Context: an optimization exercise on an open-source flow, tuned for a short achievable clock period and few clock cycles. The choices shown serve that exercise and are no tape-out recipe. RTL that was checked went through simulation tests only; none was proved equivalent to the original. Some runs may be left out. An edit can pass the tests and still lose a function that they never use. For run 4, only the layout was checked, not whether the RTL still works. Power and IR drop assume default switching activity.

==> design/flow/design.v <==
module pc_counter(
		input clk,
		input reset,
		input [31:0] next_addr,
		output reg [31:0] current,
		input hazardStall);
	always @(posedge clk) begin
		if (reset == 1)
			current <= 32'h00003000;
		else if (hazardStall == 0)
			current <= next_addr;
	end
endmodule
module alu( output reg[31:0] aluresult, output zero,
            input[3:0] operation, input[31:0] data_a, input [31:0] data_b );
  assign zero = (aluresult == 32'b0);
  always @(*) begin
    case (operation)
      4'b0000: begin  
        aluresult = data_a & data_b;
      end
      4'b0001: begin  
        aluresult = data_a | data_b;
      end
      4'b0010: begin  
        aluresult = data_a + data_b;
      end
      4'b0110: begin  
        aluresult = data_a - data_b;
      end
      4'b0111: begin  
        if  
          ((data_a[31] == 1) && (data_b [31] == 0))
          begin
          aluresult = 1;
        end
       else if  
          ((data_b[31] == 1) && (data_a [31] == 0))
          begin
          aluresult = 0;
        end
        else  
        begin
          aluresult =  data_a < data_b ? 1 : 0;
      end
      end
      4'b1100: begin  
        aluresult = ~( data_a  | data_b );
      end
      default: begin
        aluresult = data_a + data_b;
      end
    endcase
  end
endmodule
module mux32_2_1(
	input s,
	input [31:0] in0,
	input [31:0] in1,
	output reg [31:0] out
	);
	always @(*)
		if (s==1) begin
			out = in1;
		end
		else begin
			out = in0;
		end
endmodule
module InstructionFetch(
    input clk,
		input reset,
		output [31:0] inst_addr,
		input [31:0] aluAddresult,
		output [31:0] instr_add_4,
		input pcSrc,
		input hazardStall,  
		input jump,
		input [31:0] jumpMux1
		);
	wire [31:0] next_addr;
	pc_counter pc_counter(
	    .clk (clk),
			.reset    (reset   ), 	 
			.next_addr    (next_addr), 	 
			.current  (inst_addr),	 
			.hazardStall(hazardStall));
	wire [31:0] mux2mux;
	mux32_2_1 mux32_2_1_b (
			.s    (pcSrc   ),  
			.in0  (instr_add_4 ),   
			.in1  (aluAddresult ),  
			.out  (mux2mux ));  
	alu aluPLus4 (
			.aluresult  (instr_add_4),  
			.zero       (      ), 		
			.operation  (4'b0010 ), 	 
			.data_a     (inst_addr), 	 
			.data_b     (32'd4    ));		 
  mux32_2_1 mux32_2_1_j (
			.s    (jump   ),  
			.in0  (mux2mux ),   
			.in1  (jumpMux1),  
			.out  (next_addr ));  
endmodule
module IFIDPipeReg(
		input reset,
		input[31:0] instr_add_4,
		output reg [31:0] IFIDinstr_add_4,
		input[31:0] instr,
		output reg [31:0] IFIDinstr,
		input ifFlush,  
		input stall,
		input clk);  
	always @(posedge clk)
	begin
		if (reset == 1) begin
			IFIDinstr <= 32'h0000;
		end
		else if (stall == 1) begin
			IFIDinstr <= IFIDinstr;
		end
		else if (ifFlush == 1) begin
			IFIDinstr <= 32'h0000;
		end
		else begin
			IFIDinstr_add_4 <= instr_add_4;
			IFIDinstr <= instr;
		end
	end
endmodule
module controlunit ( output reg regdest, output reg jump, output reg branch, output reg memread,
                     output reg memtoreg, output reg memwrite, output reg alusrc, output reg regwrite,
                     output reg[1:0] aluop, input [5:0] opcode );
  always @(*) begin
    {regdest, alusrc, memtoreg, regwrite, memread, memwrite, branch, jump, aluop}=10'b0000000000;
    case (opcode)
      6'b000000: begin  
        regdest = 1;
        regwrite = 1;
        aluop = 2'b10;
      end
      6'b100011: begin  
        alusrc = 1;
        memtoreg = 1;
        regwrite = 1;
        memread = 1;
      end
      6'b101011: begin  
        alusrc = 1;
	   memwrite = 1;
      end
      6'b000100: begin  
        branch = 1;
        aluop = 2'b01;
      end
      6'b001000: begin  
        regwrite = 1;
	alusrc = 1;
      end
      6'b001001: begin  
        regwrite = 1;
	   alusrc = 1;
      end
      6'b000010: begin  
        jump = 1;
      end
    endcase
  end
endmodule
module sign_extend(
	input [15:0] extendMe,
	output reg [31:0] extended);
	always @(*)
		begin if
				(extendMe[15] == 0)
			extended =  {16'b0000000000000000, extendMe};
		else
			extended =  {16'b1111111111111111, extendMe};
		end
endmodule
module shiftleft2(
	input [29:0] shiftMe,
	output reg [31:0] shifted);
	always @(*) begin
		shifted = {shiftMe[29:0], 2'b00};
	end
endmodule
module combineSLPC4(
	input [3:0] aluPlus4,
	input [25:0] instr,
	output reg [31:0] out
	);
	always @(*) begin
		out = {aluPlus4, instr, 2'b00};
	end
endmodule
module reg_file(
input [4:0] readReg1, readReg2, writeReg,
input [31:0] writeData,
input regWrite, clk,
output reg [31:0] readData1, readData2
);
reg [31:0] regFile [31:0];
always @(*) begin
	if (readReg1 == 0)
		readData1 = 0;
	else if (regWrite && writeReg == readReg1)
		readData1 = writeData;
	else
		readData1 = regFile[readReg1];
	if (readReg2 == 0)
		readData2 = 0;
	else if (regWrite && writeReg == readReg2)
		readData2 = writeData;
	else
		readData2 = regFile[readReg2];
end
always @(posedge clk) begin
	if (regWrite && writeReg != 0)
		regFile[writeReg] <= writeData;
end
endmodule
module comparator(
		input [31:0] readData1,
		input [31:0] readData2,
		output reg IFFlush,
		input [5:0] IFIDinstr,
		output reg PCSrc,
		output reg jump,
		output zero
		);
	alu alu (
			.aluresult  (  ),
			.zero       (zero      ),
			.operation  (4'b0110 ),
			.data_a     (readData1    ),
			.data_b     (readData2    ));
	always @(*) begin
    case (IFIDinstr)
      6'b000010: begin
		IFFlush = 1;
		PCSrc = 0;
		jump = 1;
      end
      6'b000100: begin  
		IFFlush = zero;
		PCSrc = zero;
		jump = 0;
      end
      default: begin
        IFFlush = 0;
		PCSrc = 0;
		jump = 0;
      end
    endcase
  end
endmodule
module andGate(input in0, input in1, output reg out);
	always @(*) begin
		if ((in0 == 1 ) && (in1 == 1))
				out = 1;
		else
			out = 0;
		end
endmodule
module InstructionDecode(
		input [31:0] IFIDinstr,
		input [31:0] IFIDinstr_add_4,
		output [31:0] aluAddresult,
		input [4:0] writeReg,
		input [31:0] writeData,
		input regWrite,
		input clk,
		input stall,
		output [31:0] readData1,
		output [31:0] data_out,
		output ifflush,
		output pcSrc,
		output [31:0] signExtended,
		output jump,
		output [31:0] aluAddB
		);
	wire [31:0] branchOffset;
	sign_extend sign_extend (
			.extendMe  (IFIDinstr[15:0]),  
			.extended  (signExtended));  
	shiftleft2 shiftleft2 (
			.shiftMe  (signExtended[29:0]),   
			.shifted  (branchOffset ));		 
	alu aluAdd (
			.aluresult  (aluAddresult ),  
			.zero       (      ),  
			.operation  (4'b0010),  
			.data_a     (IFIDinstr_add_4  ),   
			.data_b     (branchOffset    ));  
	combineSLPC4 combineSLPC4 (
		.aluPlus4  (IFIDinstr_add_4[31:28]),  
		.instr  (IFIDinstr[25:0] ),  
		.out  (aluAddB ));	 
	reg_file reg_file (
			.readReg1   (IFIDinstr[25:21]),  
			.readReg2   (IFIDinstr[20:16]),  
			.writeReg   (writeReg  ),    
			.writeData  (writeData ),    
			.regWrite   (regWrite  ),    
			.clk        (clk       ),    
			.readData1  (readData1 ),    
			.readData2  (data_out ));   
	wire ifflushInternal, pcSrcAnd, jumpInternal, zero;
	comparator c1(
			.readData1 (readData1),
			.readData2 (data_out),
			.IFFlush (ifflushInternal),
			.IFIDinstr (IFIDinstr[31:26]),
			.PCSrc (pcSrcAnd),
			.jump (jumpInternal),
			.zero (zero));
	wire go = ~stall;
	andGate andGate (
		.in0  (ifflushInternal ),
		.in1  (go ),
		.out  (ifflush ));
	andGate andGate2 (
		.in0  (pcSrcAnd ),
		.in1  (go ),
		.out  (pcSrc ));
	andGate andGate3 (
		.in0  (jumpInternal ),
		.in1  (go ),
		.out  (jump ));
endmodule
module IDEXPipeReg(
	input reset,
	input bubble,
	input regdestID,
	input mem_readID,
	input memtoregID,
	input MemWriteSafe,
	input alusrcID,
	input RegWriteHazardSafe,
	input [1:0] aluopID,
	output reg regdest,
	output reg mem_readEX,
	output reg memtoregEX,
	output reg MemWriteSafeEX,
	output reg alusrc,
	output reg RegWriteHazardSafeEX,
	output reg [1:0] aluop,
	input  [31:0] readData1ID,
	input  [31:0] readData2ID,
	output reg [31:0] readData1EX,
	output reg  [31:0] readData2EX,
	input [31:0] extendedID,
	output reg [31:0] extendedEX,
	input [31:0] IFIDinstr,
	output reg [31:0] IDEXinstr,
	input clk);
	always @(posedge clk)
	begin
		if (reset == 1 || bubble == 1) begin
			mem_readEX <= 0;
			MemWriteSafeEX <= 0;
			RegWriteHazardSafeEX <= 0;
		end
		else begin
			mem_readEX <= mem_readID;
			MemWriteSafeEX <= MemWriteSafe;
			RegWriteHazardSafeEX <= RegWriteHazardSafe;
		end
		regdest <= regdestID;
		memtoregEX <= memtoregID;
		alusrc <= alusrcID;
		aluop <= aluopID;
		readData1EX <= readData1ID;
		readData2EX <= readData2ID;
		extendedEX <= extendedID;
		IDEXinstr <= IFIDinstr;
	end
endmodule
module alu_control(input[1:0] aluop, input[5:0] funct, output reg[3:0] operation );
  always @(*) begin
    if (aluop == 2'b00)
      operation = 4'b0010;       
    else if (aluop == 2'b01)
      operation = 4'b0110;       
    else if (aluop == 2'b10 && funct == 6'b100000)
      operation = 4'b0010;       
    else if (aluop[1] == 1 && funct == 6'b100010)
      operation = 4'b0110;        
    else if (aluop == 2'b10 && funct == 6'b100100)
      operation = 4'b0000;       
    else if (aluop == 2'b10 && funct== 6'b100101)
      operation = 4'b0001;       
    else if (aluop == 2'b10 && funct == 6'b101010)
      operation = 4'b0111;       
    else
      operation = 4'b0010;       
  end
endmodule
module mux4_4_1(
		input [31:0] IDEX,
		input [31:0] EXMEM,
		input [31:0] MEMWB,
		input [1:0] s,
		output reg [31:0] aluInput);
	always @(*)
	    case (s)
     2'b10 : begin 
        aluInput = EXMEM;
      end
     2'b01 : begin 
        aluInput = MEMWB;
      end
     default : begin 
        aluInput = IDEX;
      end
	    endcase
endmodule
module mux4_2_1(
		input [4:0] in0,
		input [4:0] in1,
		input s,
		output reg [4:0] out);
	always @(*)
		if (s==1) begin
			out = in1;
	 end
	 else begin
			out = in0;
	 end
endmodule
module execute(
		input [1:0] alu_op,
		output [31:0] data_addrEXMEM,
		input [31:0] IDEXreadData1,
		input [31:0] IDEXreadData2,
		input [31:0] EXMEMresult,
		input [31:0] MEMWBresult,
		input [31:0] IDEXsignExtended,
		input [31:0] IDEXinstr,
		input alu_src,
		input [1:0] fwdA,
		input [1:0] fwdB,
		input regdest,
		output [4:0] writeReg,
		output [31:0] fwdBMux
		);
	wire [3:0] operation;
	alu_control alu_control (
			.aluop      (alu_op),   
			.funct      (IDEXinstr[5:0]     ),  
			.operation  (operation ));  
	wire [31:0] readData1;
	wire [31:0] readData2;
	mux4_4_1 fwdmuxa (
			.IDEX      (IDEXreadData1     ),
			.EXMEM     (EXMEMresult       ),
			.MEMWB     (MEMWBresult       ),
			.s         (fwdA        ),
			.aluInput  (readData1 ));
	mux4_4_1 fwdmuxb (
			.IDEX      (IDEXreadData2     ),
			.EXMEM     (EXMEMresult       ),
			.MEMWB     (MEMWBresult       ),
			.s         (fwdB        ),
			.aluInput  (fwdBMux ));
	mux32_2_1 mux32_2_1 (
			.s    (alu_src   ),
			.in0  (fwdBMux ),
			.in1  (IDEXsignExtended ),
			.out  (readData2 ));
	alu aluMain (
			.aluresult  (data_addrEXMEM),
			.zero       (      ),
			.operation  (operation ),
			.data_a     (readData1    ),
			.data_b     (readData2    ));
	mux4_2_1 mux4_2_1 (
			.in0  (IDEXinstr[20:16]),
			.in1  (IDEXinstr[15:11]),
			.s    (regdest),
			.out  (writeReg));
endmodule
module EXMEMPipeReg(
		input reset,
		input [4:0] writeRegEX,
		input [31:0] data_addrEX,
		input [31:0] writeDataEX,
		input mem_readEX, memwrite,
		input RegWriteEx, memtoregEX,
		output reg [4:0] writeRegMEM,
		output reg [31:0] data_addr,
		output reg [31:0] writeData,
		output reg mem_read, mem_write,
		output reg RegWriteMem, memtoregMEM,
		input clk);
	always @(posedge clk) begin
		if (reset == 1) begin
			mem_read <= 0;
			mem_write <= 0;
			RegWriteMem <= 0;
		end
		else begin
			mem_read <= mem_readEX;
			mem_write <= memwrite;
			RegWriteMem <= RegWriteEx;
		end
		writeRegMEM <= writeRegEX;
		data_addr <= data_addrEX;
		writeData <= writeDataEX;
		memtoregMEM <= memtoregEX;
	end
endmodule
module MEMWBPipeReg(
	input reset,
	input [31:0] read_data,
	input [31:0] data_addr,
	input [4:0] writeRegMem,
	input regWriteMem,
	input memtoregMem,
	output reg [31:0] read_dataIF,
	output reg [31:0] data_addrIF,
	output reg [4:0] writeRegMemIF,
	output reg regWrite,
	output reg memtoreg,
	input clk);
	always @(posedge clk) begin
		if (reset == 1)
			regWrite <= 0;
		else
			regWrite <= regWriteMem;
		data_addrIF <= data_addr;
		memtoreg <= memtoregMem;
		writeRegMemIF <= writeRegMem;
		read_dataIF <= read_data;
	end
endmodule
module HazardDetector(
		input [4:0] IDEXinstrRt2016,
		input [4:0] IFIDinstrRs2521,
		input [4:0] IFIDinstrRt2016,
		input IDEXMemRead,
		input IDbranch,
		input IDEXRegWrite,
		input [4:0] IDEXWriteReg,
		input EXMEMRegWrite,
		input [4:0] EXMEMWriteReg,
		output reg stall,
		input RegWrite,
		input MemWrite,
		output reg RegWriteSafe,
		output reg MemWriteSafe);
	reg loadUse, branchWait;
	always @(*) begin
		loadUse = (IDEXMemRead == 1) &&
			((IDEXinstrRt2016 == IFIDinstrRs2521) || (IDEXinstrRt2016 == IFIDinstrRt2016));
		branchWait = (IDbranch == 1) && (
			((IDEXRegWrite == 1) && (IDEXWriteReg != 0) &&
			 ((IDEXWriteReg == IFIDinstrRs2521) || (IDEXWriteReg == IFIDinstrRt2016))) ||
			((EXMEMRegWrite == 1) && (EXMEMWriteReg != 0) &&
			 ((EXMEMWriteReg == IFIDinstrRs2521) || (EXMEMWriteReg == IFIDinstrRt2016))));
		stall = loadUse || branchWait;
		if (stall) begin
			RegWriteSafe = 0;
			MemWriteSafe = 0;
		end
		else begin
			RegWriteSafe = RegWrite;
			MemWriteSafe = MemWrite;
		end
	end
endmodule
module ForwardingUnit(
		input [4:0] IDEXinstrRt2016,
		input [4:0] IDEXinstrRs2521,
		input EXMEMRegWrite,
		input [4:0] EXMEMRegRd1511,
		input MEMWBRegWrite,
		input [4:0] MEMWBRegRd1511,
		output reg [1:0] fwdA,
		output reg [1:0] fwdB
		);
	always @(*)
	begin
		fwdA = 2'b00;
		fwdB = 2'b00;
		if ((EXMEMRegWrite == 1) && (EXMEMRegRd1511 != 0)) begin
			if (EXMEMRegRd1511 == IDEXinstrRs2521) begin
				fwdA = 2'b10;
			end
			if (EXMEMRegRd1511 == IDEXinstrRt2016) begin
				fwdB = 2'b10;
			end
		end
		if ((EXMEMRegWrite == 0) || (EXMEMRegRd1511 == 0 || EXMEMRegRd1511 != IDEXinstrRs2521)) begin
			if ((MEMWBRegWrite == 1) && (MEMWBRegRd1511 != 0)) begin
				if (MEMWBRegRd1511 == IDEXinstrRs2521) begin
					fwdA = 2'b01;
				end
			end
		end
		if ((EXMEMRegWrite == 0) || (EXMEMRegRd1511 == 0 || EXMEMRegRd1511 != IDEXinstrRt2016)) begin
			if ((MEMWBRegWrite == 1) && (MEMWBRegRd1511 != 0)) begin
				if (MEMWBRegRd1511 == IDEXinstrRt2016) begin
					fwdB = 2'b01;
				end
			end
		end
	end
endmodule
module pipelineProcessor(
	input clk,
	input reset,
	output [31:0]  inst_addr,
	input  [31:0]  instr,
	output [31:0]  data_addr,
	output  [31:0]  data_out,
	output        mem_read,
	output          mem_write,
	input  [31:0]  data_in
	);
	wire [31:0] instr_add_4;
	wire [31:0] aluAddresult;
	wire [31:0] IFIDinstr;
	wire [31:0] jumpMux1;
	wire pcSrc, jump, stall, ifFlush;
	InstructionFetch InstructionFetch (
	  .clk   (clk),
		.reset         (reset        ),
		.inst_addr     (inst_addr    ),
		.aluAddresult  (aluAddresult ),
		.instr_add_4   (instr_add_4  ),
		.pcSrc         (pcSrc        ),
		.hazardStall	(stall ),
		.jump         (jump),
		.jumpMux1     (jumpMux1));
	wire [31:0] IFIDinstr_add_4;
	IFIDPipeReg IFIDPipeReg (
		.reset            (reset           ),
		.instr_add_4      (instr_add_4     ),
		.IFIDinstr_add_4  (IFIDinstr_add_4 ),
		.instr            (instr           ),
		.IFIDinstr        (IFIDinstr       ),
		.ifFlush          (ifFlush         ),
		.stall            (stall           ),
		.clk              (clk             ));
	wire [1:0] aluopID;
	wire regdestID, jumpID, branchID, mem_readID, memtoregID, MemWriteHazard;
	wire alusrcID, RegWriteHazard;
	controlunit controlunit (
		.regdest   (regdestID  ),
		.jump      (jumpID     ),
		.branch    (branchID   ),
		.memread   (mem_readID  ),
		.memtoreg  (memtoregID ),
		.memwrite  (MemWriteHazard ),
		.alusrc    (alusrcID   ),
		.regwrite  (RegWriteHazard ),
		.aluop     (aluopID    ),
		.opcode    (IFIDinstr[31:26]   ));
	wire [31:0] readData1ID;
	wire [31:0] readData2ID;
	wire [31:0] signExtended;
	wire [4:0] writeReg;
	wire [31:0] writeData;
	wire regWrite;
	InstructionDecode InstructionDecode (
		.IFIDinstr        (IFIDinstr       ),
		.IFIDinstr_add_4  (IFIDinstr_add_4 ),
		.aluAddresult     (aluAddresult    ),
		.writeReg         (writeReg        ),
		.writeData        (writeData       ),
		.regWrite         (regWrite        ),
		.clk              (clk             ),
		.stall            (stall           ),
		.readData1        (readData1ID       ),
		.data_out         (readData2ID        ),
		.ifflush          (ifFlush         ),
		.pcSrc            (pcSrc           ),
		.signExtended     (signExtended    ),
		.jump 			  (jump)			,
		.aluAddB		  (jumpMux1));
	wire [31:0] extendedEX;
	wire [31:0] IDEXreadData1, IDEXreadData2, IDEXinstr2;
	wire [1:0] alu_op;
	wire regdest, mem_readEX, memtoregEX, mem_writeEX, alusrc, RegWriteEx;
	wire RegWriteSafe, MemWriteSafe;
	IDEXPipeReg IDEXPipeReg (
		.reset                 (reset                ),
		.bubble                (stall                ),
		.regdestID             (regdestID            ),
		.mem_readID            (mem_readID           ),
		.memtoregID            (memtoregID           ),
		.MemWriteSafe          (MemWriteSafe         ),
		.alusrcID              (alusrcID             ),
		.RegWriteHazardSafe    (RegWriteSafe  		 ),
		.aluopID               (aluopID              ),
		.regdest               (regdest              ),
		.mem_readEX            (mem_readEX           ),
		.memtoregEX            (memtoregEX           ),
		.MemWriteSafeEX        (mem_writeEX       ),
		.alusrc                (alusrc               ),
		.RegWriteHazardSafeEX  (RegWriteEx		 ),
		.aluop                 (alu_op                ),
		.readData1ID           (readData1ID          ),
		.readData2ID           (readData2ID          ),
		.readData1EX           (IDEXreadData1          ),
		.readData2EX           (IDEXreadData2          ),
		.extendedID            (signExtended           ),
		.extendedEX            (extendedEX           ),
		.IFIDinstr			   (IFIDinstr			  ),
		.IDEXinstr				(IDEXinstr2			  ),
		.clk                   (clk                  ));
	wire [31:0] data_addrEX;
	wire [1:0] fwdA, fwdB;
	wire [4:0] writeRegEX;
	wire [31:0] writeDataEX;
	execute execute (
		.alu_op            (alu_op           ),
		.data_addrEXMEM    (data_addrEX   ),
		.IDEXreadData1     (IDEXreadData1    ),
		.IDEXreadData2     (IDEXreadData2    ),
		.EXMEMresult       (data_addr      ),
		.MEMWBresult       (writeData      ),
		.IDEXsignExtended  (extendedEX  ),
		.IDEXinstr         (IDEXinstr2        ),
		.alu_src           (alusrc          ),
		.fwdA              (fwdA             ),
		.fwdB              (fwdB             ),
		.regdest           (regdest          ),
		.writeReg          (writeRegEX       ),
		.fwdBMux		   (writeDataEX		));
	wire [4:0] writeRegMEM;
	wire RegWriteMem, memtoregMEM;
	EXMEMPipeReg EXMEMPipeReg (
		.reset        (reset       ),
		.writeRegEX   (writeRegEX  ),
		.data_addrEX  (data_addrEX ),
		.writeDataEX  (writeDataEX ),
		.mem_readEX   (mem_readEX  ),
		.memwrite     (mem_writeEX    ),
		.RegWriteEx   (RegWriteEx  ),
		.memtoregEX   (memtoregEX  ),
		.writeRegMEM  (writeRegMEM ),
		.data_addr    (data_addr   ),
		.writeData    (data_out   ),
		.mem_read     (mem_read    ),
		.mem_write    (mem_write   ),
		.RegWriteMem  (RegWriteMem ),
		.memtoregMEM  (memtoregMEM ),
		.clk          (clk         ));
	wire [31:0] read_dataIF, data_addrIF;
	wire memtoreg;
	MEMWBPipeReg MEMWBPipeReg (
		.reset          (reset         ),
		.read_data      (data_in     ),
		.data_addr      (data_addr     ),
		.writeRegMem    (writeRegMEM   ),
		.regWriteMem    (RegWriteMem  ),
		.memtoregMem    (memtoregMEM   ),
		.read_dataIF    (read_dataIF   ),
		.data_addrIF    (data_addrIF   ),
		.writeRegMemIF  (writeReg ),
		.regWrite       (regWrite      ),
		.memtoreg       (memtoreg      ),
		.clk            (clk           ));
	mux32_2_1 mux32_2_1data (
		.s    (memtoreg   ),
		.in0  (data_addrIF ),
		.in1  (read_dataIF ),
		.out  (writeData ));
	HazardDetector HazardDetector (
		.IDEXinstrRt2016  (IDEXinstr2[20:16] ),
		.IFIDinstrRs2521  (IFIDinstr[25:21] ),
		.IFIDinstrRt2016  (IFIDinstr[20:16] ),
		.IDEXMemRead      (mem_readEX     ),
		.IDbranch         (branchID        ),
		.IDEXRegWrite     (RegWriteEx      ),
		.IDEXWriteReg     (writeRegEX      ),
		.EXMEMRegWrite    (RegWriteMem     ),
		.EXMEMWriteReg    (writeRegMEM     ),
		.stall            (stall           ),
		.RegWrite         (RegWriteHazard        ),
		.MemWrite         (MemWriteHazard        ),
		.RegWriteSafe     (RegWriteSafe    ),
		.MemWriteSafe     (MemWriteSafe    ));
	ForwardingUnit ForwardingUnit (
		.IDEXinstrRt2016  (IDEXinstr2[20:16] ),
		.IDEXinstrRs2521  (IDEXinstr2[25:21] ),
		.EXMEMRegWrite    (RegWriteMem   ),
		.EXMEMRegRd1511   (writeRegMEM  ),
		.MEMWBRegWrite    (regWrite   ),
		.MEMWBRegRd1511   (writeReg  ),
		.fwdA             (fwdA            ),
		.fwdB             (fwdB            ));
endmodule
==> design/flow/run.sh <==
#!/bin/bash
# synth_recipe.tcl (not shown) runs the flow's synth.tcl, then flattens the netlist and writes it again
# the make line also repeats each setting of config.mk as NAME=value (left out here)
make -C /OpenROAD-flow-scripts/flow DESIGN_CONFIG=/design/flow/config.mk WORK_HOME=/design/flow/orfs CLKGATE_MAP_FILE= SYNTH_SCRIPT=/design/flow/synth_recipe.tcl finish
==> design/flow/config.mk <==
export PLATFORM = sky130hd
export DESIGN_NAME = pipelineProcessor
export DESIGN_NICKNAME = pipelineProcessor
export VERILOG_FILES = /design/flow/design.v
export SDC_FILE = /design/flow/constraint.sdc
export NUM_CORES = 4
export LEC_CHECK = 0
export CAP_MARGIN = 20
export CORE_MARGIN = 2
export CORE_UTILIZATION = 40
export PLACE_DENSITY = 0.6
export SLEW_MARGIN = 20
==> design/flow/constraint.sdc <==
create_clock -name core_clock -period 9.0 [get_ports {clk}]
set_input_delay 1.8000 -clock core_clock [delete_from_list [all_inputs] [get_ports {clk}]]
set_output_delay 1.8000 -clock core_clock [all_outputs]
set_load 0.01 [all_outputs]
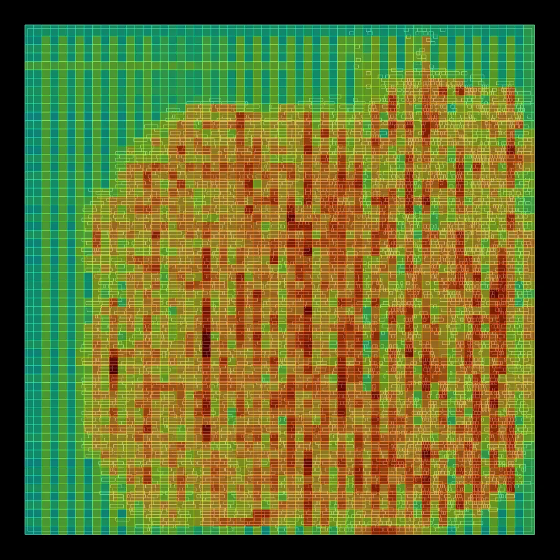
Fig. 1. Routing congestion map (run 1).
met2 Usage GRT: 38.9%
gr usage total: 24.0%
Top Usage Layer GRT: met2
met3 Usage GRT: 3.81%

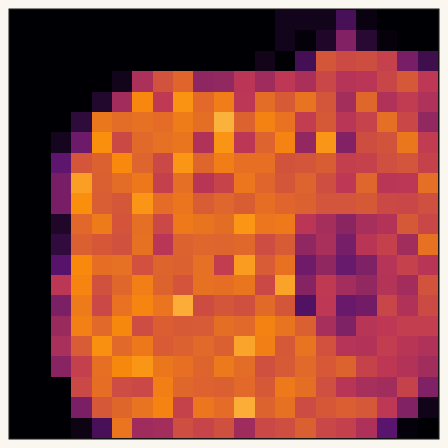
Fig. 2. Placement density heat map (run 1).
The die is cut into 21 by 21 equal tiles; black is low, pale yellow is high, 0 to 100% covered.
- fullest tile: 83%
- tiles over 75% full: 3.9%
- nearly empty tiles: 21%
- mean over tiles: 43%
core area: 169000 sq um
initial core utilization: 40.2%
final core utilization: 45.9%

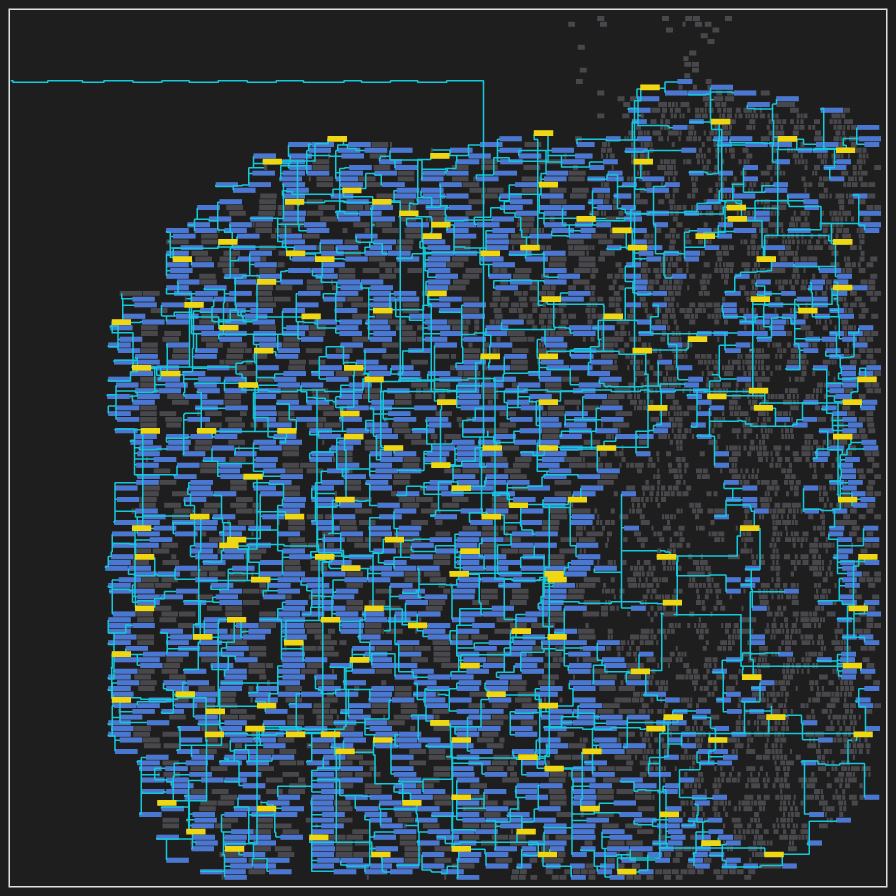
Fig. 3. Clock wires, drivers and flops (run 1).
- clock wires: cyan (length 17700 microns)
- flip-flops: blue (count 1372)
- cells driving clock nets: yellow (count 150)
- flops lie: spread over the die

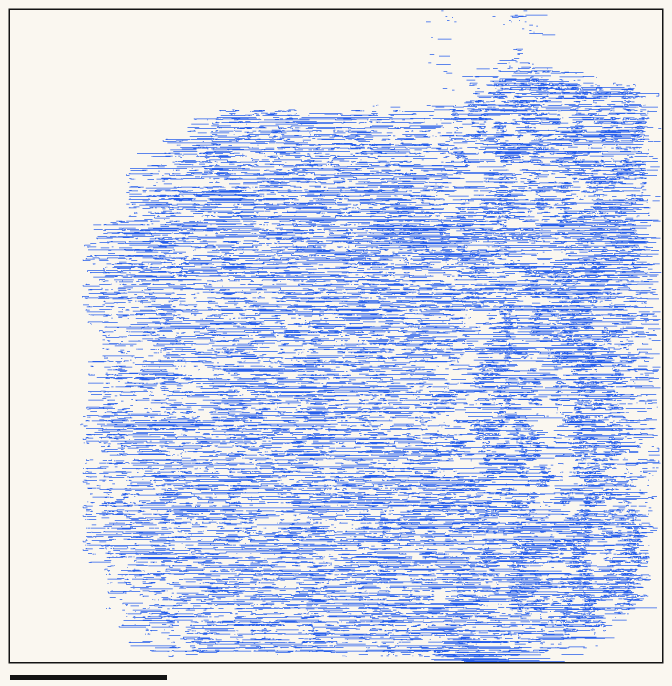
Fig. 4. Signal wires on met1 (run 1).
Scale bar: 100 microns.
- share of all routed wire: 40%
- longest straight run: 105 microns
- nets with wire on the layer: 4658
- wire length on this layer: 84.5 mm

==> run summary, run 1 <==
Status = no timing/DRC/antenna violations
Seq_cells = 1372
Max power group = sequential cells
CP cell instances = buf_4 > mux4_2 > mux4_2 > mux2i_1 > nand2_1 > o21ai_0 > or2_2 > ha_1 > o21a_1 > a21boi_2 > o2111ai_1 > a2111oi_0 > o211ai_1 > and3_1 > o2111ai_1 > nor4b_4 > and2_1 > buf_4 > nor2_1 > a22oi_1 > a211oi_1
Post-Route M1 WL = 84500 microns
Post-synth top cells = edfxtp_1 (1056), mux4_2 (637), dfxtp_1 (316), nor2_1 (265), clkbuf_1 (222)
Setup WS post-layout = 1.40 ns
Post-synth top area cell = edfxtp_1
Final nets = 4912
Flops & latches, synth = 1372
Placed Area = 72500 sq um
Largest family of logic cells by synthesized area = multiplexers
Seq power = 8240 uW
Cell total after placement = 6747
Clock buffers = 193
Synth Area in XOR/XNOR = 1.65%
Routability cong. = 0.912
Asr flop ratio synth = 0%
Worst Path Required = 9.70 ns
Total number of vias = 43958
Area share of and/or/nand/nor cells after synthesis = 5.56%
Ys flop type = edfxtp_1
Hold-critical path endpoint = EXMEMPipeReg.memtoregMEM
ANT nets after route = 0
Largest net degree at the start of global routing = 71
Maximum VDD drop = 0.204 mV
Most frequent cells in the layout = edfxtp_1 (1056), mux4_2 (637), dfxtp_1 (304)
Switching Fraction = 30.9%
Final instance area = 77600 sq um
Root Driver = clkbuf_16
Ant. Diodes = 3
Period utilization = 84.5%
Max Cap Viol = 0
R2r setup slk = 1.40 ns
Reg2reg path depth = 21
First-pass GRT wire length = 303000 microns
Share of cells above drive strength 1 = 23.5%
WP buf/inv = 2
Die Y-Extent = 416 microns
Routed WL = 209000 microns
Clock power share = 33.4%
M1 GR Usage = 33.2%
Register area share after synthesis = 56.0%
Hold buffers post-CTS = 0
Final HPWL DP = 130000 microns
Sequential cell area share = 49.0%
CTS-repair resized insts = 0
Commonest non-fill, non-tap cell in the layout = edfxtp_1
Worst-skew pair later-pin latency = 0.82 ns
Hold WS = 0.328 ns
CTS Sinks = 1372
Critical path endpoint = InstructionFetch.pc_counter.current[16]
Final setup TNS = 0 ns
Peak Freq = 132 MHz
Avg Synthesized Cell Area = 15.0 sq um
Clock-cell share = 6.54%
Clk. pwr = 6380 uW
Worst slew pin tran = 1.14 ns
Unrepaired setup endpoints after global routing = no
GR Overflow Total = 0
Pre-Repair DR Iteration Count = 6
H-tree depth = 4
Metal2 WL = 100000 microns
WL/cell = 29.8 microns
Worst-path fanout max = 27
Non-clock buffering overhead = 3.41%
Worst min-delay path class = reg -> reg
Critical Path AT = 8.30 ns
Register Area = 38100 sq um
Mux contribution to synthesized area = 22.8%
Hold path cells = 0
Slew headroom = 24.0%
NetSw = 5900 uW
Gate power share = 23.5%
Biggest register = InstructionDecode.reg_file.regFile
Library cells used by synthesis = 91
IO buf count = 163
Largest register FFs = 1024
Comb_multi_in = 2690
Max incr delay on CP = 0.81 ns
Sequential share of power = 43.1%
CTS max path bufs = 3
Non-Filler Instances = 7024
# Taps = 2218
Power Internal = 13200 uW
Drt initial violations = 5016
Die area = 173000 sq um
Setup bufs post-CTS = 0
Synth Cell Area = 67900 sq um
Worst path top cell family by delay = compound AO/OA/AOI/OAI gates
Filler instances = 14549
CP endpoint kind = flop
Fraction of area in multi-input gates = 36.5%
Met3 wire length = 18000 microns
Non-clk bufs = 268
P_leak = 0.0259 uW
Worst Skew = 0.0366 ns
Number of global-route vias before repair = 43146
CTS clk-pin slew, worst paths = 0.06 ns
Fin. Hold Viols = 0
Post-synthesis compound-gate area fraction = 7.92%
Synth Area in Adders = 3.07%
Uppermost layer routed = met5
Crit path launch type = flop
Top-count cell post-synth = edfxtp_1
Count of final setup violators = 0
Slowest cell on crit path = mux2i_1
Layout area overhead = 14.2%
Total combinational power = 4490 uW
Slew Viols, Final = 0
Num rows = 151
Pwr/cell area = 246 nW/um^2
Synth top area cells = edfxtp_1 (47%), mux4_2 (21%), dfxtp_1 (9.3%)
HP Start = IDEXPipeReg.memtoregEX
Biggest Area Class = flip-flops and latches
Critical path class = reg -> reg
Number of synthesized flops with an enable pin = 1056
CTS Buf Count = 150
CP Depth = 21
Fin crit period = 7.60 ns
Number of warnings issued by yosys = 19
CTS tree = done
Top Ports = 164
Initial antenna violation count = 11
Area occupied by multi-input gates = 28300 sq um
Inverters = 199
Vias per Instance = 6.26
Post-Place Worst Slack = 1.44 ns
Top cell type's share of synthesized area = 46.7%
Worst r2r dst = InstructionFetch.pc_counter.current[16]
Total power = 19100 uW
Cells after Synth = 4544
# DRC = 0
Die width = 416 microns
Testbench counts for the RTL of run 1, summed over its fixed seeds: cycles 82,488.
Fig. 5: run 1, cell placement
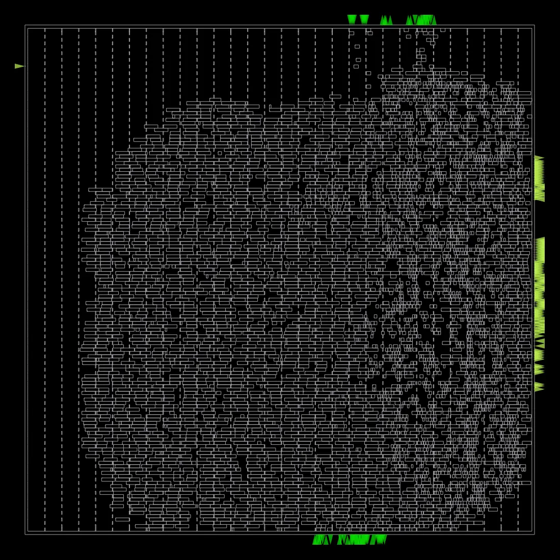

==> run 2: a larger rewrite; changed files in full <==
==> design/flow/design.v <==
module pipelineProcessor(
	input clk,
	input reset,
	output [31:0]  inst_addr,
	input  [31:0]  instr,
	output [31:0]  data_addr,
	output  [31:0]  data_out,
	output        mem_read,
	output          mem_write,
	input  [31:0]  data_in
	);
	reg [31:2] pc;
	reg        ifid_v;
	reg [31:0] ifid_ir;
	reg [31:2] ifid_pc4;
	reg        idex_we, idex_mr, idex_mw, idex_br;
	reg [4:0]  idex_rd;
	reg [31:0] idex_a, idex_b, idex_sd;
	reg        idex_fa_em, idex_fa_mw, idex_fb_em, idex_fb_mw, idex_fs_em, idex_fs_mw;
	reg        idex_sub, idex_and, idex_or, idex_slt;
	reg [31:2] idex_tgt;
	reg        exmem_we, exmem_mr, exmem_mw;
	reg [4:0]  exmem_rd;
	reg [31:0] exmem_res, exmem_sd;
	reg        memwb_we;
	reg [4:0]  memwb_rd;
	reg [31:0] memwb_res;
	reg [31:0] rf [1:31];
	wire [31:2] pc4 = pc + 30'd1;
	wire if_j = (instr[31:26] == 6'b000010);
	wire [31:2] if_jt = {pc4[31:28], instr[25:0]};
	wire [5:0] op = ifid_ir[31:26];
	wire [4:0] rs = ifid_ir[25:21];
	wire [4:0] rt = ifid_ir[20:16];
	wire [4:0] rdf = ifid_ir[15:11];
	wire [15:0] imm = ifid_ir[15:0];
	wire d_rtype = (op == 6'b000000);
	wire d_addi  = (op == 6'b001000) | (op == 6'b001001);
	wire d_lw    = (op == 6'b100011);
	wire d_sw    = (op == 6'b101011);
	wire d_beq   = (op == 6'b000100) & (imm != 16'd0);
	wire d_same  = (rs == rt);
	wire d_bsame = d_beq & d_same;     
	wire d_bex   = d_beq & ~d_same;    
	wire use_rs = d_rtype | d_addi | d_lw | d_sw | d_bex;
	wire use_rt = d_rtype | d_sw | d_bex;
	wire d_we   = d_rtype | d_addi | d_lw;
	wire [4:0] d_rd = d_rtype ? rdf : rt;
	wire wb_hit_s = memwb_we & (memwb_rd == rs);
	wire wb_hit_t = memwb_we & (memwb_rd == rt);
	wire [31:0] rf_s = (rs == 5'd0) ? 32'd0 : (wb_hit_s ? memwb_res : rf[rs]);
	wire [31:0] rf_t = (rt == 5'd0) ? 32'd0 : (wb_hit_t ? memwb_res : rf[rt]);
	wire [31:0] sext = {{16{imm[15]}}, imm};
	wire [31:2] d_tgt = ifid_pc4 + {{14{imm[15]}}, imm};
	wire em_s = idex_we & (idex_rd == rs);
	wire em_t = idex_we & (idex_rd == rt);
	wire mw_s = exmem_we & (exmem_rd == rs);
	wire mw_t = exmem_we & (exmem_rd == rt);
	wire stall = ifid_v & idex_mr & ((use_rs & em_s) | (use_rt & em_t));
	wire [31:0] ex_a  = idex_fa_em ? exmem_res : (idex_fa_mw ? memwb_res : idex_a);
	wire [31:0] ex_b  = idex_fb_em ? exmem_res : (idex_fb_mw ? memwb_res : idex_b);
	wire [31:0] ex_sd = idex_fs_em ? exmem_res : (idex_fs_mw ? memwb_res : idex_sd);
	wire [31:0] ex_sum = ex_a + (ex_b ^ {32{idex_sub}}) + {31'd0, idex_sub};
	wire ex_lt = (ex_a[31] ^ ex_b[31]) ? ex_a[31] : ex_sum[31];
	wire [31:0] ex_res = idex_slt ? {31'd0, ex_lt} :
	                     idex_and ? (ex_a & ex_b) :
	                     idex_or  ? (ex_a | ex_b) : ex_sum;
	wire ex_taken = idex_br & (ex_a == ex_b);
	wire id_taken = ifid_v & d_bsame;
	always @(posedge clk) begin
		if (reset)
			pc <= 30'h00000C00;
		else if (ex_taken)
			pc <= idex_tgt;
		else if (id_taken)
			pc <= d_tgt;
		else if (stall)
			pc <= pc;
		else if (if_j)
			pc <= if_jt;
		else
			pc <= pc4;
	end
	always @(posedge clk) begin
		if (reset | ex_taken | id_taken)
			ifid_v <= 1'b0;
		else if (!stall)
			ifid_v <= ~if_j;
		if (!stall) begin
			ifid_ir  <= instr;
			ifid_pc4 <= pc4;
		end
	end
	wire id_go = ifid_v & ~stall & ~ex_taken;
	always @(posedge clk) begin
		if (reset) begin
			idex_we <= 1'b0;
			idex_mr <= 1'b0;
			idex_mw <= 1'b0;
			idex_br <= 1'b0;
		end
		else begin
			idex_we <= id_go & d_we & (d_rd != 5'd0);
			idex_mr <= id_go & d_lw;
			idex_mw <= id_go & d_sw;
			idex_br <= id_go & d_bex;
		end
		idex_rd  <= d_rd;
		idex_a   <= rf_s;
		idex_b   <= (d_addi | d_lw | d_sw) ? sext : rf_t;
		idex_sd  <= rf_t;
		idex_fa_em <= em_s;
		idex_fa_mw <= mw_s & ~em_s;
		idex_fb_em <= em_t & ~(d_addi | d_lw | d_sw);
		idex_fb_mw <= mw_t & ~em_t & ~(d_addi | d_lw | d_sw);
		idex_fs_em <= em_t;
		idex_fs_mw <= mw_t & ~em_t;
		idex_sub <= d_bex | (d_rtype & ifid_ir[1]) | (d_rtype & ifid_ir[3]);
		idex_slt <= d_rtype & ifid_ir[3];
		idex_and <= d_rtype & ~ifid_ir[3] & ifid_ir[2] & ~ifid_ir[0];
		idex_or  <= d_rtype & ~ifid_ir[3] & ifid_ir[2] & ifid_ir[0];
		idex_tgt <= d_tgt;
	end
	always @(posedge clk) begin
		if (reset) begin
			exmem_we <= 1'b0;
			exmem_mr <= 1'b0;
			exmem_mw <= 1'b0;
		end
		else begin
			exmem_we <= idex_we;
			exmem_mr <= idex_mr;
			exmem_mw <= idex_mw;
		end
		exmem_rd  <= idex_rd;
		exmem_res <= ex_res;
		exmem_sd  <= ex_sd;
	end
	assign data_addr = exmem_res;
	assign data_out  = exmem_sd;
	assign mem_read  = exmem_mr;
	assign mem_write = exmem_mw;
	always @(posedge clk) begin
		if (reset)
			memwb_we <= 1'b0;
		else
			memwb_we <= exmem_we;
		memwb_rd  <= exmem_rd;
		memwb_res <= exmem_mr ? data_in : exmem_res;
	end
	always @(posedge clk) begin
		if (memwb_we)
			rf[memwb_rd] <= memwb_res;
	end
	assign inst_addr = {pc, 2'b00};
endmodule
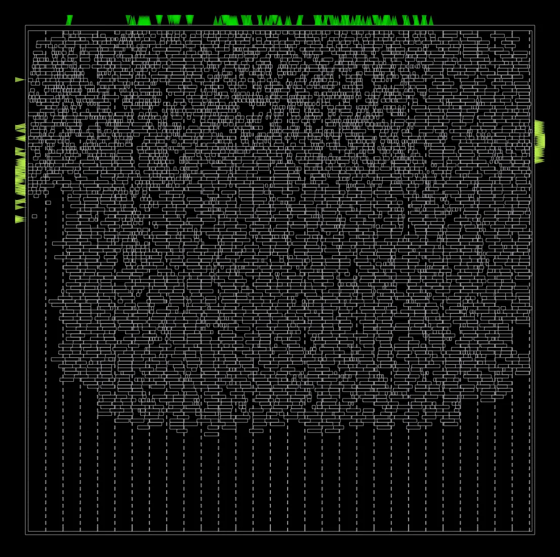
Fig. 6. Cell placement (run 2).
num rows: 147
seq_cells: 1345
filler instances: 13907
core area: 161000 sq um
sequential cell area share: 50.7%

==> run 2 against run 1 <==
Net effect: synthesized cell count fell by 3.9%; sequential share of layout area up 1.6 points; first-iteration DRC count decreased by 1.0%; core utilization rose by 0.079 points; total power decreased by 13%; non-clock buffer count rose by 6; still clean.
==> run summary, run 2 <==
Worst slew pin tran = 1.12 ns (-0.0182 ns)
# DRC = 0 (unchanged)
# Taps = 2160 (-2.6%)
Post-synth top cells = edfxtp_1 (1054), mux4_2 (493), dfxtp_1 (291), mux2i_1 (279), nor2_1 (277)
Root Driver = clkbuf_16
NetSw = 4470 uW (-24%)
Post-Place Worst Slack = 4.11 ns (+2.66 ns)
Post-Route M1 WL = 82100 microns (-2.8%)
Slew Viols, Final = 0 (unchanged)
Met3 Usage GRT = 4.03% (+0.23 points)
Gate power share = 15.3% (-8.2 points)
Worst-skew pair later-pin latency = 0.77 ns (-0.05 ns)
Register Area = 37500 sq um (-1.5%)
Pwr/cell area = 224 nW/um^2 (-9.1%)
Final instance area = 74000 sq um (-4.7%)
Reg2reg path depth = 11 (-48%)
CTS tree = done
IO buf count = 161 (-1.2%)
Crit path launch type = flop
Placed Area = 69300 sq um (-4.5%)
Cells after Synth = 4369 (-3.9%)
Number of warnings issued by yosys = 1 (-18)
Area occupied by multi-input gates = 26100 sq um (-7.7%)
Final nets = 4662 (-5.1%)
Top cell type's share of synthesized area = 48.7% (+2.1 points)
Sequential share of power = 48.6% (+5.5 points)
Hold WS = 0.384 ns (+0.0563 ns)
Share of cells above drive strength 1 = 21.7% (-1.8 points)
CP Depth = 11 (-48%)
Total combinational power = 2540 uW (-43%)
Metal2 WL = 95800 microns (-4.7%)
Number of global-route vias before repair = 41027 (-4.9%)
Final HPWL DP = 118000 microns (-9.5%)
Largest register FFs = 992 (-3.1%)
Synth Area in XOR/XNOR = 1.99% (+0.34 points)
Total power = 16600 uW (-13%)
Post-synth top area cell = edfxtp_1
Synth top area cells = edfxtp_1 (49%), mux4_2 (17%), dfxtp_1 (9.0%)
Largest net degree at the start of global routing = 132 (+86%)
Routability cong. = 0.895 (-1.9%)
Fin. Hold Viols = 0 (unchanged)
Non-clock buffering overhead = 3.47% (+0.063 points)
Met3 wire length = 16600 microns (-7.9%)
Register area share after synthesis = 57.7% (+1.7 points)
Hold path cells = 0 (unchanged)
Hold buffers post-CTS = 0 (unchanged)
CTS Sinks = 1345 (-2.0%)
Total number of vias = 41252 (-6.2%)
Biggest Area Class = flip-flops and latches
Worst Skew = 0.0251 ns (-0.0114 ns)
CTS clk-pin slew, worst paths = 0.06 ns (about the same)
Seq power = 8050 uW (-2%)
Mux contribution to synthesized area = 23.2% (+0.31 points)
Die Y-Extent = 407 microns (-2.2%)
CTS max path bufs = 3 (unchanged)
Fin crit period = 4.89 ns (-2.71 ns)
CP cell instances = buf_4 > mux2i_1 > nor2_1 > a21oi_1 > ha_1 > nor4_1 > nand4_1 > nor4_1 > or3_1 > o211ai_1 > a21oi_1
WL/cell = 29.9 microns (+0.29%)
Flops & latches, synth = 1345 (-2.0%)
Worst min-delay path class = reg -> reg
Critical Path AT = 5.58 ns (-2.72 ns)
Max power group = sequential cells
Initial core utilization = 40.3% (+0.17 points)
Power Internal = 12100 uW (-8.4%)
Vias per Instance = 6.12 (-2.3%)
Critical path endpoint = pc[7]
Area share of and/or/nand/nor cells after synthesis = 4.95% (-0.60 points)
Gr usage total = 24.2% (+0.22 points)
Synth Area in Adders = 2.41% (-0.66 points)
P_leak = 0.0251 uW (-3.2%)
Met2 Usage GRT = 38.8% (-0.066 points)
Hold-critical path endpoint = exmem_rd[4]
Switching Fraction = 27.0% (-3.9 points)
Worst Path Required = 9.69 ns (about the same)
Slew headroom = 25.0% (+1.1 points)
Library cells used by synthesis = 79 (-13%)
Top Usage Layer GRT = met2
Number of synthesized flops with an enable pin = 1054 (-0.19%)
GR Overflow Total = 0 (unchanged)
Ant. Diodes = 0 (-3)
Clock-cell share = 6.36% (-0.17 points)
Asr flop ratio synth = 0% (unchanged)
Setup bufs post-CTS = 0 (unchanged)
Clock buffers = 203 (+5.2%)
Cell total after placement = 6489 (-3.8%)
Drt initial violations = 4966 (-1.0%)
Final core utilization = 46.0% (+0.079 points)
First-pass GRT wire length = 288000 microns (-4.8%)
M1 GR Usage = 33.2% (-0.050 points)
Period utilization = 54.3% (-30 points)
Status = no timing/DRC/antenna violations
Max incr delay on CP = 0.93 ns (+0.12 ns)
Testbench counts for the RTL of run 2, summed over its fixed seeds: cycles 64,940.
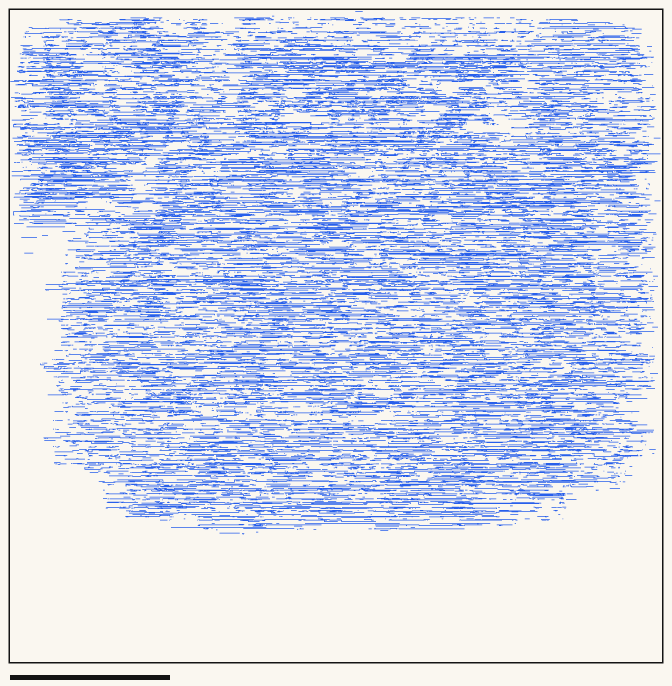
Fig. 7. Signal wires on met1 (run 2).
Scale bar: 100 microns.
- share of all routed wire: 41%
- main direction: horizontal

Fig. 8: run 2, routing congestion map
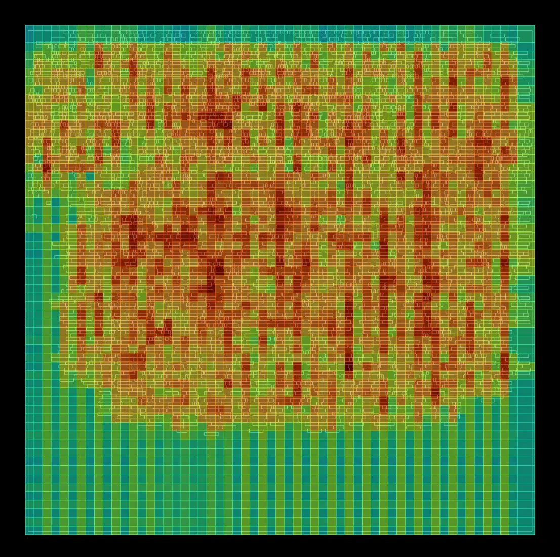

==> run 2 -> run 3 <==
--- a/design/flow/config.mk
+++ b/design/flow/config.mk
@@ -6,7 +6,10 @@
 export NUM_CORES = 4
 export LEC_CHECK = 0
+export ABC_CLOCK_PERIOD_IN_PS = 3000
 export CAP_MARGIN = 20
 export CORE_MARGIN = 2
 export CORE_UTILIZATION = 40
 export PLACE_DENSITY = 0.6
+export SETUP_SLACK_MARGIN = 5
 export SLEW_MARGIN = 20
+export TNS_END_PERCENT = 100
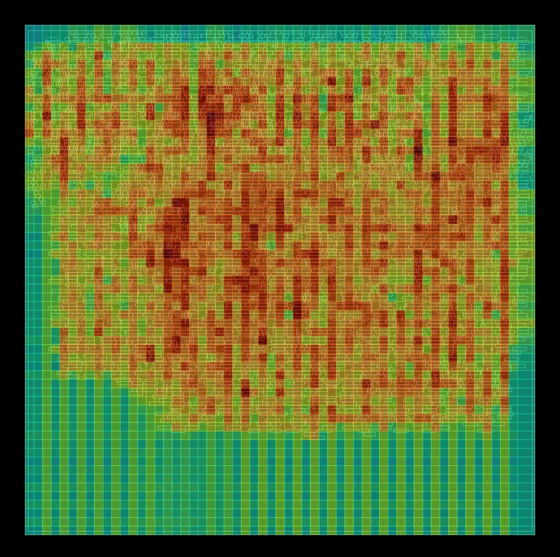
Fig. 9. Routing congestion map (run 3).
gr usage total: 24.7%
final core utilization: 46.6%
M1 GR Usage: 34.7%
WL/cell: 30.3 microns
met2 Usage GRT: 38.5%

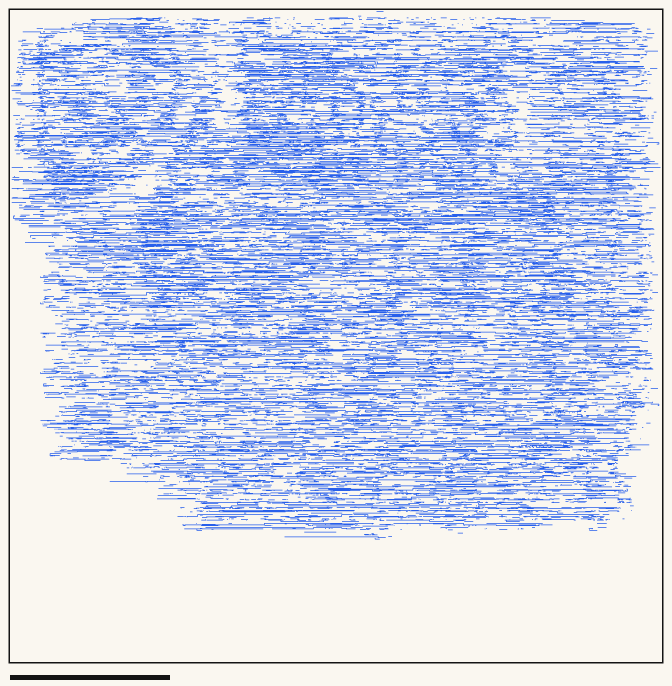
Fig. 10. Signal wires on met1 (run 3).
Scale bar: 100 microns.
- main direction: horizontal
- longest straight run: 135 microns
- nets with wire on the layer: 4485
- share of all routed wire: 41%
total number of vias: 41938
Routed WL: 206000 microns

==> run 3 against run 2 <==
Net effect: wire length is 2.4% higher; combinational power hardly changed; hold slack better by 0.0073 ns; critical path depth is 5 higher; still clean; cell count is 0.93% higher; total power is 0.84% lower; sequential cell count stayed put; synthesized area stayed put.
==> run summary, run 3 <==
Status = no timing/DRC/antenna violations
Worst min-delay path class = reg -> reg
Seq_cells = 1345 (unchanged)
Routability cong. = 0.882 (-1.5%)
Root Driver = clkbuf_16
Met3 wire length = 18500 microns (+12%)
Clock-cell share = 5.96% (-0.40 points)
Number of synthesized flops with an enable pin = 1054 (unchanged)
CTS clk-pin slew, worst paths = 0.06 ns (about the same)
Period utilization = 44.2% (-10 points)
# DRC = 0 (unchanged)
Hold-critical path endpoint = exmem_rd[2]
Metal2 WL = 95600 microns (-0.23%)
Power Internal = 11900 uW (-1.9%)
Largest family of logic cells by synthesized area = multiplexers
Number of warnings issued by yosys = 1 (unchanged)
Pwr/cell area = 219 nW/um^2 (-2.1%)
Total combinational power = 2570 uW (about the same)
Largest register FFs = 992 (unchanged)
Core area = 161000 sq um (unchanged)
Reg2reg path depth = 16 (+5)
Top cell type's share of synthesized area = 48.7% (unchanged)
GR Overflow Total = 0 (unchanged)
Library cells used by synthesis = 79 (unchanged)
IO buf count = 161 (unchanged)
Seq power = 8140 uW (+1%)
Asr flop ratio synth = 0% (unchanged)
Gate power share = 15.7% (+0.4 points)
Final nets = 4726 (+1.4%)
Share of cells above drive strength 1 = 24.0% (+2.4 points)
Vias per Instance = 6.16 (+0.72%)
Register Area = 37600 sq um (about the same)
Setup bufs post-CTS = 31 (+31)
Sequential cell area share = 50.1% (-0.58 points)
Critical Path AT = 4.67 ns (-0.91 ns)
CTS max path bufs = 3 (unchanged)
Hold path cells = 0 (unchanged)
Fin. Hold Viols = 0 (unchanged)
Post-Route M1 WL = 84200 microns (+2.5%)
Worst Path Required = 9.70 ns (about the same)
Hold buffers post-CTS = 0 (unchanged)
Post-Place Worst Slack = 3.76 ns (-0.348 ns)
Largest net degree at the start of global routing = 113 (-14%)
Area share of and/or/nand/nor cells after synthesis = 4.95% (unchanged)
Number of global-route vias before repair = 41380 (+0.86%)
Met3 Usage GRT = 4.03% (unchanged)
Biggest Area Class = flip-flops and latches
Clock buffers = 198 (-2.5%)
Total power = 16400 uW (-0.84%)
Ant. Diodes = 0 (unchanged)
Switching Fraction = 27.8% (+0.81 points)
Flops & latches, synth = 1345 (unchanged)
Biggest register = rf
Mux contribution to synthesized area = 23.2% (unchanged)
Critical path endpoint = exmem_res[28]
Slew headroom = 28.0% (+3.0 points)
Fin crit period = 3.98 ns (-0.911 ns)
Cell total after placement = 6490 (+0.015%)
Die Y-Extent = 407 microns (unchanged)
Area occupied by multi-input gates = 26500 sq um (+1.2%)
Final instance area = 74900 sq um (+1.2%)
Placed Area = 69300 sq um (about the same)
CTS Sinks = 1345 (unchanged)
NetSw = 4560 uW (+2.1%)
CP Depth = 16 (+5)
First-pass GRT wire length = 293000 microns (+1.6%)
Register area share after synthesis = 57.7% (unchanged)
Synth Area in Adders = 2.41% (unchanged)
Worst Skew = 0.0259 ns (+0.000822 ns)
Worst slew pin tran = 1.08 ns (-0.0377 ns)
Pre-Repair DR Iteration Count = 5
Worst-skew pair later-pin latency = 0.79 ns (+0.02 ns)
Non-clock buffering overhead = 4.51% (+1.0 points)
Initial core utilization = 40.3% (unchanged)
Synth top area cells = edfxtp_1 (49%), mux4_2 (17%), dfxtp_1 (9.0%)
Filler instances = 13865 (-0.30%)
Slew Viols, Final = 0 (unchanged)
Synth Cell Area = 64900 sq um
Top Usage Layer GRT = met2
P_leak = 0.0255 uW (+1.6%)
Max power group = sequential cells
Hold WS = 0.391 ns (+0.00734 ns)
Sequential share of power = 49.5% (+0.9 points)
# Taps = 2160 (unchanged)
Final HPWL DP = 119000 microns (+0.82%)
Post-synth top cells = edfxtp_1 (1054), mux4_2 (493), dfxtp_1 (291), mux2i_1 (279), nor2_1 (277)
Avg Synthesized Cell Area = 14.9 sq um
Max incr delay on CP = 0.59 ns (-0.34 ns)
Synth Area in XOR/XNOR = 1.99% (unchanged)
CTS tree = done
Post-synth top area cell = edfxtp_1
Drt initial violations = 4668 (-6.0%)
Num rows = 147 (unchanged)
Cells after Synth = 4369 (unchanged)
CP cell instances = nand2b_1 > o21ai_4 > buf_4 > a21oi_2 > fa_2 > nor2b_2 > o311a_4 > a211oi_2 > o211a_1 > nor4_4 > o31a_1 > a21bo_2 > a221oi_2 > xor2_1 > mux2_4 > a211oi_2
Crit path launch type = flop
Fig. 11: run 3, routed metal per tile
The die is cut into 20 by 20 equal tiles; black is low, pale yellow is high, scaled to the fullest tile. Values are wire area over tile area, all layers added.
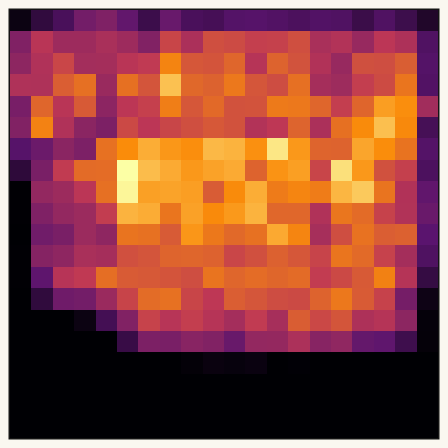

## Run 4: files that changed since run 3, shown whole
removed: design/flow/run.sh
==> design/flow/design.v <==
module ks_add #(parameter W = 32) (
	input  [W-1:0] a,
	input  [W-1:0] b,
	input          cin,
	output [W-1:0] s,
	output         cout);
	reg [W:0] g, p, gn, pn;
	integer l, i;
	always @(*) begin
		g = {a & b, cin};
		p = {a ^ b, 1'b0};
		for (l = 0; (1 << l) <= W; l = l + 1) begin
			for (i = 0; i <= W; i = i + 1) begin
				if (i >= (1 << l)) begin
					gn[i] = g[i] | (p[i] & g[i - (1 << l)]);
					pn[i] = p[i] & p[i - (1 << l)];
				end
				else begin
					gn[i] = g[i];
					pn[i] = p[i];
				end
			end
			g = gn;
			p = pn;
		end
	end
	assign s = a ^ b ^ g[W-1:0];
	assign cout = g[W];
endmodule
module pipelineProcessor(
	input clk,
	input reset,
	output [31:0]  inst_addr,
	input  [31:0]  instr,
	output [31:0]  data_addr,
	output  [31:0]  data_out,
	output        mem_read,
	output          mem_write,
	input  [31:0]  data_in
	);
	reg [31:2] pc;
	reg        ifid_v;
	reg [31:0] ifid_ir;
	reg [31:2] ifid_pc4;
	reg        idex_we, idex_mr, idex_mw, idex_br;
	reg [4:0]  idex_rd;
	reg [31:0] idex_a, idex_b, idex_bx, idex_sd;
	reg        idex_fa_em, idex_fb_em, idex_fs_em;
	reg        idex_sub, idex_and, idex_or, idex_slt;
	reg [31:2] idex_tgt;
	reg        exmem_we, exmem_mr, exmem_mw;
	reg [4:0]  exmem_rd;
	reg [31:0] exmem_res, exmem_sd;
	reg        memwb_we;
	reg [4:0]  memwb_rd;
	reg [31:0] memwb_res;
	reg        ifid_imm, ifid_lw, ifid_sw, ifid_bex, ifid_bsame;
	reg        ifid_use_rs, ifid_use_rt, ifid_we, ifid_sub, ifid_slt, ifid_and, ifid_or;
	reg [4:0]  ifid_rd;
	reg [31:0] ifid_rs_oh, ifid_rt_oh;
	wire [31:2] pc4;
	ks_add #(30) pc_inc (.a(pc), .b(30'd0), .cin(1'b1), .s(pc4), .cout());
	wire if_j = (instr[31:26] == 6'b000010);
	wire [31:2] if_jt = {pc4[31:28], instr[25:0]};
	wire [5:0] f_op = instr[31:26];
	wire f_rtype = (f_op == 6'b000000);
	wire f_addi  = (f_op == 6'b001000) | (f_op == 6'b001001);
	wire f_lw    = (f_op == 6'b100011);
	wire f_sw    = (f_op == 6'b101011);
	wire f_beq   = (f_op == 6'b000100) & (instr[15:0] != 16'd0);
	wire f_same  = (instr[25:21] == instr[20:16]);
	wire f_bex   = f_beq & ~f_same;    
	wire f_short = (instr[15:3] == 13'h0000) | (instr[15:3] == 13'h1fff);
	wire if_bs   = f_beq & f_same & f_short;
	wire [16*30-1:0] if_bts;
	genvar gk;
	generate
		for (gk = 0; gk < 16; gk = gk + 1) begin : bts
			wire [29:0] off = {{26{gk[3]}}, gk[3:0]} + 30'd1;
			ks_add #(30) add (.a(pc), .b(off), .cin(1'b0), .s(if_bts[gk*30 +: 30]), .cout());
		end
	endgenerate
	wire [31:2] if_bt = if_bts[instr[3:0]*30 +: 30];
	wire [4:0] f_rd = f_rtype ? instr[15:11] : instr[20:16];
	wire [31:0] f_rs_oh = 32'd1 << instr[25:21];
	wire [31:0] f_rt_oh = 32'd1 << instr[20:16];
	wire [4:0] rs = ifid_ir[25:21];
	wire [4:0] rt = ifid_ir[20:16];
	wire [15:0] imm = ifid_ir[15:0];
	wire [32*32-1:0] rfq;
	assign rfq[31:0] = 32'd0;
	genvar gi;
	generate
		for (gi = 1; gi < 32; gi = gi + 1) begin : regs
			reg [31:0] q;
			always @(posedge clk)
				if (memwb_we && memwb_rd == gi)
					q <= memwb_res;
			assign rfq[gi*32 +: 32] = q;
		end
	endgenerate
	reg [31:0] rd_s, rd_t;
	integer ri;
	always @(*) begin
		rd_s = 32'd0;
		rd_t = 32'd0;
		for (ri = 1; ri < 32; ri = ri + 1) begin
			rd_s = rd_s | ({32{ifid_rs_oh[ri]}} & rfq[ri*32 +: 32]);
			rd_t = rd_t | ({32{ifid_rt_oh[ri]}} & rfq[ri*32 +: 32]);
		end
	end
	wire wb_hit_s = memwb_we & (memwb_rd == rs);
	wire wb_hit_t = memwb_we & (memwb_rd == rt);
	wire [31:0] rf_s = wb_hit_s ? memwb_res : rd_s;
	wire [31:0] rf_t = wb_hit_t ? memwb_res : rd_t;
	wire [31:0] sext = {{16{imm[15]}}, imm};
	wire [31:2] d_tgt;
	ks_add #(30) id_badd (.a(ifid_pc4), .b({{14{imm[15]}}, imm}), .cin(1'b0), .s(d_tgt), .cout());
	wire em_s = idex_we & (idex_rd == rs);
	wire em_t = idex_we & (idex_rd == rt);
	wire mw_s = exmem_we & (exmem_rd == rs);
	wire mw_t = exmem_we & (exmem_rd == rt);
	wire [31:0] mem_val = exmem_mr ? data_in : exmem_res;
	wire stall = ifid_v & idex_mr & ((ifid_use_rs & em_s) | (ifid_use_rt & em_t));
	wire [31:0] ex_a  = idex_fa_em ? exmem_res : idex_a;
	wire [31:0] ex_b  = idex_fb_em ? exmem_res : idex_b;
	wire [31:0] ex_sd = idex_fs_em ? exmem_res : idex_sd;
	wire [31:0] ex_fbx = exmem_res ^ {32{idex_sub}};
	wire [31:0] sum00, sum01, sum10, sum11;
	wire        c00, c01, c10, c11;
	ks_add #(32) ex_add00 (.a(idex_a),    .b(idex_bx), .cin(idex_sub), .s(sum00), .cout(c00));
	ks_add #(32) ex_add01 (.a(idex_a),    .b(ex_fbx),  .cin(idex_sub), .s(sum01), .cout(c01));
	ks_add #(32) ex_add10 (.a(exmem_res), .b(idex_bx), .cin(idex_sub), .s(sum10), .cout(c10));
	ks_add #(32) ex_add11 (.a(exmem_res), .b(ex_fbx),  .cin(idex_sub), .s(sum11), .cout(c11));
	wire [31:0] ex_sum  = idex_fa_em ? (idex_fb_em ? sum11 : sum10) : (idex_fb_em ? sum01 : sum00);
	wire        ex_cout = idex_fa_em ? (idex_fb_em ? c11 : c10) : (idex_fb_em ? c01 : c00);
	wire ex_lt = ~ex_cout ^ ex_a[31] ^ ex_b[31];
	wire [31:0] ex_res = idex_slt ? {31'd0, ex_lt} :
	                     idex_and ? (ex_a & ex_b) :
	                     idex_or  ? (ex_a | ex_b) : ex_sum;
	wire ex_taken = idex_br & (idex_fa_em ? (exmem_res == idex_b) :
	                           idex_fb_em ? (idex_a == exmem_res) : (idex_a == idex_b));
	wire id_taken = ifid_v & ifid_bsame;
	always @(posedge clk) begin
		if (reset)
			pc <= 30'h00000C00;
		else if (ex_taken)
			pc <= idex_tgt;
		else if (id_taken)
			pc <= d_tgt;
		else if (stall)
			pc <= pc;
		else if (if_j)
			pc <= if_jt;
		else if (if_bs)
			pc <= if_bt;
		else
			pc <= pc4;
	end
	always @(posedge clk) begin
		if (reset | ex_taken | id_taken)
			ifid_v <= 1'b0;
		else if (!stall)
			ifid_v <= ~(if_j | if_bs);
		if (!stall) begin
			ifid_ir  <= instr;
			ifid_pc4 <= pc4;
			ifid_imm   <= f_addi | f_lw | f_sw;
			ifid_lw    <= f_lw;
			ifid_sw    <= f_sw;
			ifid_bex   <= f_bex;
			ifid_bsame <= f_beq & f_same & ~f_short;
			ifid_use_rs <= f_rtype | f_addi | f_lw | f_sw | f_bex;
			ifid_use_rt <= f_rtype | f_sw | f_bex;
			ifid_we    <= (f_rtype | f_addi | f_lw) & (f_rd != 5'd0);
			ifid_rd    <= f_rd;
			ifid_sub   <= f_rtype & (instr[1] | instr[3]);
			ifid_slt   <= f_rtype & instr[3];
			ifid_and   <= f_rtype & ~instr[3] & instr[2] & ~instr[0];
			ifid_or    <= f_rtype & ~instr[3] & instr[2] & instr[0];
			ifid_rs_oh <= f_rs_oh;
			ifid_rt_oh <= f_rt_oh;
		end
	end
	wire id_go = ifid_v & ~stall & ~ex_taken;
	wire [31:0] d_b = ifid_imm ? sext : (mw_t ? mem_val : rf_t);
	always @(posedge clk) begin
		if (reset) begin
			idex_we <= 1'b0;
			idex_mr <= 1'b0;
			idex_mw <= 1'b0;
			idex_br <= 1'b0;
		end
		else begin
			idex_we <= id_go & ifid_we;
			idex_mr <= id_go & ifid_lw;
			idex_mw <= id_go & ifid_sw;
			idex_br <= id_go & ifid_bex;
		end
		idex_rd  <= ifid_rd;
		idex_a   <= mw_s ? mem_val : rf_s;
		idex_b   <= d_b;
		idex_bx  <= d_b ^ {32{ifid_sub}};
		idex_sd  <= mw_t ? mem_val : rf_t;
		idex_fa_em <= em_s;
		idex_fb_em <= em_t & ~ifid_imm;
		idex_fs_em <= em_t;
		idex_sub <= ifid_sub;
		idex_slt <= ifid_slt;
		idex_and <= ifid_and;
		idex_or  <= ifid_or;
		idex_tgt <= d_tgt;
	end
	always @(posedge clk) begin
		if (reset) begin
			exmem_we <= 1'b0;
			exmem_mr <= 1'b0;
			exmem_mw <= 1'b0;
		end
		else begin
			exmem_we <= idex_we;
			exmem_mr <= idex_mr;
			exmem_mw <= idex_mw;
		end
		exmem_rd  <= idex_rd;
		exmem_res <= ex_res;
		exmem_sd  <= ex_sd;
	end
	assign data_addr = exmem_res;
	assign data_out  = exmem_sd;
	assign mem_read  = exmem_mr;
	assign mem_write = exmem_mw;
	always @(posedge clk) begin
		if (reset)
			memwb_we <= 1'b0;
		else
			memwb_we <= exmem_we;
		memwb_rd  <= exmem_rd;
		memwb_res <= mem_val;
	end
	assign inst_addr = {pc, 2'b00};
endmodule
==> design/flow/flow/run.sh <==
#!/bin/bash
# Standard layout, with the timing repair aiming further below the clock
# period and free to resize cells to any footprint.
set -o pipefail
export SETUP_SLACK_MARGIN=5.5
bash standard.sh MATCH_CELL_FOOTPRINT=0 finish > standard.log 2>&1
==> design/flow/standard.sh <==
#!/bin/bash
# synth_recipe.tcl (not shown) runs the flow's synth.tcl, then flattens the netlist and writes it again
# the make line also repeats each setting of config.mk as NAME=value (left out here)
make -C /OpenROAD-flow-scripts/flow DESIGN_CONFIG=/design/flow/config.mk WORK_HOME=/design/flow/orfs CLKGATE_MAP_FILE= SYNTH_SCRIPT=/design/flow/synth_recipe.tcl "${@:-finish}"
==> design/flow/config.mk <==
export PLATFORM = sky130hd
export DESIGN_NAME = pipelineProcessor
export DESIGN_NICKNAME = pipelineProcessor
export VERILOG_FILES = /design/flow/design.v
export SDC_FILE = /design/flow/constraint.sdc
export NUM_CORES = 4
export LEC_CHECK = 0
export ABC_CLOCK_PERIOD_IN_PS = 3000
export CAP_MARGIN = 20
export CORE_MARGIN = 2
export CORE_UTILIZATION = 40
export PLACE_DENSITY = 0.6
export SLEW_MARGIN = 20
export TNS_END_PERCENT = 100
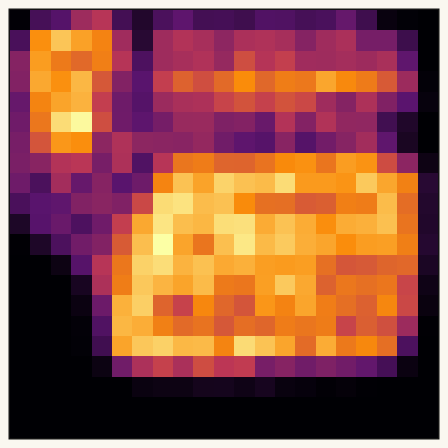
Fig. 12. Routed metal per tile (run 4).
The die is cut into 21 by 21 equal tiles; black is low, pale yellow is high, scaled to the fullest tile. Values are wire area over tile area, all layers added.
- nearly empty tiles: 20%
- densest ninth of the die: middle
- fullest tile: 0.80
Routed WL: 338000 microns
WL/cell: 37.9 microns
total number of vias: 64345

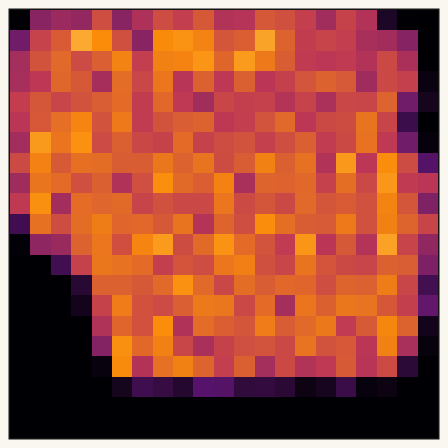
Fig. 13. Placement density heat map (run 4).
The die is cut into 21 by 21 equal tiles; black is low, pale yellow is high, 0 to 100% covered.
- emptiest ninth of the die: bottom left
- fullest tile: 81%
- tiles over 75% full: 4.5%
core area: 179000 sq um
initial core utilization: 40.3%

==> run 4 against run 3 <==
Net effect: still clean on timing, DRC and antenna; synthesized cell count increased by 40%; die area rose by 11%; core utilization rose by 1.5 points; fmax up 3.2%; synthesized area up 11%; clock skew increased by 0.016 ns; cell area grew 15%; critical path type unchanged; largest cell class unchanged; largest power group unchanged.
==> run summary, run 4 <==
Met3 wire length = 54700 microns (+200%)
Area share of and/or/nand/nor cells after synthesis = 9.46% (+4.5 points)
Met2 Usage GRT = 49.2% (+11 points)
Cells after Synth = 6137 (+40%)
Mux contribution to synthesized area = 3.13% (-20 points)
IO buf count = 161 (unchanged)
Num rows = 155 (+5.4%)
Hold WS = 0.337 ns (-0.0538 ns)
Seq_cells = 1442 (+7.2%)
Max power group = sequential cells
Max incr delay on CP = 0.39 ns (-0.20 ns)
Worst path top cell family by delay = compound AO/OA/AOI/OAI gates
Sequential cell area share = 47.0% (-3.1 points)
Non-Filler Instances = 8901
Post-synth top cells = edfxtp_1 (1127), a22oi_1 (395), clkbuf_1 (343), nor2_1 (332), dfxtp_1 (315)
Post-synth top area cell = edfxtp_1
# Taps = 2355 (+9.0%)
Number of global-route vias before repair = 59933 (+45%)
NetSw = 7380 uW (+62%)
Count of final setup violators = 0
Register area share after synthesis = 55.8% (-1.9 points)
Sequential share of power = 42.1% (-7.4 points)
Inverters = 141
Asr flop ratio synth = 0% (unchanged)
Hold path cells = 0 (unchanged)
Uppermost layer routed = met5
Number of synthesized flops with an enable pin = 1127 (+6.9%)
Slew Viols, Final = 0 (unchanged)
Unrepaired setup endpoints after global routing = yes
Power Internal = 14300 uW (+21%)
Drt initial violations = 14248 (+210%)
Setup WS post-layout = 5.15 ns
Maximum VDD drop = 0.185 mV
Crit path launch type = flop
Die area = 183000 sq um
Hold buffers post-CTS = 0 (unchanged)
Clock buffers = 202 (+2.0%)
Switching Fraction = 34.0% (+6.2 points)
CP endpoint kind = flop
Largest family of logic cells by synthesized area = compound AO/OA/AOI/OAI gates
Crit path from = idex_sub
Critical path class = reg -> reg
Worst-path fanout max = 14
Post-Place Worst Slack = 3.01 ns (-0.754 ns)
CP most frequent cell = ha_4
Post-synthesis compound-gate area fraction = 20.8%
Total combinational power = 6130 uW (+140%)
Synth Cell Area = 71900 sq um (+11%)
Metal2 WL = 137000 microns (+43%)
Final instance area = 85900 sq um (+15%)
Share of cells above drive strength 1 = 16.5% (-7.5 points)
ANT nets after route = 0
Final core utilization = 48.1% (+1.5 points)
Worst-skew pair later-pin latency = 0.83 ns (+0.04 ns)
Die Y-Extent = 428 microns (+5.2%)
First-pass GRT wire length = 459000 microns (+57%)
Die width = 428 microns
Clock power share = 29.7%
Critical Path AT = 4.56 ns (-0.11 ns)
Fraction of area in multi-input gates = 36.8%
Final nets = 6654 (+41%)
Gr usage total = 35.1% (+10 points)
R2r setup slk = 5.15 ns
Routability cong. = 0.960 (+8.9%)
CP Depth = 16 (unchanged)
Status = no timing/DRC/antenna violations
Gate power share = 28.2% (+12 points)
Avg Synthesized Cell Area = 11.7 sq um (-21%)
Final setup TNS = 0 ns
Ant. Diodes = 6 (+6)
Synth top area cells = edfxtp_1 (47%), dfxtp_1 (8.8%), a22oi_1 (4.1%)
Register Area = 40400 sq um (+7.5%)
Synth Area in Adders = 3.07% (+0.66 points)
Biggest Area Class = flip-flops and latches
Final HPWL DP = 190000 microns (+60%)
Top-count cell post-synth = edfxtp_1
Layout area overhead = 19.4%
Biggest register = regs.q
Area occupied by multi-input gates = 31600 sq um (+19%)
Met3 Usage GRT = 13.4% (+9.4 points)
GR Overflow Total = 0 (unchanged)
HP Start = ifid_and
Largest register FFs = 992 (unchanged)
Synth Area in XOR/XNOR = 4.67% (+2.7 points)
Placed Area = 76900 sq um (+11%)
H-tree depth = 4
Commonest non-fill, non-tap cell in the layout = edfxtp_1
CP cell instances = clkinvlp_4 > buf_12 > ha_4 > inv_2 > ha_4 > o21a_1 > o211ai_1 > a211o_1 > a2111oi_4 > buf_4 > o31a_1 > a41o_1 > nand2_1 > a311o_1 > o2111ai_1 > or3b_1
Library cells used by synthesis = 99 (+25%)
Root Driver = clkbuf_16
Setup bufs post-CTS = 138 (+350%)
Critical path endpoint = exmem_res[0]
CTS clk-pin slew, worst paths = 0.07 ns (about the same)
Post-Route M1 WL = 122000 microns (+45%)
Filler instances = 15796 (+14%)
Ys flop type = edfxtp_1
Initial antenna violation count = 12
Vias per Instance = 7.23 (+17%)
Top cell type's share of synthesized area = 47.0% (-1.7 points)
Total power = 21700 uW (+32%)
Worst min-delay path class = reg -> reg
CTS Buf Count = 155
Clk. pwr = 6450 uW
Number of warnings issued by yosys = 3 (+2)
CTS tree = done
Worst slew pin tran = 1.33 ns (+0.245 ns)
Worst Path Required = 9.70 ns (about the same)
CTS Sinks = 1442 (+7.2%)
Fin. Hold Viols = 0 (unchanged)
Reg2reg path depth = 16 (unchanged)
Worst r2r dst = exmem_res[0]
Fin crit period = 3.85 ns (-0.125 ns)
Most frequent cells in the layout = edfxtp_1 (1127), a22oi_1 (390), buf_4 (323)
P_leak = 0.0309 uW (+21%)
Reg2reg start = idex_sub
CTS-repair resized insts = 414
Seq power = 9140 uW (+12%)
Pre-Repair DR Iteration Count = 10 (+5)
Clock-cell share = 5.85% (-0.10 points)
Largest net degree at the start of global routing = 70 (-38%)
Max Cap Viol = 0
Hold-critical path endpoint = idex_and
Flops & latches, synth = 1442 (+7.2%)
# DRC = 0 (unchanged)
Peak Freq = 260 MHz
CTS max path bufs = 3 (unchanged)
Non-clock buffering overhead = 6.26% (+1.8 points)
Top Ports = 164
WP buf/inv = 4
Non-clk bufs = 547
Cell total after placement = 8401 (+29%)
M1 GR Usage = 46.1% (+11 points)
Top Usage Layer GRT = met2
Period utilization = 42.8% (-1.4 points)
Pwr/cell area = 253 nW/um^2 (+15%)
Worst Skew = 0.0421 ns (+0.0162 ns)
Slowest cell on crit path = dfxtp_4
Slew headroom = 11.6% (-16 points)
Comb_multi_in = 4126
Fig. 14: run 4, signal wires on met1
Scale bar: 100 microns.
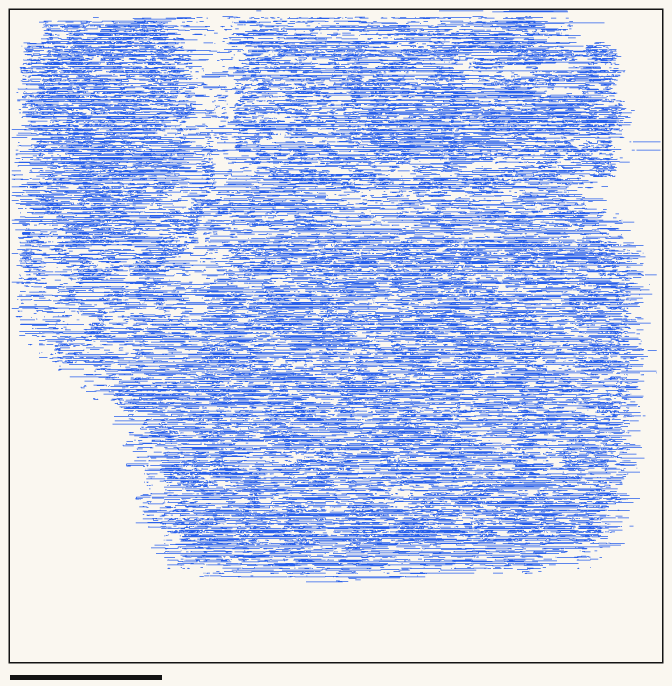

==> run 4 -> run 5 <==
--- a/design/flow/design.v
+++ b/design/flow/design.v
@@ -55,4 +55,5 @@
 	reg [4:0]  memwb_rd;
 	reg [31:0] memwb_res;
+	reg [31:1] memwb_wen;    
 	reg        ifid_imm, ifid_lw, ifid_sw, ifid_bex, ifid_bsame;
 	reg        ifid_use_rs, ifid_use_rt, ifid_we, ifid_sub, ifid_slt, ifid_and, ifid_or;
@@ -95,5 +96,5 @@
 			reg [31:0] q;
 			always @(posedge clk)
-				if (memwb_we && memwb_rd == gi)
+				if (memwb_wen[gi])
 					q <= memwb_res;
 			assign rfq[gi*32 +: 32] = q;
@@ -231,4 +232,5 @@
 	assign mem_read  = exmem_mr;
 	assign mem_write = exmem_mw;
+	wire [31:0] wen_oh = 32'd1 << exmem_rd;
 	always @(posedge clk) begin
 		if (reset)
@@ -237,4 +239,8 @@
 			memwb_we <= exmem_we;
 		memwb_rd  <= exmem_rd;
+		if (reset)
+			memwb_wen <= 31'd0;
+		else
+			memwb_wen <= exmem_we ? wen_oh[31:1] : 31'd0;
 		memwb_res <= mem_val;
 	end
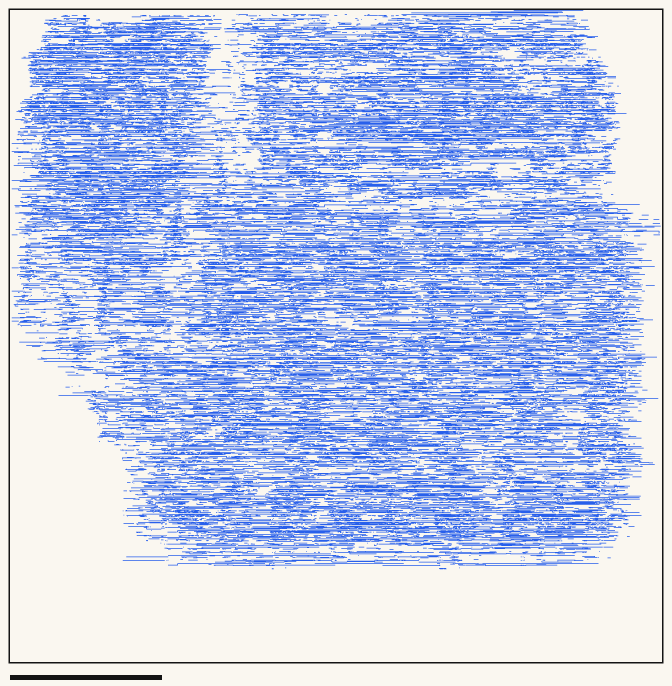
Fig. 15. Signal wires on met1 (run 5).
Scale bar: 100 microns.
- longest straight run: 103 microns
- main direction: horizontal
- share of all routed wire: 35%
- wire length on this layer: 122 mm
Routed WL: 344000 microns
total number of vias: 65100
M1 GR Usage: 46.0%

==> run 5 against run 4 <==
Net effect: still clean on timing, DRC and antenna; clock power about the same; non-clock buffer count down 13; hold slack better by 0.0012 ns; synthesized area up 0.61%; highest routed layer unchanged.
==> run summary, run 5 <==
Status = no timing/DRC/antenna violations
Inverters = 118 (-16%)
CTS Buf Count = 154 (-0.65%)
Switching Fraction = 34.0% (about the same)
Fraction of area in multi-input gates = 36.4% (-0.34 points)
Largest net degree at the start of global routing = 65 (-7.1%)
Gr usage total = 35.4% (+0.33 points)
Clock buffers = 203 (+0.50%)
Post-Place Worst Slack = 2.88 ns (-0.126 ns)
Seq_cells = 1473 (+2.1%)
Power Internal = 14400 uW (+0.34%)
Gate power share = 27.5% (-0.7 points)
Area share of and/or/nand/nor cells after synthesis = 9.44% (-0.019 points)
Final instance area = 86000 sq um (+0.10%)
Synth Area in Adders = 3.06% (-0.019 points)
Number of synthesized flops with an enable pin = 1127 (unchanged)
Clock power share = 29.5% (-0.2 points)
Max incr delay on CP = 0.40 ns (about the same)
Worst r2r dst = exmem_res[27]
Flops & latches, synth = 1473 (+2.1%)
Filler instances = 16220 (+2.7%)
Uppermost layer routed = met5
NetSw = 7400 uW (+0.26%)
Slew Viols, Final = 0 (unchanged)
Initial antenna violation count = 12 (unchanged)
Commonest non-fill, non-tap cell in the layout = edfxtp_1
Hold WS = 0.339 ns (+0.00122 ns)
Non-clk bufs = 534 (-2.4%)
Reg2reg path depth = 18 (+2)
Total combinational power = 5980 uW (-2%)
GR Overflow Total = 0 (unchanged)
Worst Path Required = 9.67 ns (-0.03 ns)
Crit path from = idex_sub
Number of global-route vias before repair = 60370 (+0.73%)
First-pass GRT wire length = 463000 microns (+0.88%)
Drt initial violations = 14103 (-1.0%)
Sequential share of power = 43.0% (+0.9 points)
Die Y-Extent = 429 microns (+0.30%)
R2r setup slk = 5.20 ns (+0.05 ns)
Fin crit period = 3.80 ns (-0.0486 ns)
Met2 Usage GRT = 49.0% (-0.19 points)
CTS max path bufs = 3 (unchanged)
Clk. pwr = 6420 uW (about the same)
Register Area = 41000 sq um (+1.6%)
Final setup TNS = 0 ns (unchanged)
Vias per Instance = 7.31 (+1.1%)
Setup bufs post-CTS = 134 (-2.9%)
Unrepaired setup endpoints after global routing = yes
Initial core utilization = 40.1% (-0.15 points)
WP buf/inv = 6 (+2)
Comb_multi_in = 4120 (-0.15%)
ANT nets after route = 0 (unchanged)
Placed Area = 76700 sq um (-0.32%)
Worst-skew pair later-pin latency = 0.81 ns (-0.02 ns)
WL/cell = 38.6 microns (+1.8%)
Reg2reg start = idex_sub
Worst path top cell family by delay = compound AO/OA/AOI/OAI gates
Top Usage Layer GRT = met2
Number of warnings issued by yosys = 3 (unchanged)
Critical Path AT = 4.47 ns (-0.09 ns)
CTS-repair resized insts = 431 (+4.1%)
Cells after Synth = 6130 (-0.11%)
Critical path endpoint = exmem_res[27]
Fin. Hold Viols = 0 (unchanged)
Register area share after synthesis = 56.3% (+0.52 points)
Layout area overhead = 18.8%
Asr flop ratio synth = 0% (unchanged)
Final nets = 6642 (-0.18%)
Critical path class = reg -> reg
Root Driver = clkbuf_16
CTS clk-pin slew, worst paths = 0.06 ns (about the same)
Worst-path fanout max = 10 (-4)
Count of final setup violators = 0 (unchanged)
Worst Skew = 0.0428 ns (+0.000683 ns)
Avg Synthesized Cell Area = 11.8 sq um (+0.72%)
H-tree depth = 4 (unchanged)
Non-Filler Instances = 8911 (+0.11%)
Biggest Area Class = flip-flops and latches
Clock-cell share = 5.78% (-0.076 points)
Die width = 429 microns (+0.30%)
Die area = 184000 sq um (+0.60%)
Synth Area in XOR/XNOR = 4.72% (+0.044 points)
# Taps = 2370 (+0.64%)
Post-synth top cells = edfxtp_1 (1127), a22oi_1 (400), dfxtp_1 (346), nor2_1 (321), clkbuf_1 (318)
CP cell instances = buf_12 > clkinvlp_4 > buf_12 > ha_4 > inv_2 > ha_4 > a21o_1 > or4_1 > o211ai_1 > buf_4 > nor4_4 > buf_4 > a311oi_4 > nor2_2 > a21oi_2 > xnor2_1 > mux2i_1 > a2111oi_2
Crit path launch type = flop
Synth top area cells = edfxtp_1 (47%), dfxtp_1 (9.6%), a22oi_1 (4.1%)
Max power group = sequential cells
Largest family of logic cells by synthesized area = compound AO/OA/AOI/OAI gates
Slew headroom = 19.6% (+8.0 points)
Top-count cell post-synth = edfxtp_1
Peak Freq = 263 MHz (+1.3%)
Mux contribution to synthesized area = 3.01% (-0.12 points)
IO buf count = 161 (unchanged)
Post-Route M1 WL = 122000 microns (about the same)
Metal2 WL = 137000 microns (about the same)
CP endpoint kind = flop
Hold-critical path endpoint = idex_and
CP Depth = 18 (+2)
Maximum VDD drop = 0.163 mV (-12%)
Met3 Usage GRT = 14.3% (+0.88 points)
Top cell type's share of synthesized area = 46.8% (-0.28 points)
Share of cells above drive strength 1 = 16.8% (+0.23 points)
CTS tree = done
Met3 wire length = 58000 microns (+6.0%)
Cell total after placement = 8388 (-0.15%)
Pre-Repair DR Iteration Count = 13 (+3)
Pwr/cell area = 253 nW/um^2 (+0.21%)
Routability cong. = 0.998 (+3.9%)
Area occupied by multi-input gates = 31300 sq um (-0.83%)
Ant. Diodes = 12 (+6)
Library cells used by synthesis = 99 (unchanged)
P_leak = 0.0306 uW (-0.94%)
Worst slew pin tran = 1.21 ns (-0.120 ns)
Seq power = 9370 uW (+2.5%)
Non-clock buffering overhead = 6.05% (-0.21 points)
Largest register FFs = 992 (unchanged)
Total power = 21800 uW (+0.31%)
Worst min-delay path class = reg -> reg
Biggest register = regs.q
Ys flop type = edfxtp_1
Hold buffers post-CTS = 0 (unchanged)
Period utilization = 42.3% (-0.54 points)
Final core utilization = 47.7% (-0.42 points)
Synth Cell Area = 72400 sq um (+0.61%)
Num rows = 156 (+0.65%)
CTS Sinks = 1473 (+2.1%)
Max Cap Viol = 0 (unchanged)
Slowest cell on crit path = or4_1
Post-synthesis compound-gate area fraction = 20.3% (-0.43 points)
Hold path cells = 0 (unchanged)
Most frequent cells in the layout = edfxtp_1 (1127), a22oi_1 (398), buf_4 (317)
Post-synth top area cell = edfxtp_1
Setup WS post-layout = 5.20 ns (+0.0486 ns)
Top Ports = 164 (unchanged)
Final HPWL DP = 186000 microns (-1.8%)
HP Start = ifid_and
# DRC = 0 (unchanged)
Testbench counts for the RTL of run 5, summed over its fixed seeds: cycles 63,284.
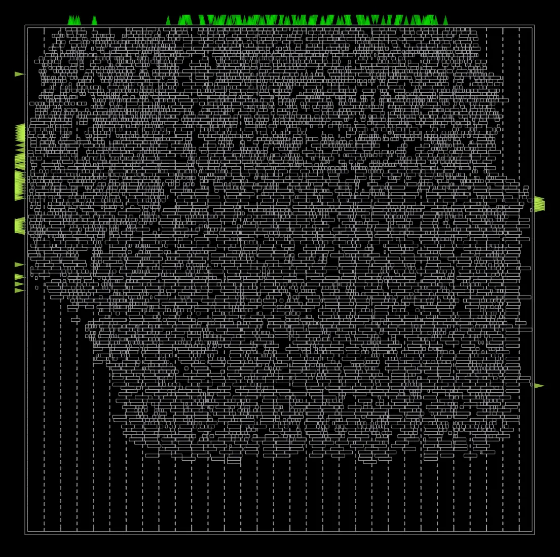
Fig. 16. Cell placement (run 5).
core area: 180000 sq um
sequential cell area share: 47.7%

Fig. 17: run 5, placement density heat map
The die is cut into 21 by 21 equal tiles; black is low, pale yellow is high, 0 to 100% covered.
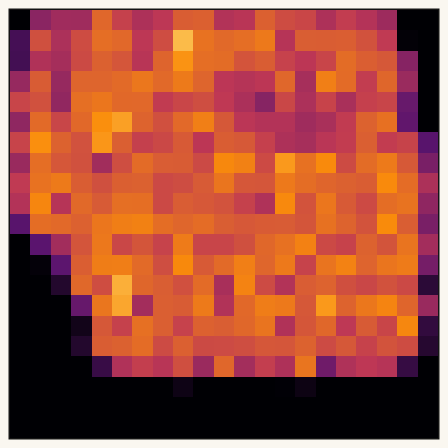

==> run 5 -> run 6 <==
--- a/design/flow/design.v
+++ b/design/flow/design.v
@@ -55,5 +55,4 @@
 	reg [4:0]  memwb_rd;
 	reg [31:0] memwb_res;
-	reg [31:1] memwb_wen;    
 	reg        ifid_imm, ifid_lw, ifid_sw, ifid_bex, ifid_bsame;
 	reg        ifid_use_rs, ifid_use_rt, ifid_we, ifid_sub, ifid_slt, ifid_and, ifid_or;
@@ -72,15 +71,4 @@
 	wire f_same  = (instr[25:21] == instr[20:16]);
 	wire f_bex   = f_beq & ~f_same;    
-	wire f_short = (instr[15:3] == 13'h0000) | (instr[15:3] == 13'h1fff);
-	wire if_bs   = f_beq & f_same & f_short;
-	wire [16*30-1:0] if_bts;
-	genvar gk;
-	generate
-		for (gk = 0; gk < 16; gk = gk + 1) begin : bts
-			wire [29:0] off = {{26{gk[3]}}, gk[3:0]} + 30'd1;
-			ks_add #(30) add (.a(pc), .b(off), .cin(1'b0), .s(if_bts[gk*30 +: 30]), .cout());
-		end
-	endgenerate
-	wire [31:2] if_bt = if_bts[instr[3:0]*30 +: 30];
 	wire [4:0] f_rd = f_rtype ? instr[15:11] : instr[20:16];
 	wire [31:0] f_rs_oh = 32'd1 << instr[25:21];
@@ -96,5 +84,5 @@
 			reg [31:0] q;
 			always @(posedge clk)
-				if (memwb_wen[gi])
+				if (memwb_we && memwb_rd == gi)
 					q <= memwb_res;
 			assign rfq[gi*32 +: 32] = q;
@@ -154,6 +142,4 @@
 		else if (if_j)
 			pc <= if_jt;
-		else if (if_bs)
-			pc <= if_bt;
 		else
 			pc <= pc4;
@@ -163,5 +149,5 @@
 			ifid_v <= 1'b0;
 		else if (!stall)
-			ifid_v <= ~(if_j | if_bs);
+			ifid_v <= ~if_j;
 		if (!stall) begin
 			ifid_ir  <= instr;
@@ -171,5 +157,5 @@
 			ifid_sw    <= f_sw;
 			ifid_bex   <= f_bex;
-			ifid_bsame <= f_beq & f_same & ~f_short;
+			ifid_bsame <= f_beq & f_same;
 			ifid_use_rs <= f_rtype | f_addi | f_lw | f_sw | f_bex;
 			ifid_use_rt <= f_rtype | f_sw | f_bex;
@@ -232,5 +218,4 @@
 	assign mem_read  = exmem_mr;
 	assign mem_write = exmem_mw;
-	wire [31:0] wen_oh = 32'd1 << exmem_rd;
 	always @(posedge clk) begin
 		if (reset)
@@ -239,8 +224,4 @@
 			memwb_we <= exmem_we;
 		memwb_rd  <= exmem_rd;
-		if (reset)
-			memwb_wen <= 31'd0;
-		else
-			memwb_wen <= exmem_we ? wen_oh[31:1] : 31'd0;
 		memwb_res <= mem_val;
 	end
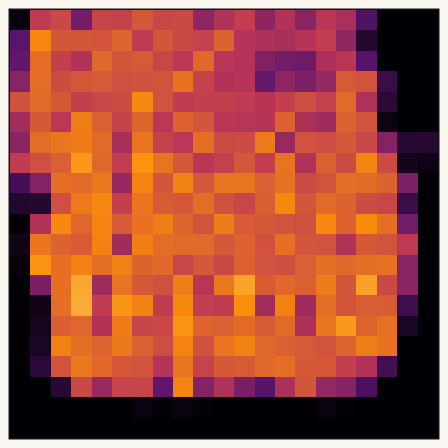
Fig. 18. Placement density heat map (run 6).
The die is cut into 21 by 21 equal tiles; black is low, pale yellow is high, 0 to 100% covered.
- mean over tiles: 44%
- tiles over 75% full: 2.5%
- nearly empty tiles: 18%
- fullest tile: 82%
- densest ninth of the die: middle

==> run 6 against run 5 <==
Net effect: critical endpoint is now idex_bx[7]; synthesized cell count decreased by 12%; clock skew decreased by 0.0039 ns; largest cell class unchanged; cell count decreased by 11%; sequential share of layout area increased by 3.4 points; critical path type unchanged; still clean on timing, DRC and antenna.
==> run summary, run 6 <==
Non-clk bufs = 382 (-28%)
Initial core utilization = 40.2% (+0.092 points)
Met3 Usage GRT = 15.2% (+0.88 points)
Top-count cell post-synth = edfxtp_1
WP buf/inv = 0 (-6)
CTS Buf Count = 156 (+1.3%)
Switching Fraction = 33.3% (-0.66 points)
IO buf count = 161 (unchanged)
Final setup TNS = 0 ns (unchanged)
Hold-critical path endpoint = idex_rd[0]
Largest net degree at the start of global routing = 84 (+29%)
Number of synthesized flops with an enable pin = 1127 (unchanged)
Non-clock buffering overhead = 4.58% (-1.5 points)
Sequential share of power = 43.5% (+0.5 points)
Post-Route M1 WL = 110000 microns (-9.6%)
Clk. pwr = 6600 uW (+3%)
CP endpoint kind = flop
CP Depth = 7 (-11)
Final instance area = 78900 sq um (-8.3%)
Clock power share = 31.1% (+1.6 points)
Fraction of area in multi-input gates = 33.7% (-2.8 points)
Final HPWL DP = 175000 microns (-6.3%)
Worst Skew = 0.0389 ns (-0.00393 ns)
Non-Filler Instances = 7958 (-11%)
Slowest cell on crit path = nand3_2
Hold buffers post-CTS = 0 (unchanged)
Post-Place Worst Slack = 3.50 ns (+0.622 ns)
Clock-cell share = 6.60% (+0.83 points)
Asr flop ratio synth = 0% (unchanged)
Post-synthesis compound-gate area fraction = 19.5% (-0.84 points)
Register area share after synthesis = 59.8% (+3.4 points)
Synth Area in Adders = 3.01% (-0.043 points)
Total power = 21200 uW (-2.5%)
Worst r2r dst = idex_bx[7]
Die area = 171000 sq um (-7.1%)
Period utilization = 39.5% (-2.8 points)
Biggest register = regs.q
CP cell instances = xor2_1 > nor4_4 > nand3_2 > o211ai_1 > o21ai_0 > mux2_2 > xor2_1
# DRC = 0 (unchanged)
Vias per Instance = 7.26 (-0.67%)
First-pass GRT wire length = 421000 microns (-9.1%)
Critical path class = reg -> reg
Largest family of logic cells by synthesized area = compound AO/OA/AOI/OAI gates
Met3 wire length = 52600 microns (-9.3%)
Ant. Diodes = 12 (unchanged)
Register Area = 40300 sq um (-1.7%)
Worst slew pin tran = 1.25 ns (+0.0449 ns)
Critical Path AT = 4.21 ns (-0.26 ns)
Metal2 WL = 124000 microns (-9.2%)
Routability cong. = 0.971 (-2.7%)
Top cell type's share of synthesized area = 50.4% (+3.6 points)
Worst path top cell family by delay = simple AND/OR/NAND/NOR gates
P_leak = 0.0281 uW (-8.2%)
Die width = 414 microns (-3.6%)
ANT nets after route = 0 (unchanged)
Num rows = 150 (-3.8%)
Hold WS = 0.340 ns (+0.00118 ns)
Peak Freq = 282 MHz (+7.1%)
Library cells used by synthesis = 87 (-12%)
Pwr/cell area = 269 nW/um^2 (+6.3%)
Synth Cell Area = 67200 sq um (-7.2%)
Unrepaired setup endpoints after global routing = yes
Final nets = 5837 (-12%)
Crit path launch type = flop
Top Usage Layer GRT = met2
GR Overflow Total = 0 (unchanged)
Most frequent cells in the layout = edfxtp_1 (1127), a22oi_1 (386), a221oi_1 (268)
Fin. Hold Viols = 0 (unchanged)
Worst Path Required = 9.66 ns (about the same)
HP Start = ifid_rd[0]
NetSw = 7070 uW (-4.4%)
M1 GR Usage = 45.3% (-0.71 points)
Biggest Area Class = flip-flops and latches
Share of cells above drive strength 1 = 13.3% (-3.5 points)
Max power group = sequential cells
Total combinational power = 5400 uW (-9.7%)
Commonest non-fill, non-tap cell in the layout = edfxtp_1
Setup bufs post-CTS = 56 (-58%)
Area share of and/or/nand/nor cells after synthesis = 8.19% (-1.3 points)
Drt initial violations = 12148 (-14%)
CTS-repair resized insts = 198 (-54%)
Uppermost layer routed = met5
Filler instances = 14740 (-9.1%)
Layout area overhead = 17.4%
Comb_multi_in = 3525 (-14%)
Gate power share = 25.4% (-2.1 points)
Seq power = 9230 uW (-1%)
Initial antenna violation count = 12 (unchanged)
WL/cell = 39.2 microns (+1.4%)
Placed Area = 72000 sq um (-6.1%)
Final core utilization = 47.2% (-0.45 points)
Max Cap Viol = 0 (unchanged)
Worst-path fanout max = 16 (+6)
CTS tree = done
Maximum VDD drop = 0.209 mV (+28%)
Slew headroom = 16.3% (-3.4 points)
H-tree depth = 4 (unchanged)
Post-synth top cells = edfxtp_1 (1127), a22oi_1 (386), dfxtp_1 (315), nor2_1 (297), clkbuf_1 (283)
Worst-skew pair later-pin latency = 0.81 ns (about the same)
Mux contribution to synthesized area = 2.82% (-0.19 points)
Die Y-Extent = 414 microns (-3.6%)
Ys flop type = edfxtp_1
Hold path cells = 0 (unchanged)
Reg2reg start = ifid_ir[17]
Number of global-route vias before repair = 53843 (-11%)
Fin crit period = 3.55 ns (-0.252 ns)
Reg2reg path depth = 7 (-11)
Pre-Repair DR Iteration Count = 15 (+2)
Slew Viols, Final = 0 (unchanged)
Setup WS post-layout = 5.45 ns (+0.252 ns)
Sequential cell area share = 51.1% (+3.4 points)
Core area = 167000 sq um (-7.4%)
Status = no timing/DRC/antenna violations
Power Internal = 14200 uW (-1.5%)
R2r setup slk = 5.45 ns (+0.25 ns)
Cell total after placement = 7581 (-9.6%)
Post-synth top area cell = edfxtp_1
Synth top area cells = edfxtp_1 (50%), dfxtp_1 (9.4%), a22oi_1 (4.3%)
CTS Sinks = 1442 (-2.1%)
Largest register FFs = 992 (unchanged)
Seq_cells = 1442 (-2.1%)
Count of final setup violators = 0 (unchanged)
Area occupied by multi-input gates = 26600 sq um (-15%)
Synth Area in XOR/XNOR = 4.25% (-0.47 points)
CTS max path bufs = 3 (unchanged)
Testbench counts for the RTL of run 6, summed over its fixed seeds: cycles 64,940.
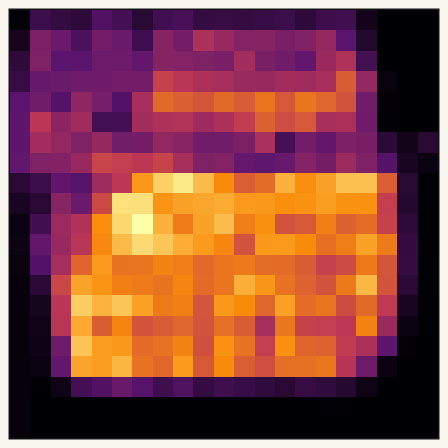
Fig. 19. Routed metal per tile (run 6).
The die is cut into 21 by 21 equal tiles; black is low, pale yellow is high, scaled to the fullest tile. Values are wire area over tile area, all layers added.
- densest ninth of the die: middle
- mean over tiles: 0.34
- nearly empty tiles: 19%
- fullest tile: 0.88
- tiles over half the peak: 38%
gr usage total: 35.2%
Routed WL: 312000 microns

Fig. 20: run 6, cell placement
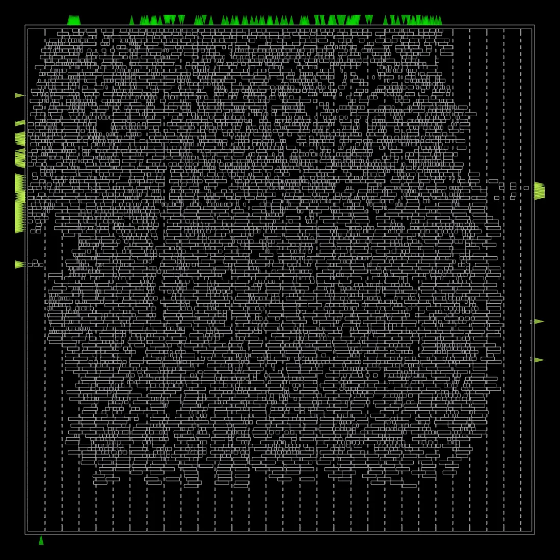

==> run 6 -> run 7 <==
--- a/design/flow/design.v
+++ b/design/flow/design.v
@@ -55,4 +55,5 @@
 	reg [4:0]  memwb_rd;
 	reg [31:0] memwb_res;
+	reg [31:1] memwb_wen;    
 	reg        ifid_imm, ifid_lw, ifid_sw, ifid_bex, ifid_bsame;
 	reg        ifid_use_rs, ifid_use_rt, ifid_we, ifid_sub, ifid_slt, ifid_and, ifid_or;
@@ -71,4 +72,15 @@
 	wire f_same  = (instr[25:21] == instr[20:16]);
 	wire f_bex   = f_beq & ~f_same;    
+	wire f_short = (instr[15:3] == 13'h0000) | (instr[15:3] == 13'h1fff);
+	wire if_bs   = f_beq & f_same & f_short;
+	wire [16*30-1:0] if_bts;
+	genvar gk;
+	generate
+		for (gk = 0; gk < 16; gk = gk + 1) begin : bts
+			wire [29:0] off = {{26{gk[3]}}, gk[3:0]} + 30'd1;
+			ks_add #(30) add (.a(pc), .b(off), .cin(1'b0), .s(if_bts[gk*30 +: 30]), .cout());
+		end
+	endgenerate
+	wire [31:2] if_bt = if_bts[instr[3:0]*30 +: 30];
 	wire [4:0] f_rd = f_rtype ? instr[15:11] : instr[20:16];
 	wire [31:0] f_rs_oh = 32'd1 << instr[25:21];
@@ -84,5 +96,5 @@
 			reg [31:0] q;
 			always @(posedge clk)
-				if (memwb_we && memwb_rd == gi)
+				if (memwb_wen[gi])
 					q <= memwb_res;
 			assign rfq[gi*32 +: 32] = q;
@@ -115,13 +127,16 @@
 	wire [31:0] ex_b  = idex_fb_em ? exmem_res : idex_b;
 	wire [31:0] ex_sd = idex_fs_em ? exmem_res : idex_sd;
-	wire [31:0] ex_fbx = exmem_res ^ {32{idex_sub}};
-	wire [31:0] sum00, sum01, sum10, sum11;
-	wire        c00, c01, c10, c11;
-	ks_add #(32) ex_add00 (.a(idex_a),    .b(idex_bx), .cin(idex_sub), .s(sum00), .cout(c00));
-	ks_add #(32) ex_add01 (.a(idex_a),    .b(ex_fbx),  .cin(idex_sub), .s(sum01), .cout(c01));
-	ks_add #(32) ex_add10 (.a(exmem_res), .b(idex_bx), .cin(idex_sub), .s(sum10), .cout(c10));
-	ks_add #(32) ex_add11 (.a(exmem_res), .b(ex_fbx),  .cin(idex_sub), .s(sum11), .cout(c11));
-	wire [31:0] ex_sum  = idex_fa_em ? (idex_fb_em ? sum11 : sum10) : (idex_fb_em ? sum01 : sum00);
-	wire        ex_cout = idex_fa_em ? (idex_fb_em ? c11 : c10) : (idex_fb_em ? c01 : c00);
+	wire [31:0] sum00, sum01a, sum01s, sum10, sum11;
+	wire        c00, c01a, c01s, c10, c11;
+	ks_add #(32) ex_add00  (.a(idex_a),    .b(idex_bx),    .cin(idex_sub), .s(sum00),  .cout(c00));
+	ks_add #(32) ex_add01a (.a(idex_a),    .b(exmem_res),  .cin(1'b0),     .s(sum01a), .cout(c01a));
+	ks_add #(32) ex_add01s (.a(idex_a),    .b(~exmem_res), .cin(1'b1),     .s(sum01s), .cout(c01s));
+	ks_add #(32) ex_add10  (.a(exmem_res), .b(idex_bx),    .cin(idex_sub), .s(sum10),  .cout(c10));
+	assign sum11 = idex_sub ? 32'd0 : {exmem_res[30:0], 1'b0};
+	assign c11   = idex_sub | exmem_res[31];
+	wire [31:0] ex_sum  = idex_fa_em ? (idex_fb_em ? sum11 : sum10) :
+	                      (idex_fb_em ? (idex_sub ? sum01s : sum01a) : sum00);
+	wire        ex_cout = idex_fa_em ? (idex_fb_em ? c11 : c10) :
+	                      (idex_fb_em ? (idex_sub ? c01s : c01a) : c00);
 	wire ex_lt = ~ex_cout ^ ex_a[31] ^ ex_b[31];
 	wire [31:0] ex_res = idex_slt ? {31'd0, ex_lt} :
@@ -142,4 +157,6 @@
 		else if (if_j)
 			pc <= if_jt;
+		else if (if_bs)
+			pc <= if_bt;
 		else
 			pc <= pc4;
@@ -149,5 +166,5 @@
 			ifid_v <= 1'b0;
 		else if (!stall)
-			ifid_v <= ~if_j;
+			ifid_v <= ~(if_j | if_bs);
 		if (!stall) begin
 			ifid_ir  <= instr;
@@ -157,5 +174,5 @@
 			ifid_sw    <= f_sw;
 			ifid_bex   <= f_bex;
-			ifid_bsame <= f_beq & f_same;
+			ifid_bsame <= f_beq & f_same & ~f_short;
 			ifid_use_rs <= f_rtype | f_addi | f_lw | f_sw | f_bex;
 			ifid_use_rt <= f_rtype | f_sw | f_bex;
@@ -218,4 +235,5 @@
 	assign mem_read  = exmem_mr;
 	assign mem_write = exmem_mw;
+	wire [31:0] wen_oh = 32'd1 << exmem_rd;
 	always @(posedge clk) begin
 		if (reset)
@@ -224,4 +242,8 @@
 			memwb_we <= exmem_we;
 		memwb_rd  <= exmem_rd;
+		if (reset)
+			memwb_wen <= 31'd0;
+		else
+			memwb_wen <= exmem_we ? wen_oh[31:1] : 31'd0;
 		memwb_res <= mem_val;
 	end
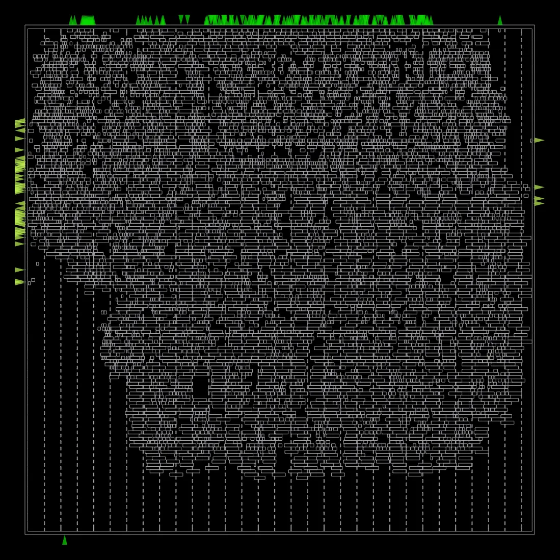
Fig. 21. Cell placement (run 7).
sequential cell area share: 48.3%
filler instances: 16048

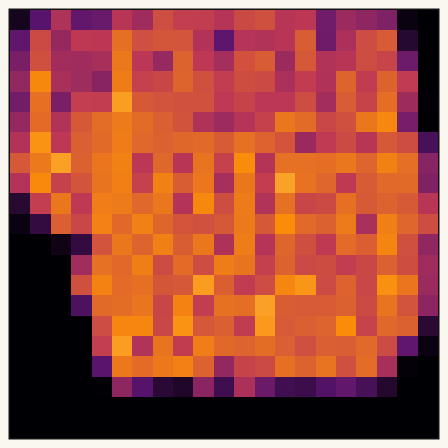
Fig. 22. Placement density heat map (run 7).
The die is cut into 21 by 21 equal tiles; black is low, pale yellow is high, 0 to 100% covered.
- tiles over 75% full: 2.7%
- emptiest ninth of the die: bottom left
- nearly empty tiles: 18%
- mean over tiles: 45%
- fullest tile: 80%
initial core utilization: 40.2%
core area: 178000 sq um
final core utilization: 47.6%

==> run 7 against run 6 <==
Net effect: largest cell class unchanged; global-route usage rose by 0.55 points; die area rose by 6.7%; critical path type unchanged; worst setup slack got worse by 0.11 ns; sequential power rose by 2%.
==> run summary, run 7 <==
Total power = 21100 uW (-0.81%)
Slew Viols, Final = 0 (unchanged)
Biggest Area Class = flip-flops and latches
Top-count cell post-synth = edfxtp_1
Met3 Usage GRT = 14.7% (-0.45 points)
CTS Buf Count = 154 (-1.3%)
Non-clk bufs = 497 (+30%)
Number of warnings issued by yosys = 3
Unrepaired setup endpoints after global routing = yes
Largest register FFs = 992 (unchanged)
Total number of vias = 64043
Total combinational power = 5100 uW (-5.6%)
Library cells used by synthesis = 101 (+16%)
Routed WL = 339000 microns (+8.8%)
Non-clock buffering overhead = 5.79% (+1.2 points)
Synth Cell Area = 71700 sq um (+6.8%)
Period utilization = 40.7% (+1.2 points)
Slowest cell on crit path = nor3_1
Reg2reg start = ifid_rs_oh[26]
# Taps = 2355
CTS-repair resized insts = 470 (+140%)
CP Depth = 8 (+1)
Slew headroom = 7.47% (-8.8 points)
Max power group = sequential cells
WL/cell = 38.1 microns (-2.7%)
NetSw = 6990 uW (-1.1%)
Met3 wire length = 55700 microns (+5.9%)
Biggest register = regs.q
Ys flop type = edfxtp_1
Num rows = 155 (+3.3%)
First-pass GRT wire length = 460000 microns (+9.4%)
Flops & latches, synth = 1473
Synth Area in Adders = 3.13% (+0.12 points)
Sequential share of power = 44.5% (+1.0 points)
Cell total after placement = 8441 (+11%)
# DRC = 0 (unchanged)
Metal2 WL = 136000 microns (+9.5%)
Pre-Repair DR Iteration Count = 17 (+2)
H-tree depth = 4 (unchanged)
Non-Filler Instances = 8898 (+12%)
Status = no timing/DRC/antenna violations
Fraction of area in multi-input gates = 35.7% (+2.0 points)
Setup WS post-layout = 5.34 ns (-0.107 ns)
Critical Path AT = 4.30 ns (+0.09 ns)
Routability cong. = 0.990 (+2.0%)
Hold WS = 0.340 ns (+0.0000790 ns)
Top cell type's share of synthesized area = 47.2% (-3.2 points)
Largest family of logic cells by synthesized area = compound AO/OA/AOI/OAI gates
Register Area = 41000 sq um (+1.7%)
CTS tree = done
Seq_cells = 1473 (+2.1%)
Hold buffers post-CTS = 0 (unchanged)
Die width = 428 microns (+3.3%)
Switching Fraction = 33.2% (-0.10 points)
Commonest non-fill, non-tap cell in the layout = edfxtp_1
CP endpoint kind = flop
Post-synth top cells = edfxtp_1 (1127), a22oi_1 (382), nor2_1 (358), clkbuf_1 (350), dfxtp_1 (346)
Final instance area = 84900 sq um (+7.6%)
Placed Area = 76200 sq um (+5.8%)
Number of synthesized flops with an enable pin = 1127 (unchanged)
CTS clk-pin slew, worst paths = 0.06 ns
Avg Synthesized Cell Area = 11.6 sq um
Count of final setup violators = 0 (unchanged)
Top Ports = 164
Hold-critical path endpoint = idex_rd[2]
Crit path from = ifid_rs_oh[26]
HP Start = ifid_rd[2]
Post-Route M1 WL = 120000 microns (+8.5%)
P_leak = 0.0305 uW (+8.7%)
Worst r2r dst = idex_a[11]
IO buf count = 161 (unchanged)
Hold path cells = 0 (unchanged)
Max Cap Viol = 0 (unchanged)
Root Driver = clkbuf_16
Pwr/cell area = 248 nW/um^2 (-7.8%)
Clock-cell share = 6.04% (-0.57 points)
Area occupied by multi-input gates = 30300 sq um (+14%)
Final HPWL DP = 191000 microns (+9.1%)
Area share of and/or/nand/nor cells after synthesis = 9.82% (+1.6 points)
Post-synth top area cell = edfxtp_1
Worst-path fanout max = 21 (+5)
Power Internal = 14100 uW (-0.66%)
Layout area overhead = 18.3%
Share of cells above drive strength 1 = 15.8% (+2.5 points)
WP buf/inv = 1 (+1)
Worst min-delay path class = reg -> reg
Clock buffers = 215
Post-synthesis compound-gate area fraction = 21.0% (+1.5 points)
Cells after Synth = 6183
M1 GR Usage = 45.9% (+0.62 points)
ANT nets after route = 0 (unchanged)
Final nets = 6646 (+14%)
Post-Place Worst Slack = 3.21 ns (-0.293 ns)
Gr usage total = 35.8% (+0.55 points)
Top Usage Layer GRT = met2
Clk. pwr = 6590 uW (about the same)
Worst Skew = 0.0346 ns (-0.00428 ns)
Final setup TNS = 0 ns (unchanged)
Maximum VDD drop = 0.162 mV (-22%)
CTS Sinks = 1473 (+2.1%)
Die Y-Extent = 428 microns (+3.3%)
GR Overflow Total = 0 (unchanged)
R2r setup slk = 5.34 ns (-0.11 ns)
Comb_multi_in = 4130 (+17%)
Critical path endpoint = idex_a[11]
Vias per Instance = 7.20 (-0.82%)
Ant. Diodes = 10 (-2)
Initial antenna violation count = 15 (+3)
Worst Path Required = 9.64 ns (-0.02 ns)
Most frequent cells in the layout = edfxtp_1 (1127), a22oi_1 (382), nor2_1 (342)
Setup bufs post-CTS = 95 (+70%)
Gate power share = 24.2% (-1.2 points)
Worst-skew pair later-pin latency = 0.82 ns (about the same)
Mux contribution to synthesized area = 2.23% (-0.59 points)
Clock power share = 31.3% (+0.2 points)
Die area = 183000 sq um (+6.7%)
Largest net degree at the start of global routing = 70 (-17%)
Synth top area cells = edfxtp_1 (47%), dfxtp_1 (9.7%), a22oi_1 (4.0%)
Asr flop ratio synth = 0% (unchanged)
CTS max path bufs = 3 (unchanged)
Reg2reg path depth = 8 (+1)
CP cell instances = buf_4 > a22o_1 > a221oi_1 > nand4_1 > nor3_1 > nand2_1 > o211ai_1 > o21ai_0
Met2 Usage GRT = 49.5%
Drt initial violations = 13553 (+12%)
Fin crit period = 3.66 ns (+0.107 ns)
Worst path top cell family by delay = simple AND/OR/NAND/NOR gates
Critical path class = reg -> reg
Uppermost layer routed = met5
Peak Freq = 273 MHz (-2.9%)
Inverters = 147
Register area share after synthesis = 56.8% (-2.9 points)
Worst slew pin tran = 1.35 ns (+0.0987 ns)
Crit path launch type = flop
Max incr delay on CP = 1.00 ns
Synth Area in XOR/XNOR = 3.86% (-0.39 points)
Seq power = 9370 uW (+2%)
Number of global-route vias before repair = 60053 (+12%)
Fin. Hold Viols = 0 (unchanged)
Testbench counts for the RTL of run 7, summed over its fixed seeds: cycles 63,284.
Fig. 23: run 7, routing congestion map
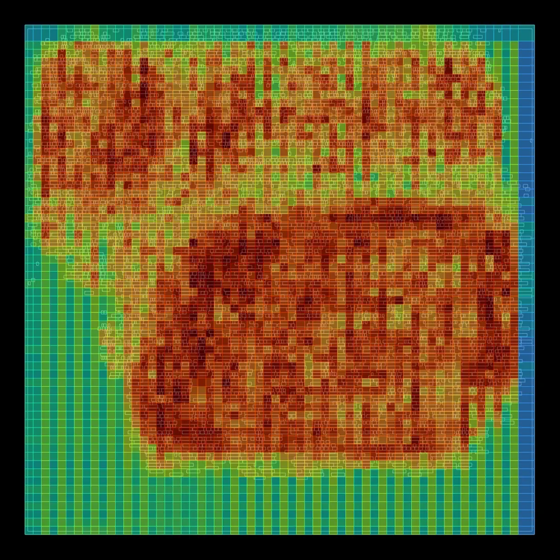

==> run 7 -> run 8 <==
==> design/flow/flow/run.sh (replaced) <==
#!/bin/bash
# Standard layout, with the timing repair aiming further below the clock
# period and free to resize cells to any footprint.
set -o pipefail
export SETUP_SLACK_MARGIN=6.2
bash standard.sh MATCH_CELL_FOOTPRINT=0 finish > standard.log 2>&1
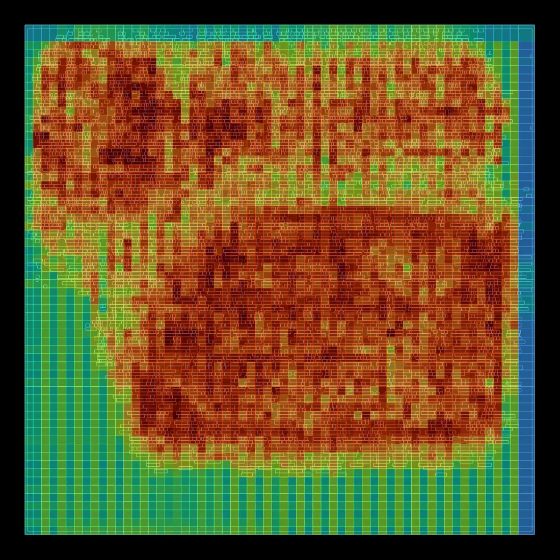
Fig. 24. Routing congestion map (run 8).
met2 Usage GRT: 51.1%
gr usage total: 37.1%

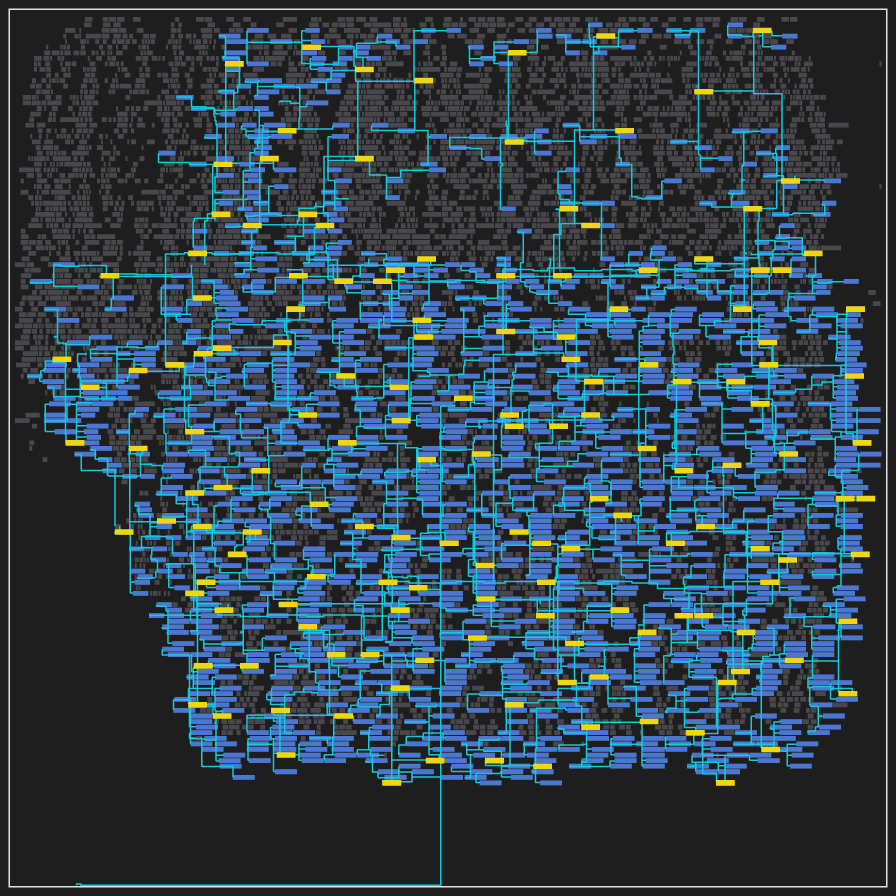
Fig. 25. Clock wires, drivers and flops (run 8).
- flip-flops: blue (count 1473)
- clock wires: cyan (length 18200 microns)
- cells driving clock nets: yellow (count 154)
- routed clock nets: 155

==> run 8 against run 7 <==
Net effect: non-clock buffer count is 363 higher; synthesized cell count unchanged; largest power group unchanged; die area did not move; clock-buffer cell count down 20; register-to-register slack improved by 0.23 ns; cell area is 8.3% higher; cell count increased by 4.2%; sequential share of layout area is 3.6 points lower; still clean; critical endpoint is now pc[24]; critical path type is now in -> reg; total power increased by 6.9%.
==> run summary, run 8 <==
Status = no timing/DRC/antenna violations
CTS tree = done
Slew Viols, Final = 0 (unchanged)
Synth top area cells = edfxtp_1 (47%), dfxtp_1 (9.7%), a22oi_1 (4.0%)
Top Usage Layer GRT = met2
Top Ports = 164 (unchanged)
Worst Path Required = 9.67 ns (+0.03 ns)
Uppermost layer routed = met5
Biggest register = regs.q
Final setup TNS = 0 ns (unchanged)
Post-Place Worst Slack = 3.21 ns (+0.00407 ns)
Worst path top cell family by delay = compound AO/OA/AOI/OAI gates
Critical Path AT = 4.28 ns (-0.02 ns)
Mux contribution to synthesized area = 2.23% (unchanged)
NetSw = 7600 uW (+8.6%)
Avg Synthesized Cell Area = 11.6 sq um (unchanged)
HP Start = ifid_rd[0]
CP endpoint kind = flop
Max Cap Viol = 0 (unchanged)
Period utilization = 40.1% (-0.57 points)
Cell total after placement = 8451 (+0.12%)
Register Area = 41100 sq um (+0.23%)
Fin. Hold Viols = 0 (unchanged)
Sequential share of power = 41.2% (-3.3 points)
Total power = 22500 uW (+6.9%)
Count of final setup violators = 0 (unchanged)
Non-clock buffering overhead = 9.99% (+4.2 points)
Hold-critical path endpoint = idex_rd[0]
Ant. Diodes = 17 (+7)
WL/cell = 39.1 microns (+2.7%)
Hold WS = 0.343 ns (+0.00359 ns)
Placed Area = 76500 sq um (+0.39%)
Library cells used by synthesis = 101 (unchanged)
Register area share after synthesis = 56.8% (unchanged)
CTS max path bufs = 3 (unchanged)
Final nets = 7014 (+5.5%)
Clock power share = 29.5% (-1.8 points)
Top-count cell post-synth = edfxtp_1
Fin crit period = 3.61 ns (-0.0515 ns)
Comb_multi_in = 4132 (+0.048%)
Die width = 428 microns (unchanged)
Final core utilization = 51.5% (+3.9 points)
Initial core utilization = 40.2% (unchanged)
Biggest Area Class = flip-flops and latches
Vias per Instance = 7.29 (+1.3%)
Die Y-Extent = 428 microns (unchanged)
Setup bufs post-CTS = 295 (+210%)
Worst-path fanout max = 4 (-81%)
Top cell type's share of synthesized area = 47.2% (unchanged)
Met3 wire length = 64300 microns (+15%)
GR Overflow Total = 0 (unchanged)
Hold path cells = 0 (unchanged)
Pwr/cell area = 245 nW/um^2 (-1.3%)
Met3 Usage GRT = 15.6% (+0.87 points)
Routability cong. = 0.975 (-1.5%)
Peak Freq = 277 MHz (+1.4%)
CTS Buf Count = 154 (unchanged)
Worst slew pin tran = 1.23 ns (-0.115 ns)
Metal2 WL = 142000 microns (+4.9%)
Synth Cell Area = 71700 sq um (unchanged)
Clock buffers = 195 (-9.3%)
Ys flop type = edfxtp_1
Power Internal = 14900 uW (+6.1%)
Worst Skew = 0.0280 ns (-0.00657 ns)
Seq power = 9270 uW (-1%)
Die area = 183000 sq um (unchanged)
Total combinational power = 6590 uW (+29%)
Reg2reg path depth = 14 (+6)
Worst min-delay path class = reg -> reg
Post-synth top area cell = edfxtp_1
Clock-cell share = 5.64% (-0.40 points)

==> layout pictures side by side <==
Placement density heat map.
(a)
The die is cut into 21 by 21 equal tiles; black is low, pale yellow is high, 0 to 100% covered.
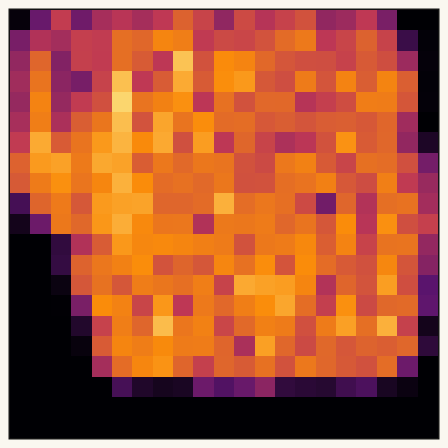
(b)
The die is cut into 20 by 20 equal tiles; black is low, pale yellow is high, 0 to 100% covered.
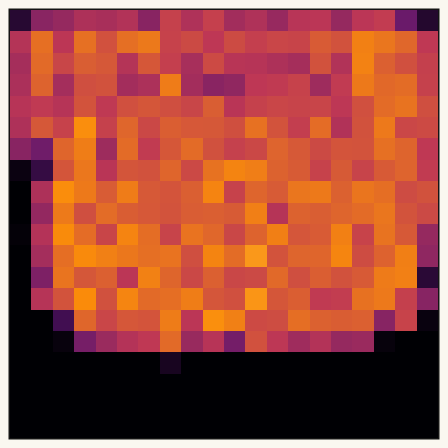
- run 8 = (a)
- run 2 = (b)

Key to (a):
- mean over tiles: 49%
- tiles over 75% full: 11%
- fullest tile: 91%
- nearly empty tiles: 17%
- emptiest ninth of the die: bottom left


==> screenshots <==
Routed metal per tile.
picture 1
The die is cut into 21 by 21 equal tiles; black is low, pale yellow is high, scaled to the fullest tile. Values are wire area over tile area, all layers added.
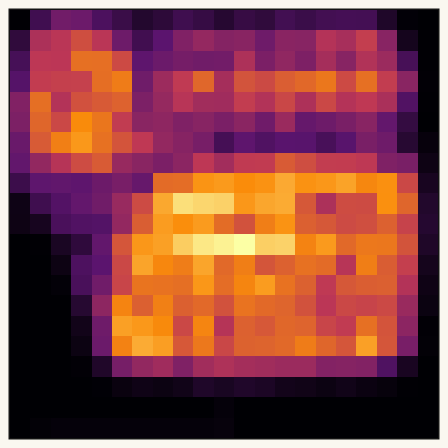
picture 2
The die is cut into 21 by 21 equal tiles; black is low, pale yellow is high, scaled to the fullest tile. Values are wire area over tile area, all layers added.
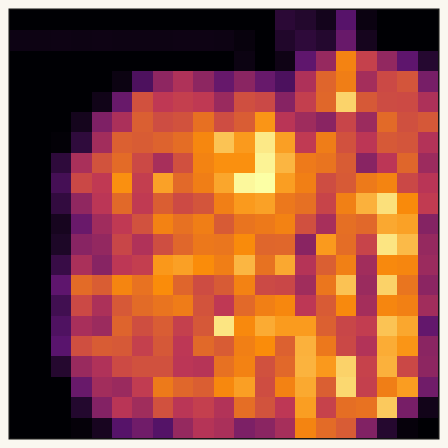
picture 3
The die is cut into 20 by 20 equal tiles; black is low, pale yellow is high, scaled to the fullest tile. Values are wire area over tile area, all layers added.
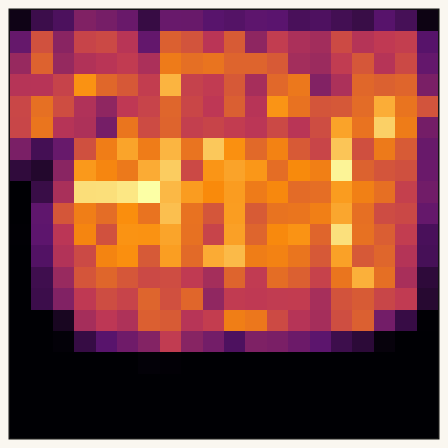
For run 8, see picture 1.
For run 2, see picture 3.
For run 1, see picture 2.

[port drivers added, routing unchanged]
The results above use ideal ports. As a check the final layouts listed here were re-extracted and re-timed, cells and wires unchanged.
Step 1: set_driving_cell puts a clkbuf_16 on clk and a buf_2 on each other input, an assumption about the parent block.
Step 2, shift: input delay + t, output delay - t, t = (earliest + latest rising clock arrival at the registers) / 2. This alone moves slack from input paths to output paths.
Slacks: ideal / step 1 / step 2; pairs: ideal / step 1.
| run | shift t [ns] | slack for setup (ns) | worst setup path at the end | worst data-port slew with drivers (ns) |
|---|---|---|---|---|
| run 1 | 0.885 | 1.399 / 1.399 / 1.399 | register to register | 0.09 |
| run 2 | 0.836 | 4.111 / 4.111 / 4.111 | register to register | 0.05 |
| run 3 | 0.859 | 5.022 / 5.022 / 4.934 | input to register | 0.06 |
| run 4 | 0.889 | 5.147 / 5.147 / 4.559 | input to register | 0.06 |
| run 5 | 0.877 | 5.196 / 5.196 / 4.575 | input to register | 0.11 |
| run 6 | 0.885 | 5.448 / 5.448 / 4.731 | input to register | 0.12 |
| run 7 | 0.898 | 5.341 / 5.298 / 4.400 | input to register | 0.22 |
| run 8 | 0.886 | 5.392 / 5.250 / 4.364 | input to register | 0.23 |
After both steps every run listed still meets setup and hold. The setup slack of run 8, which loses most, moves by -0.142 ns with the drivers and by -1.028 ns with both steps.
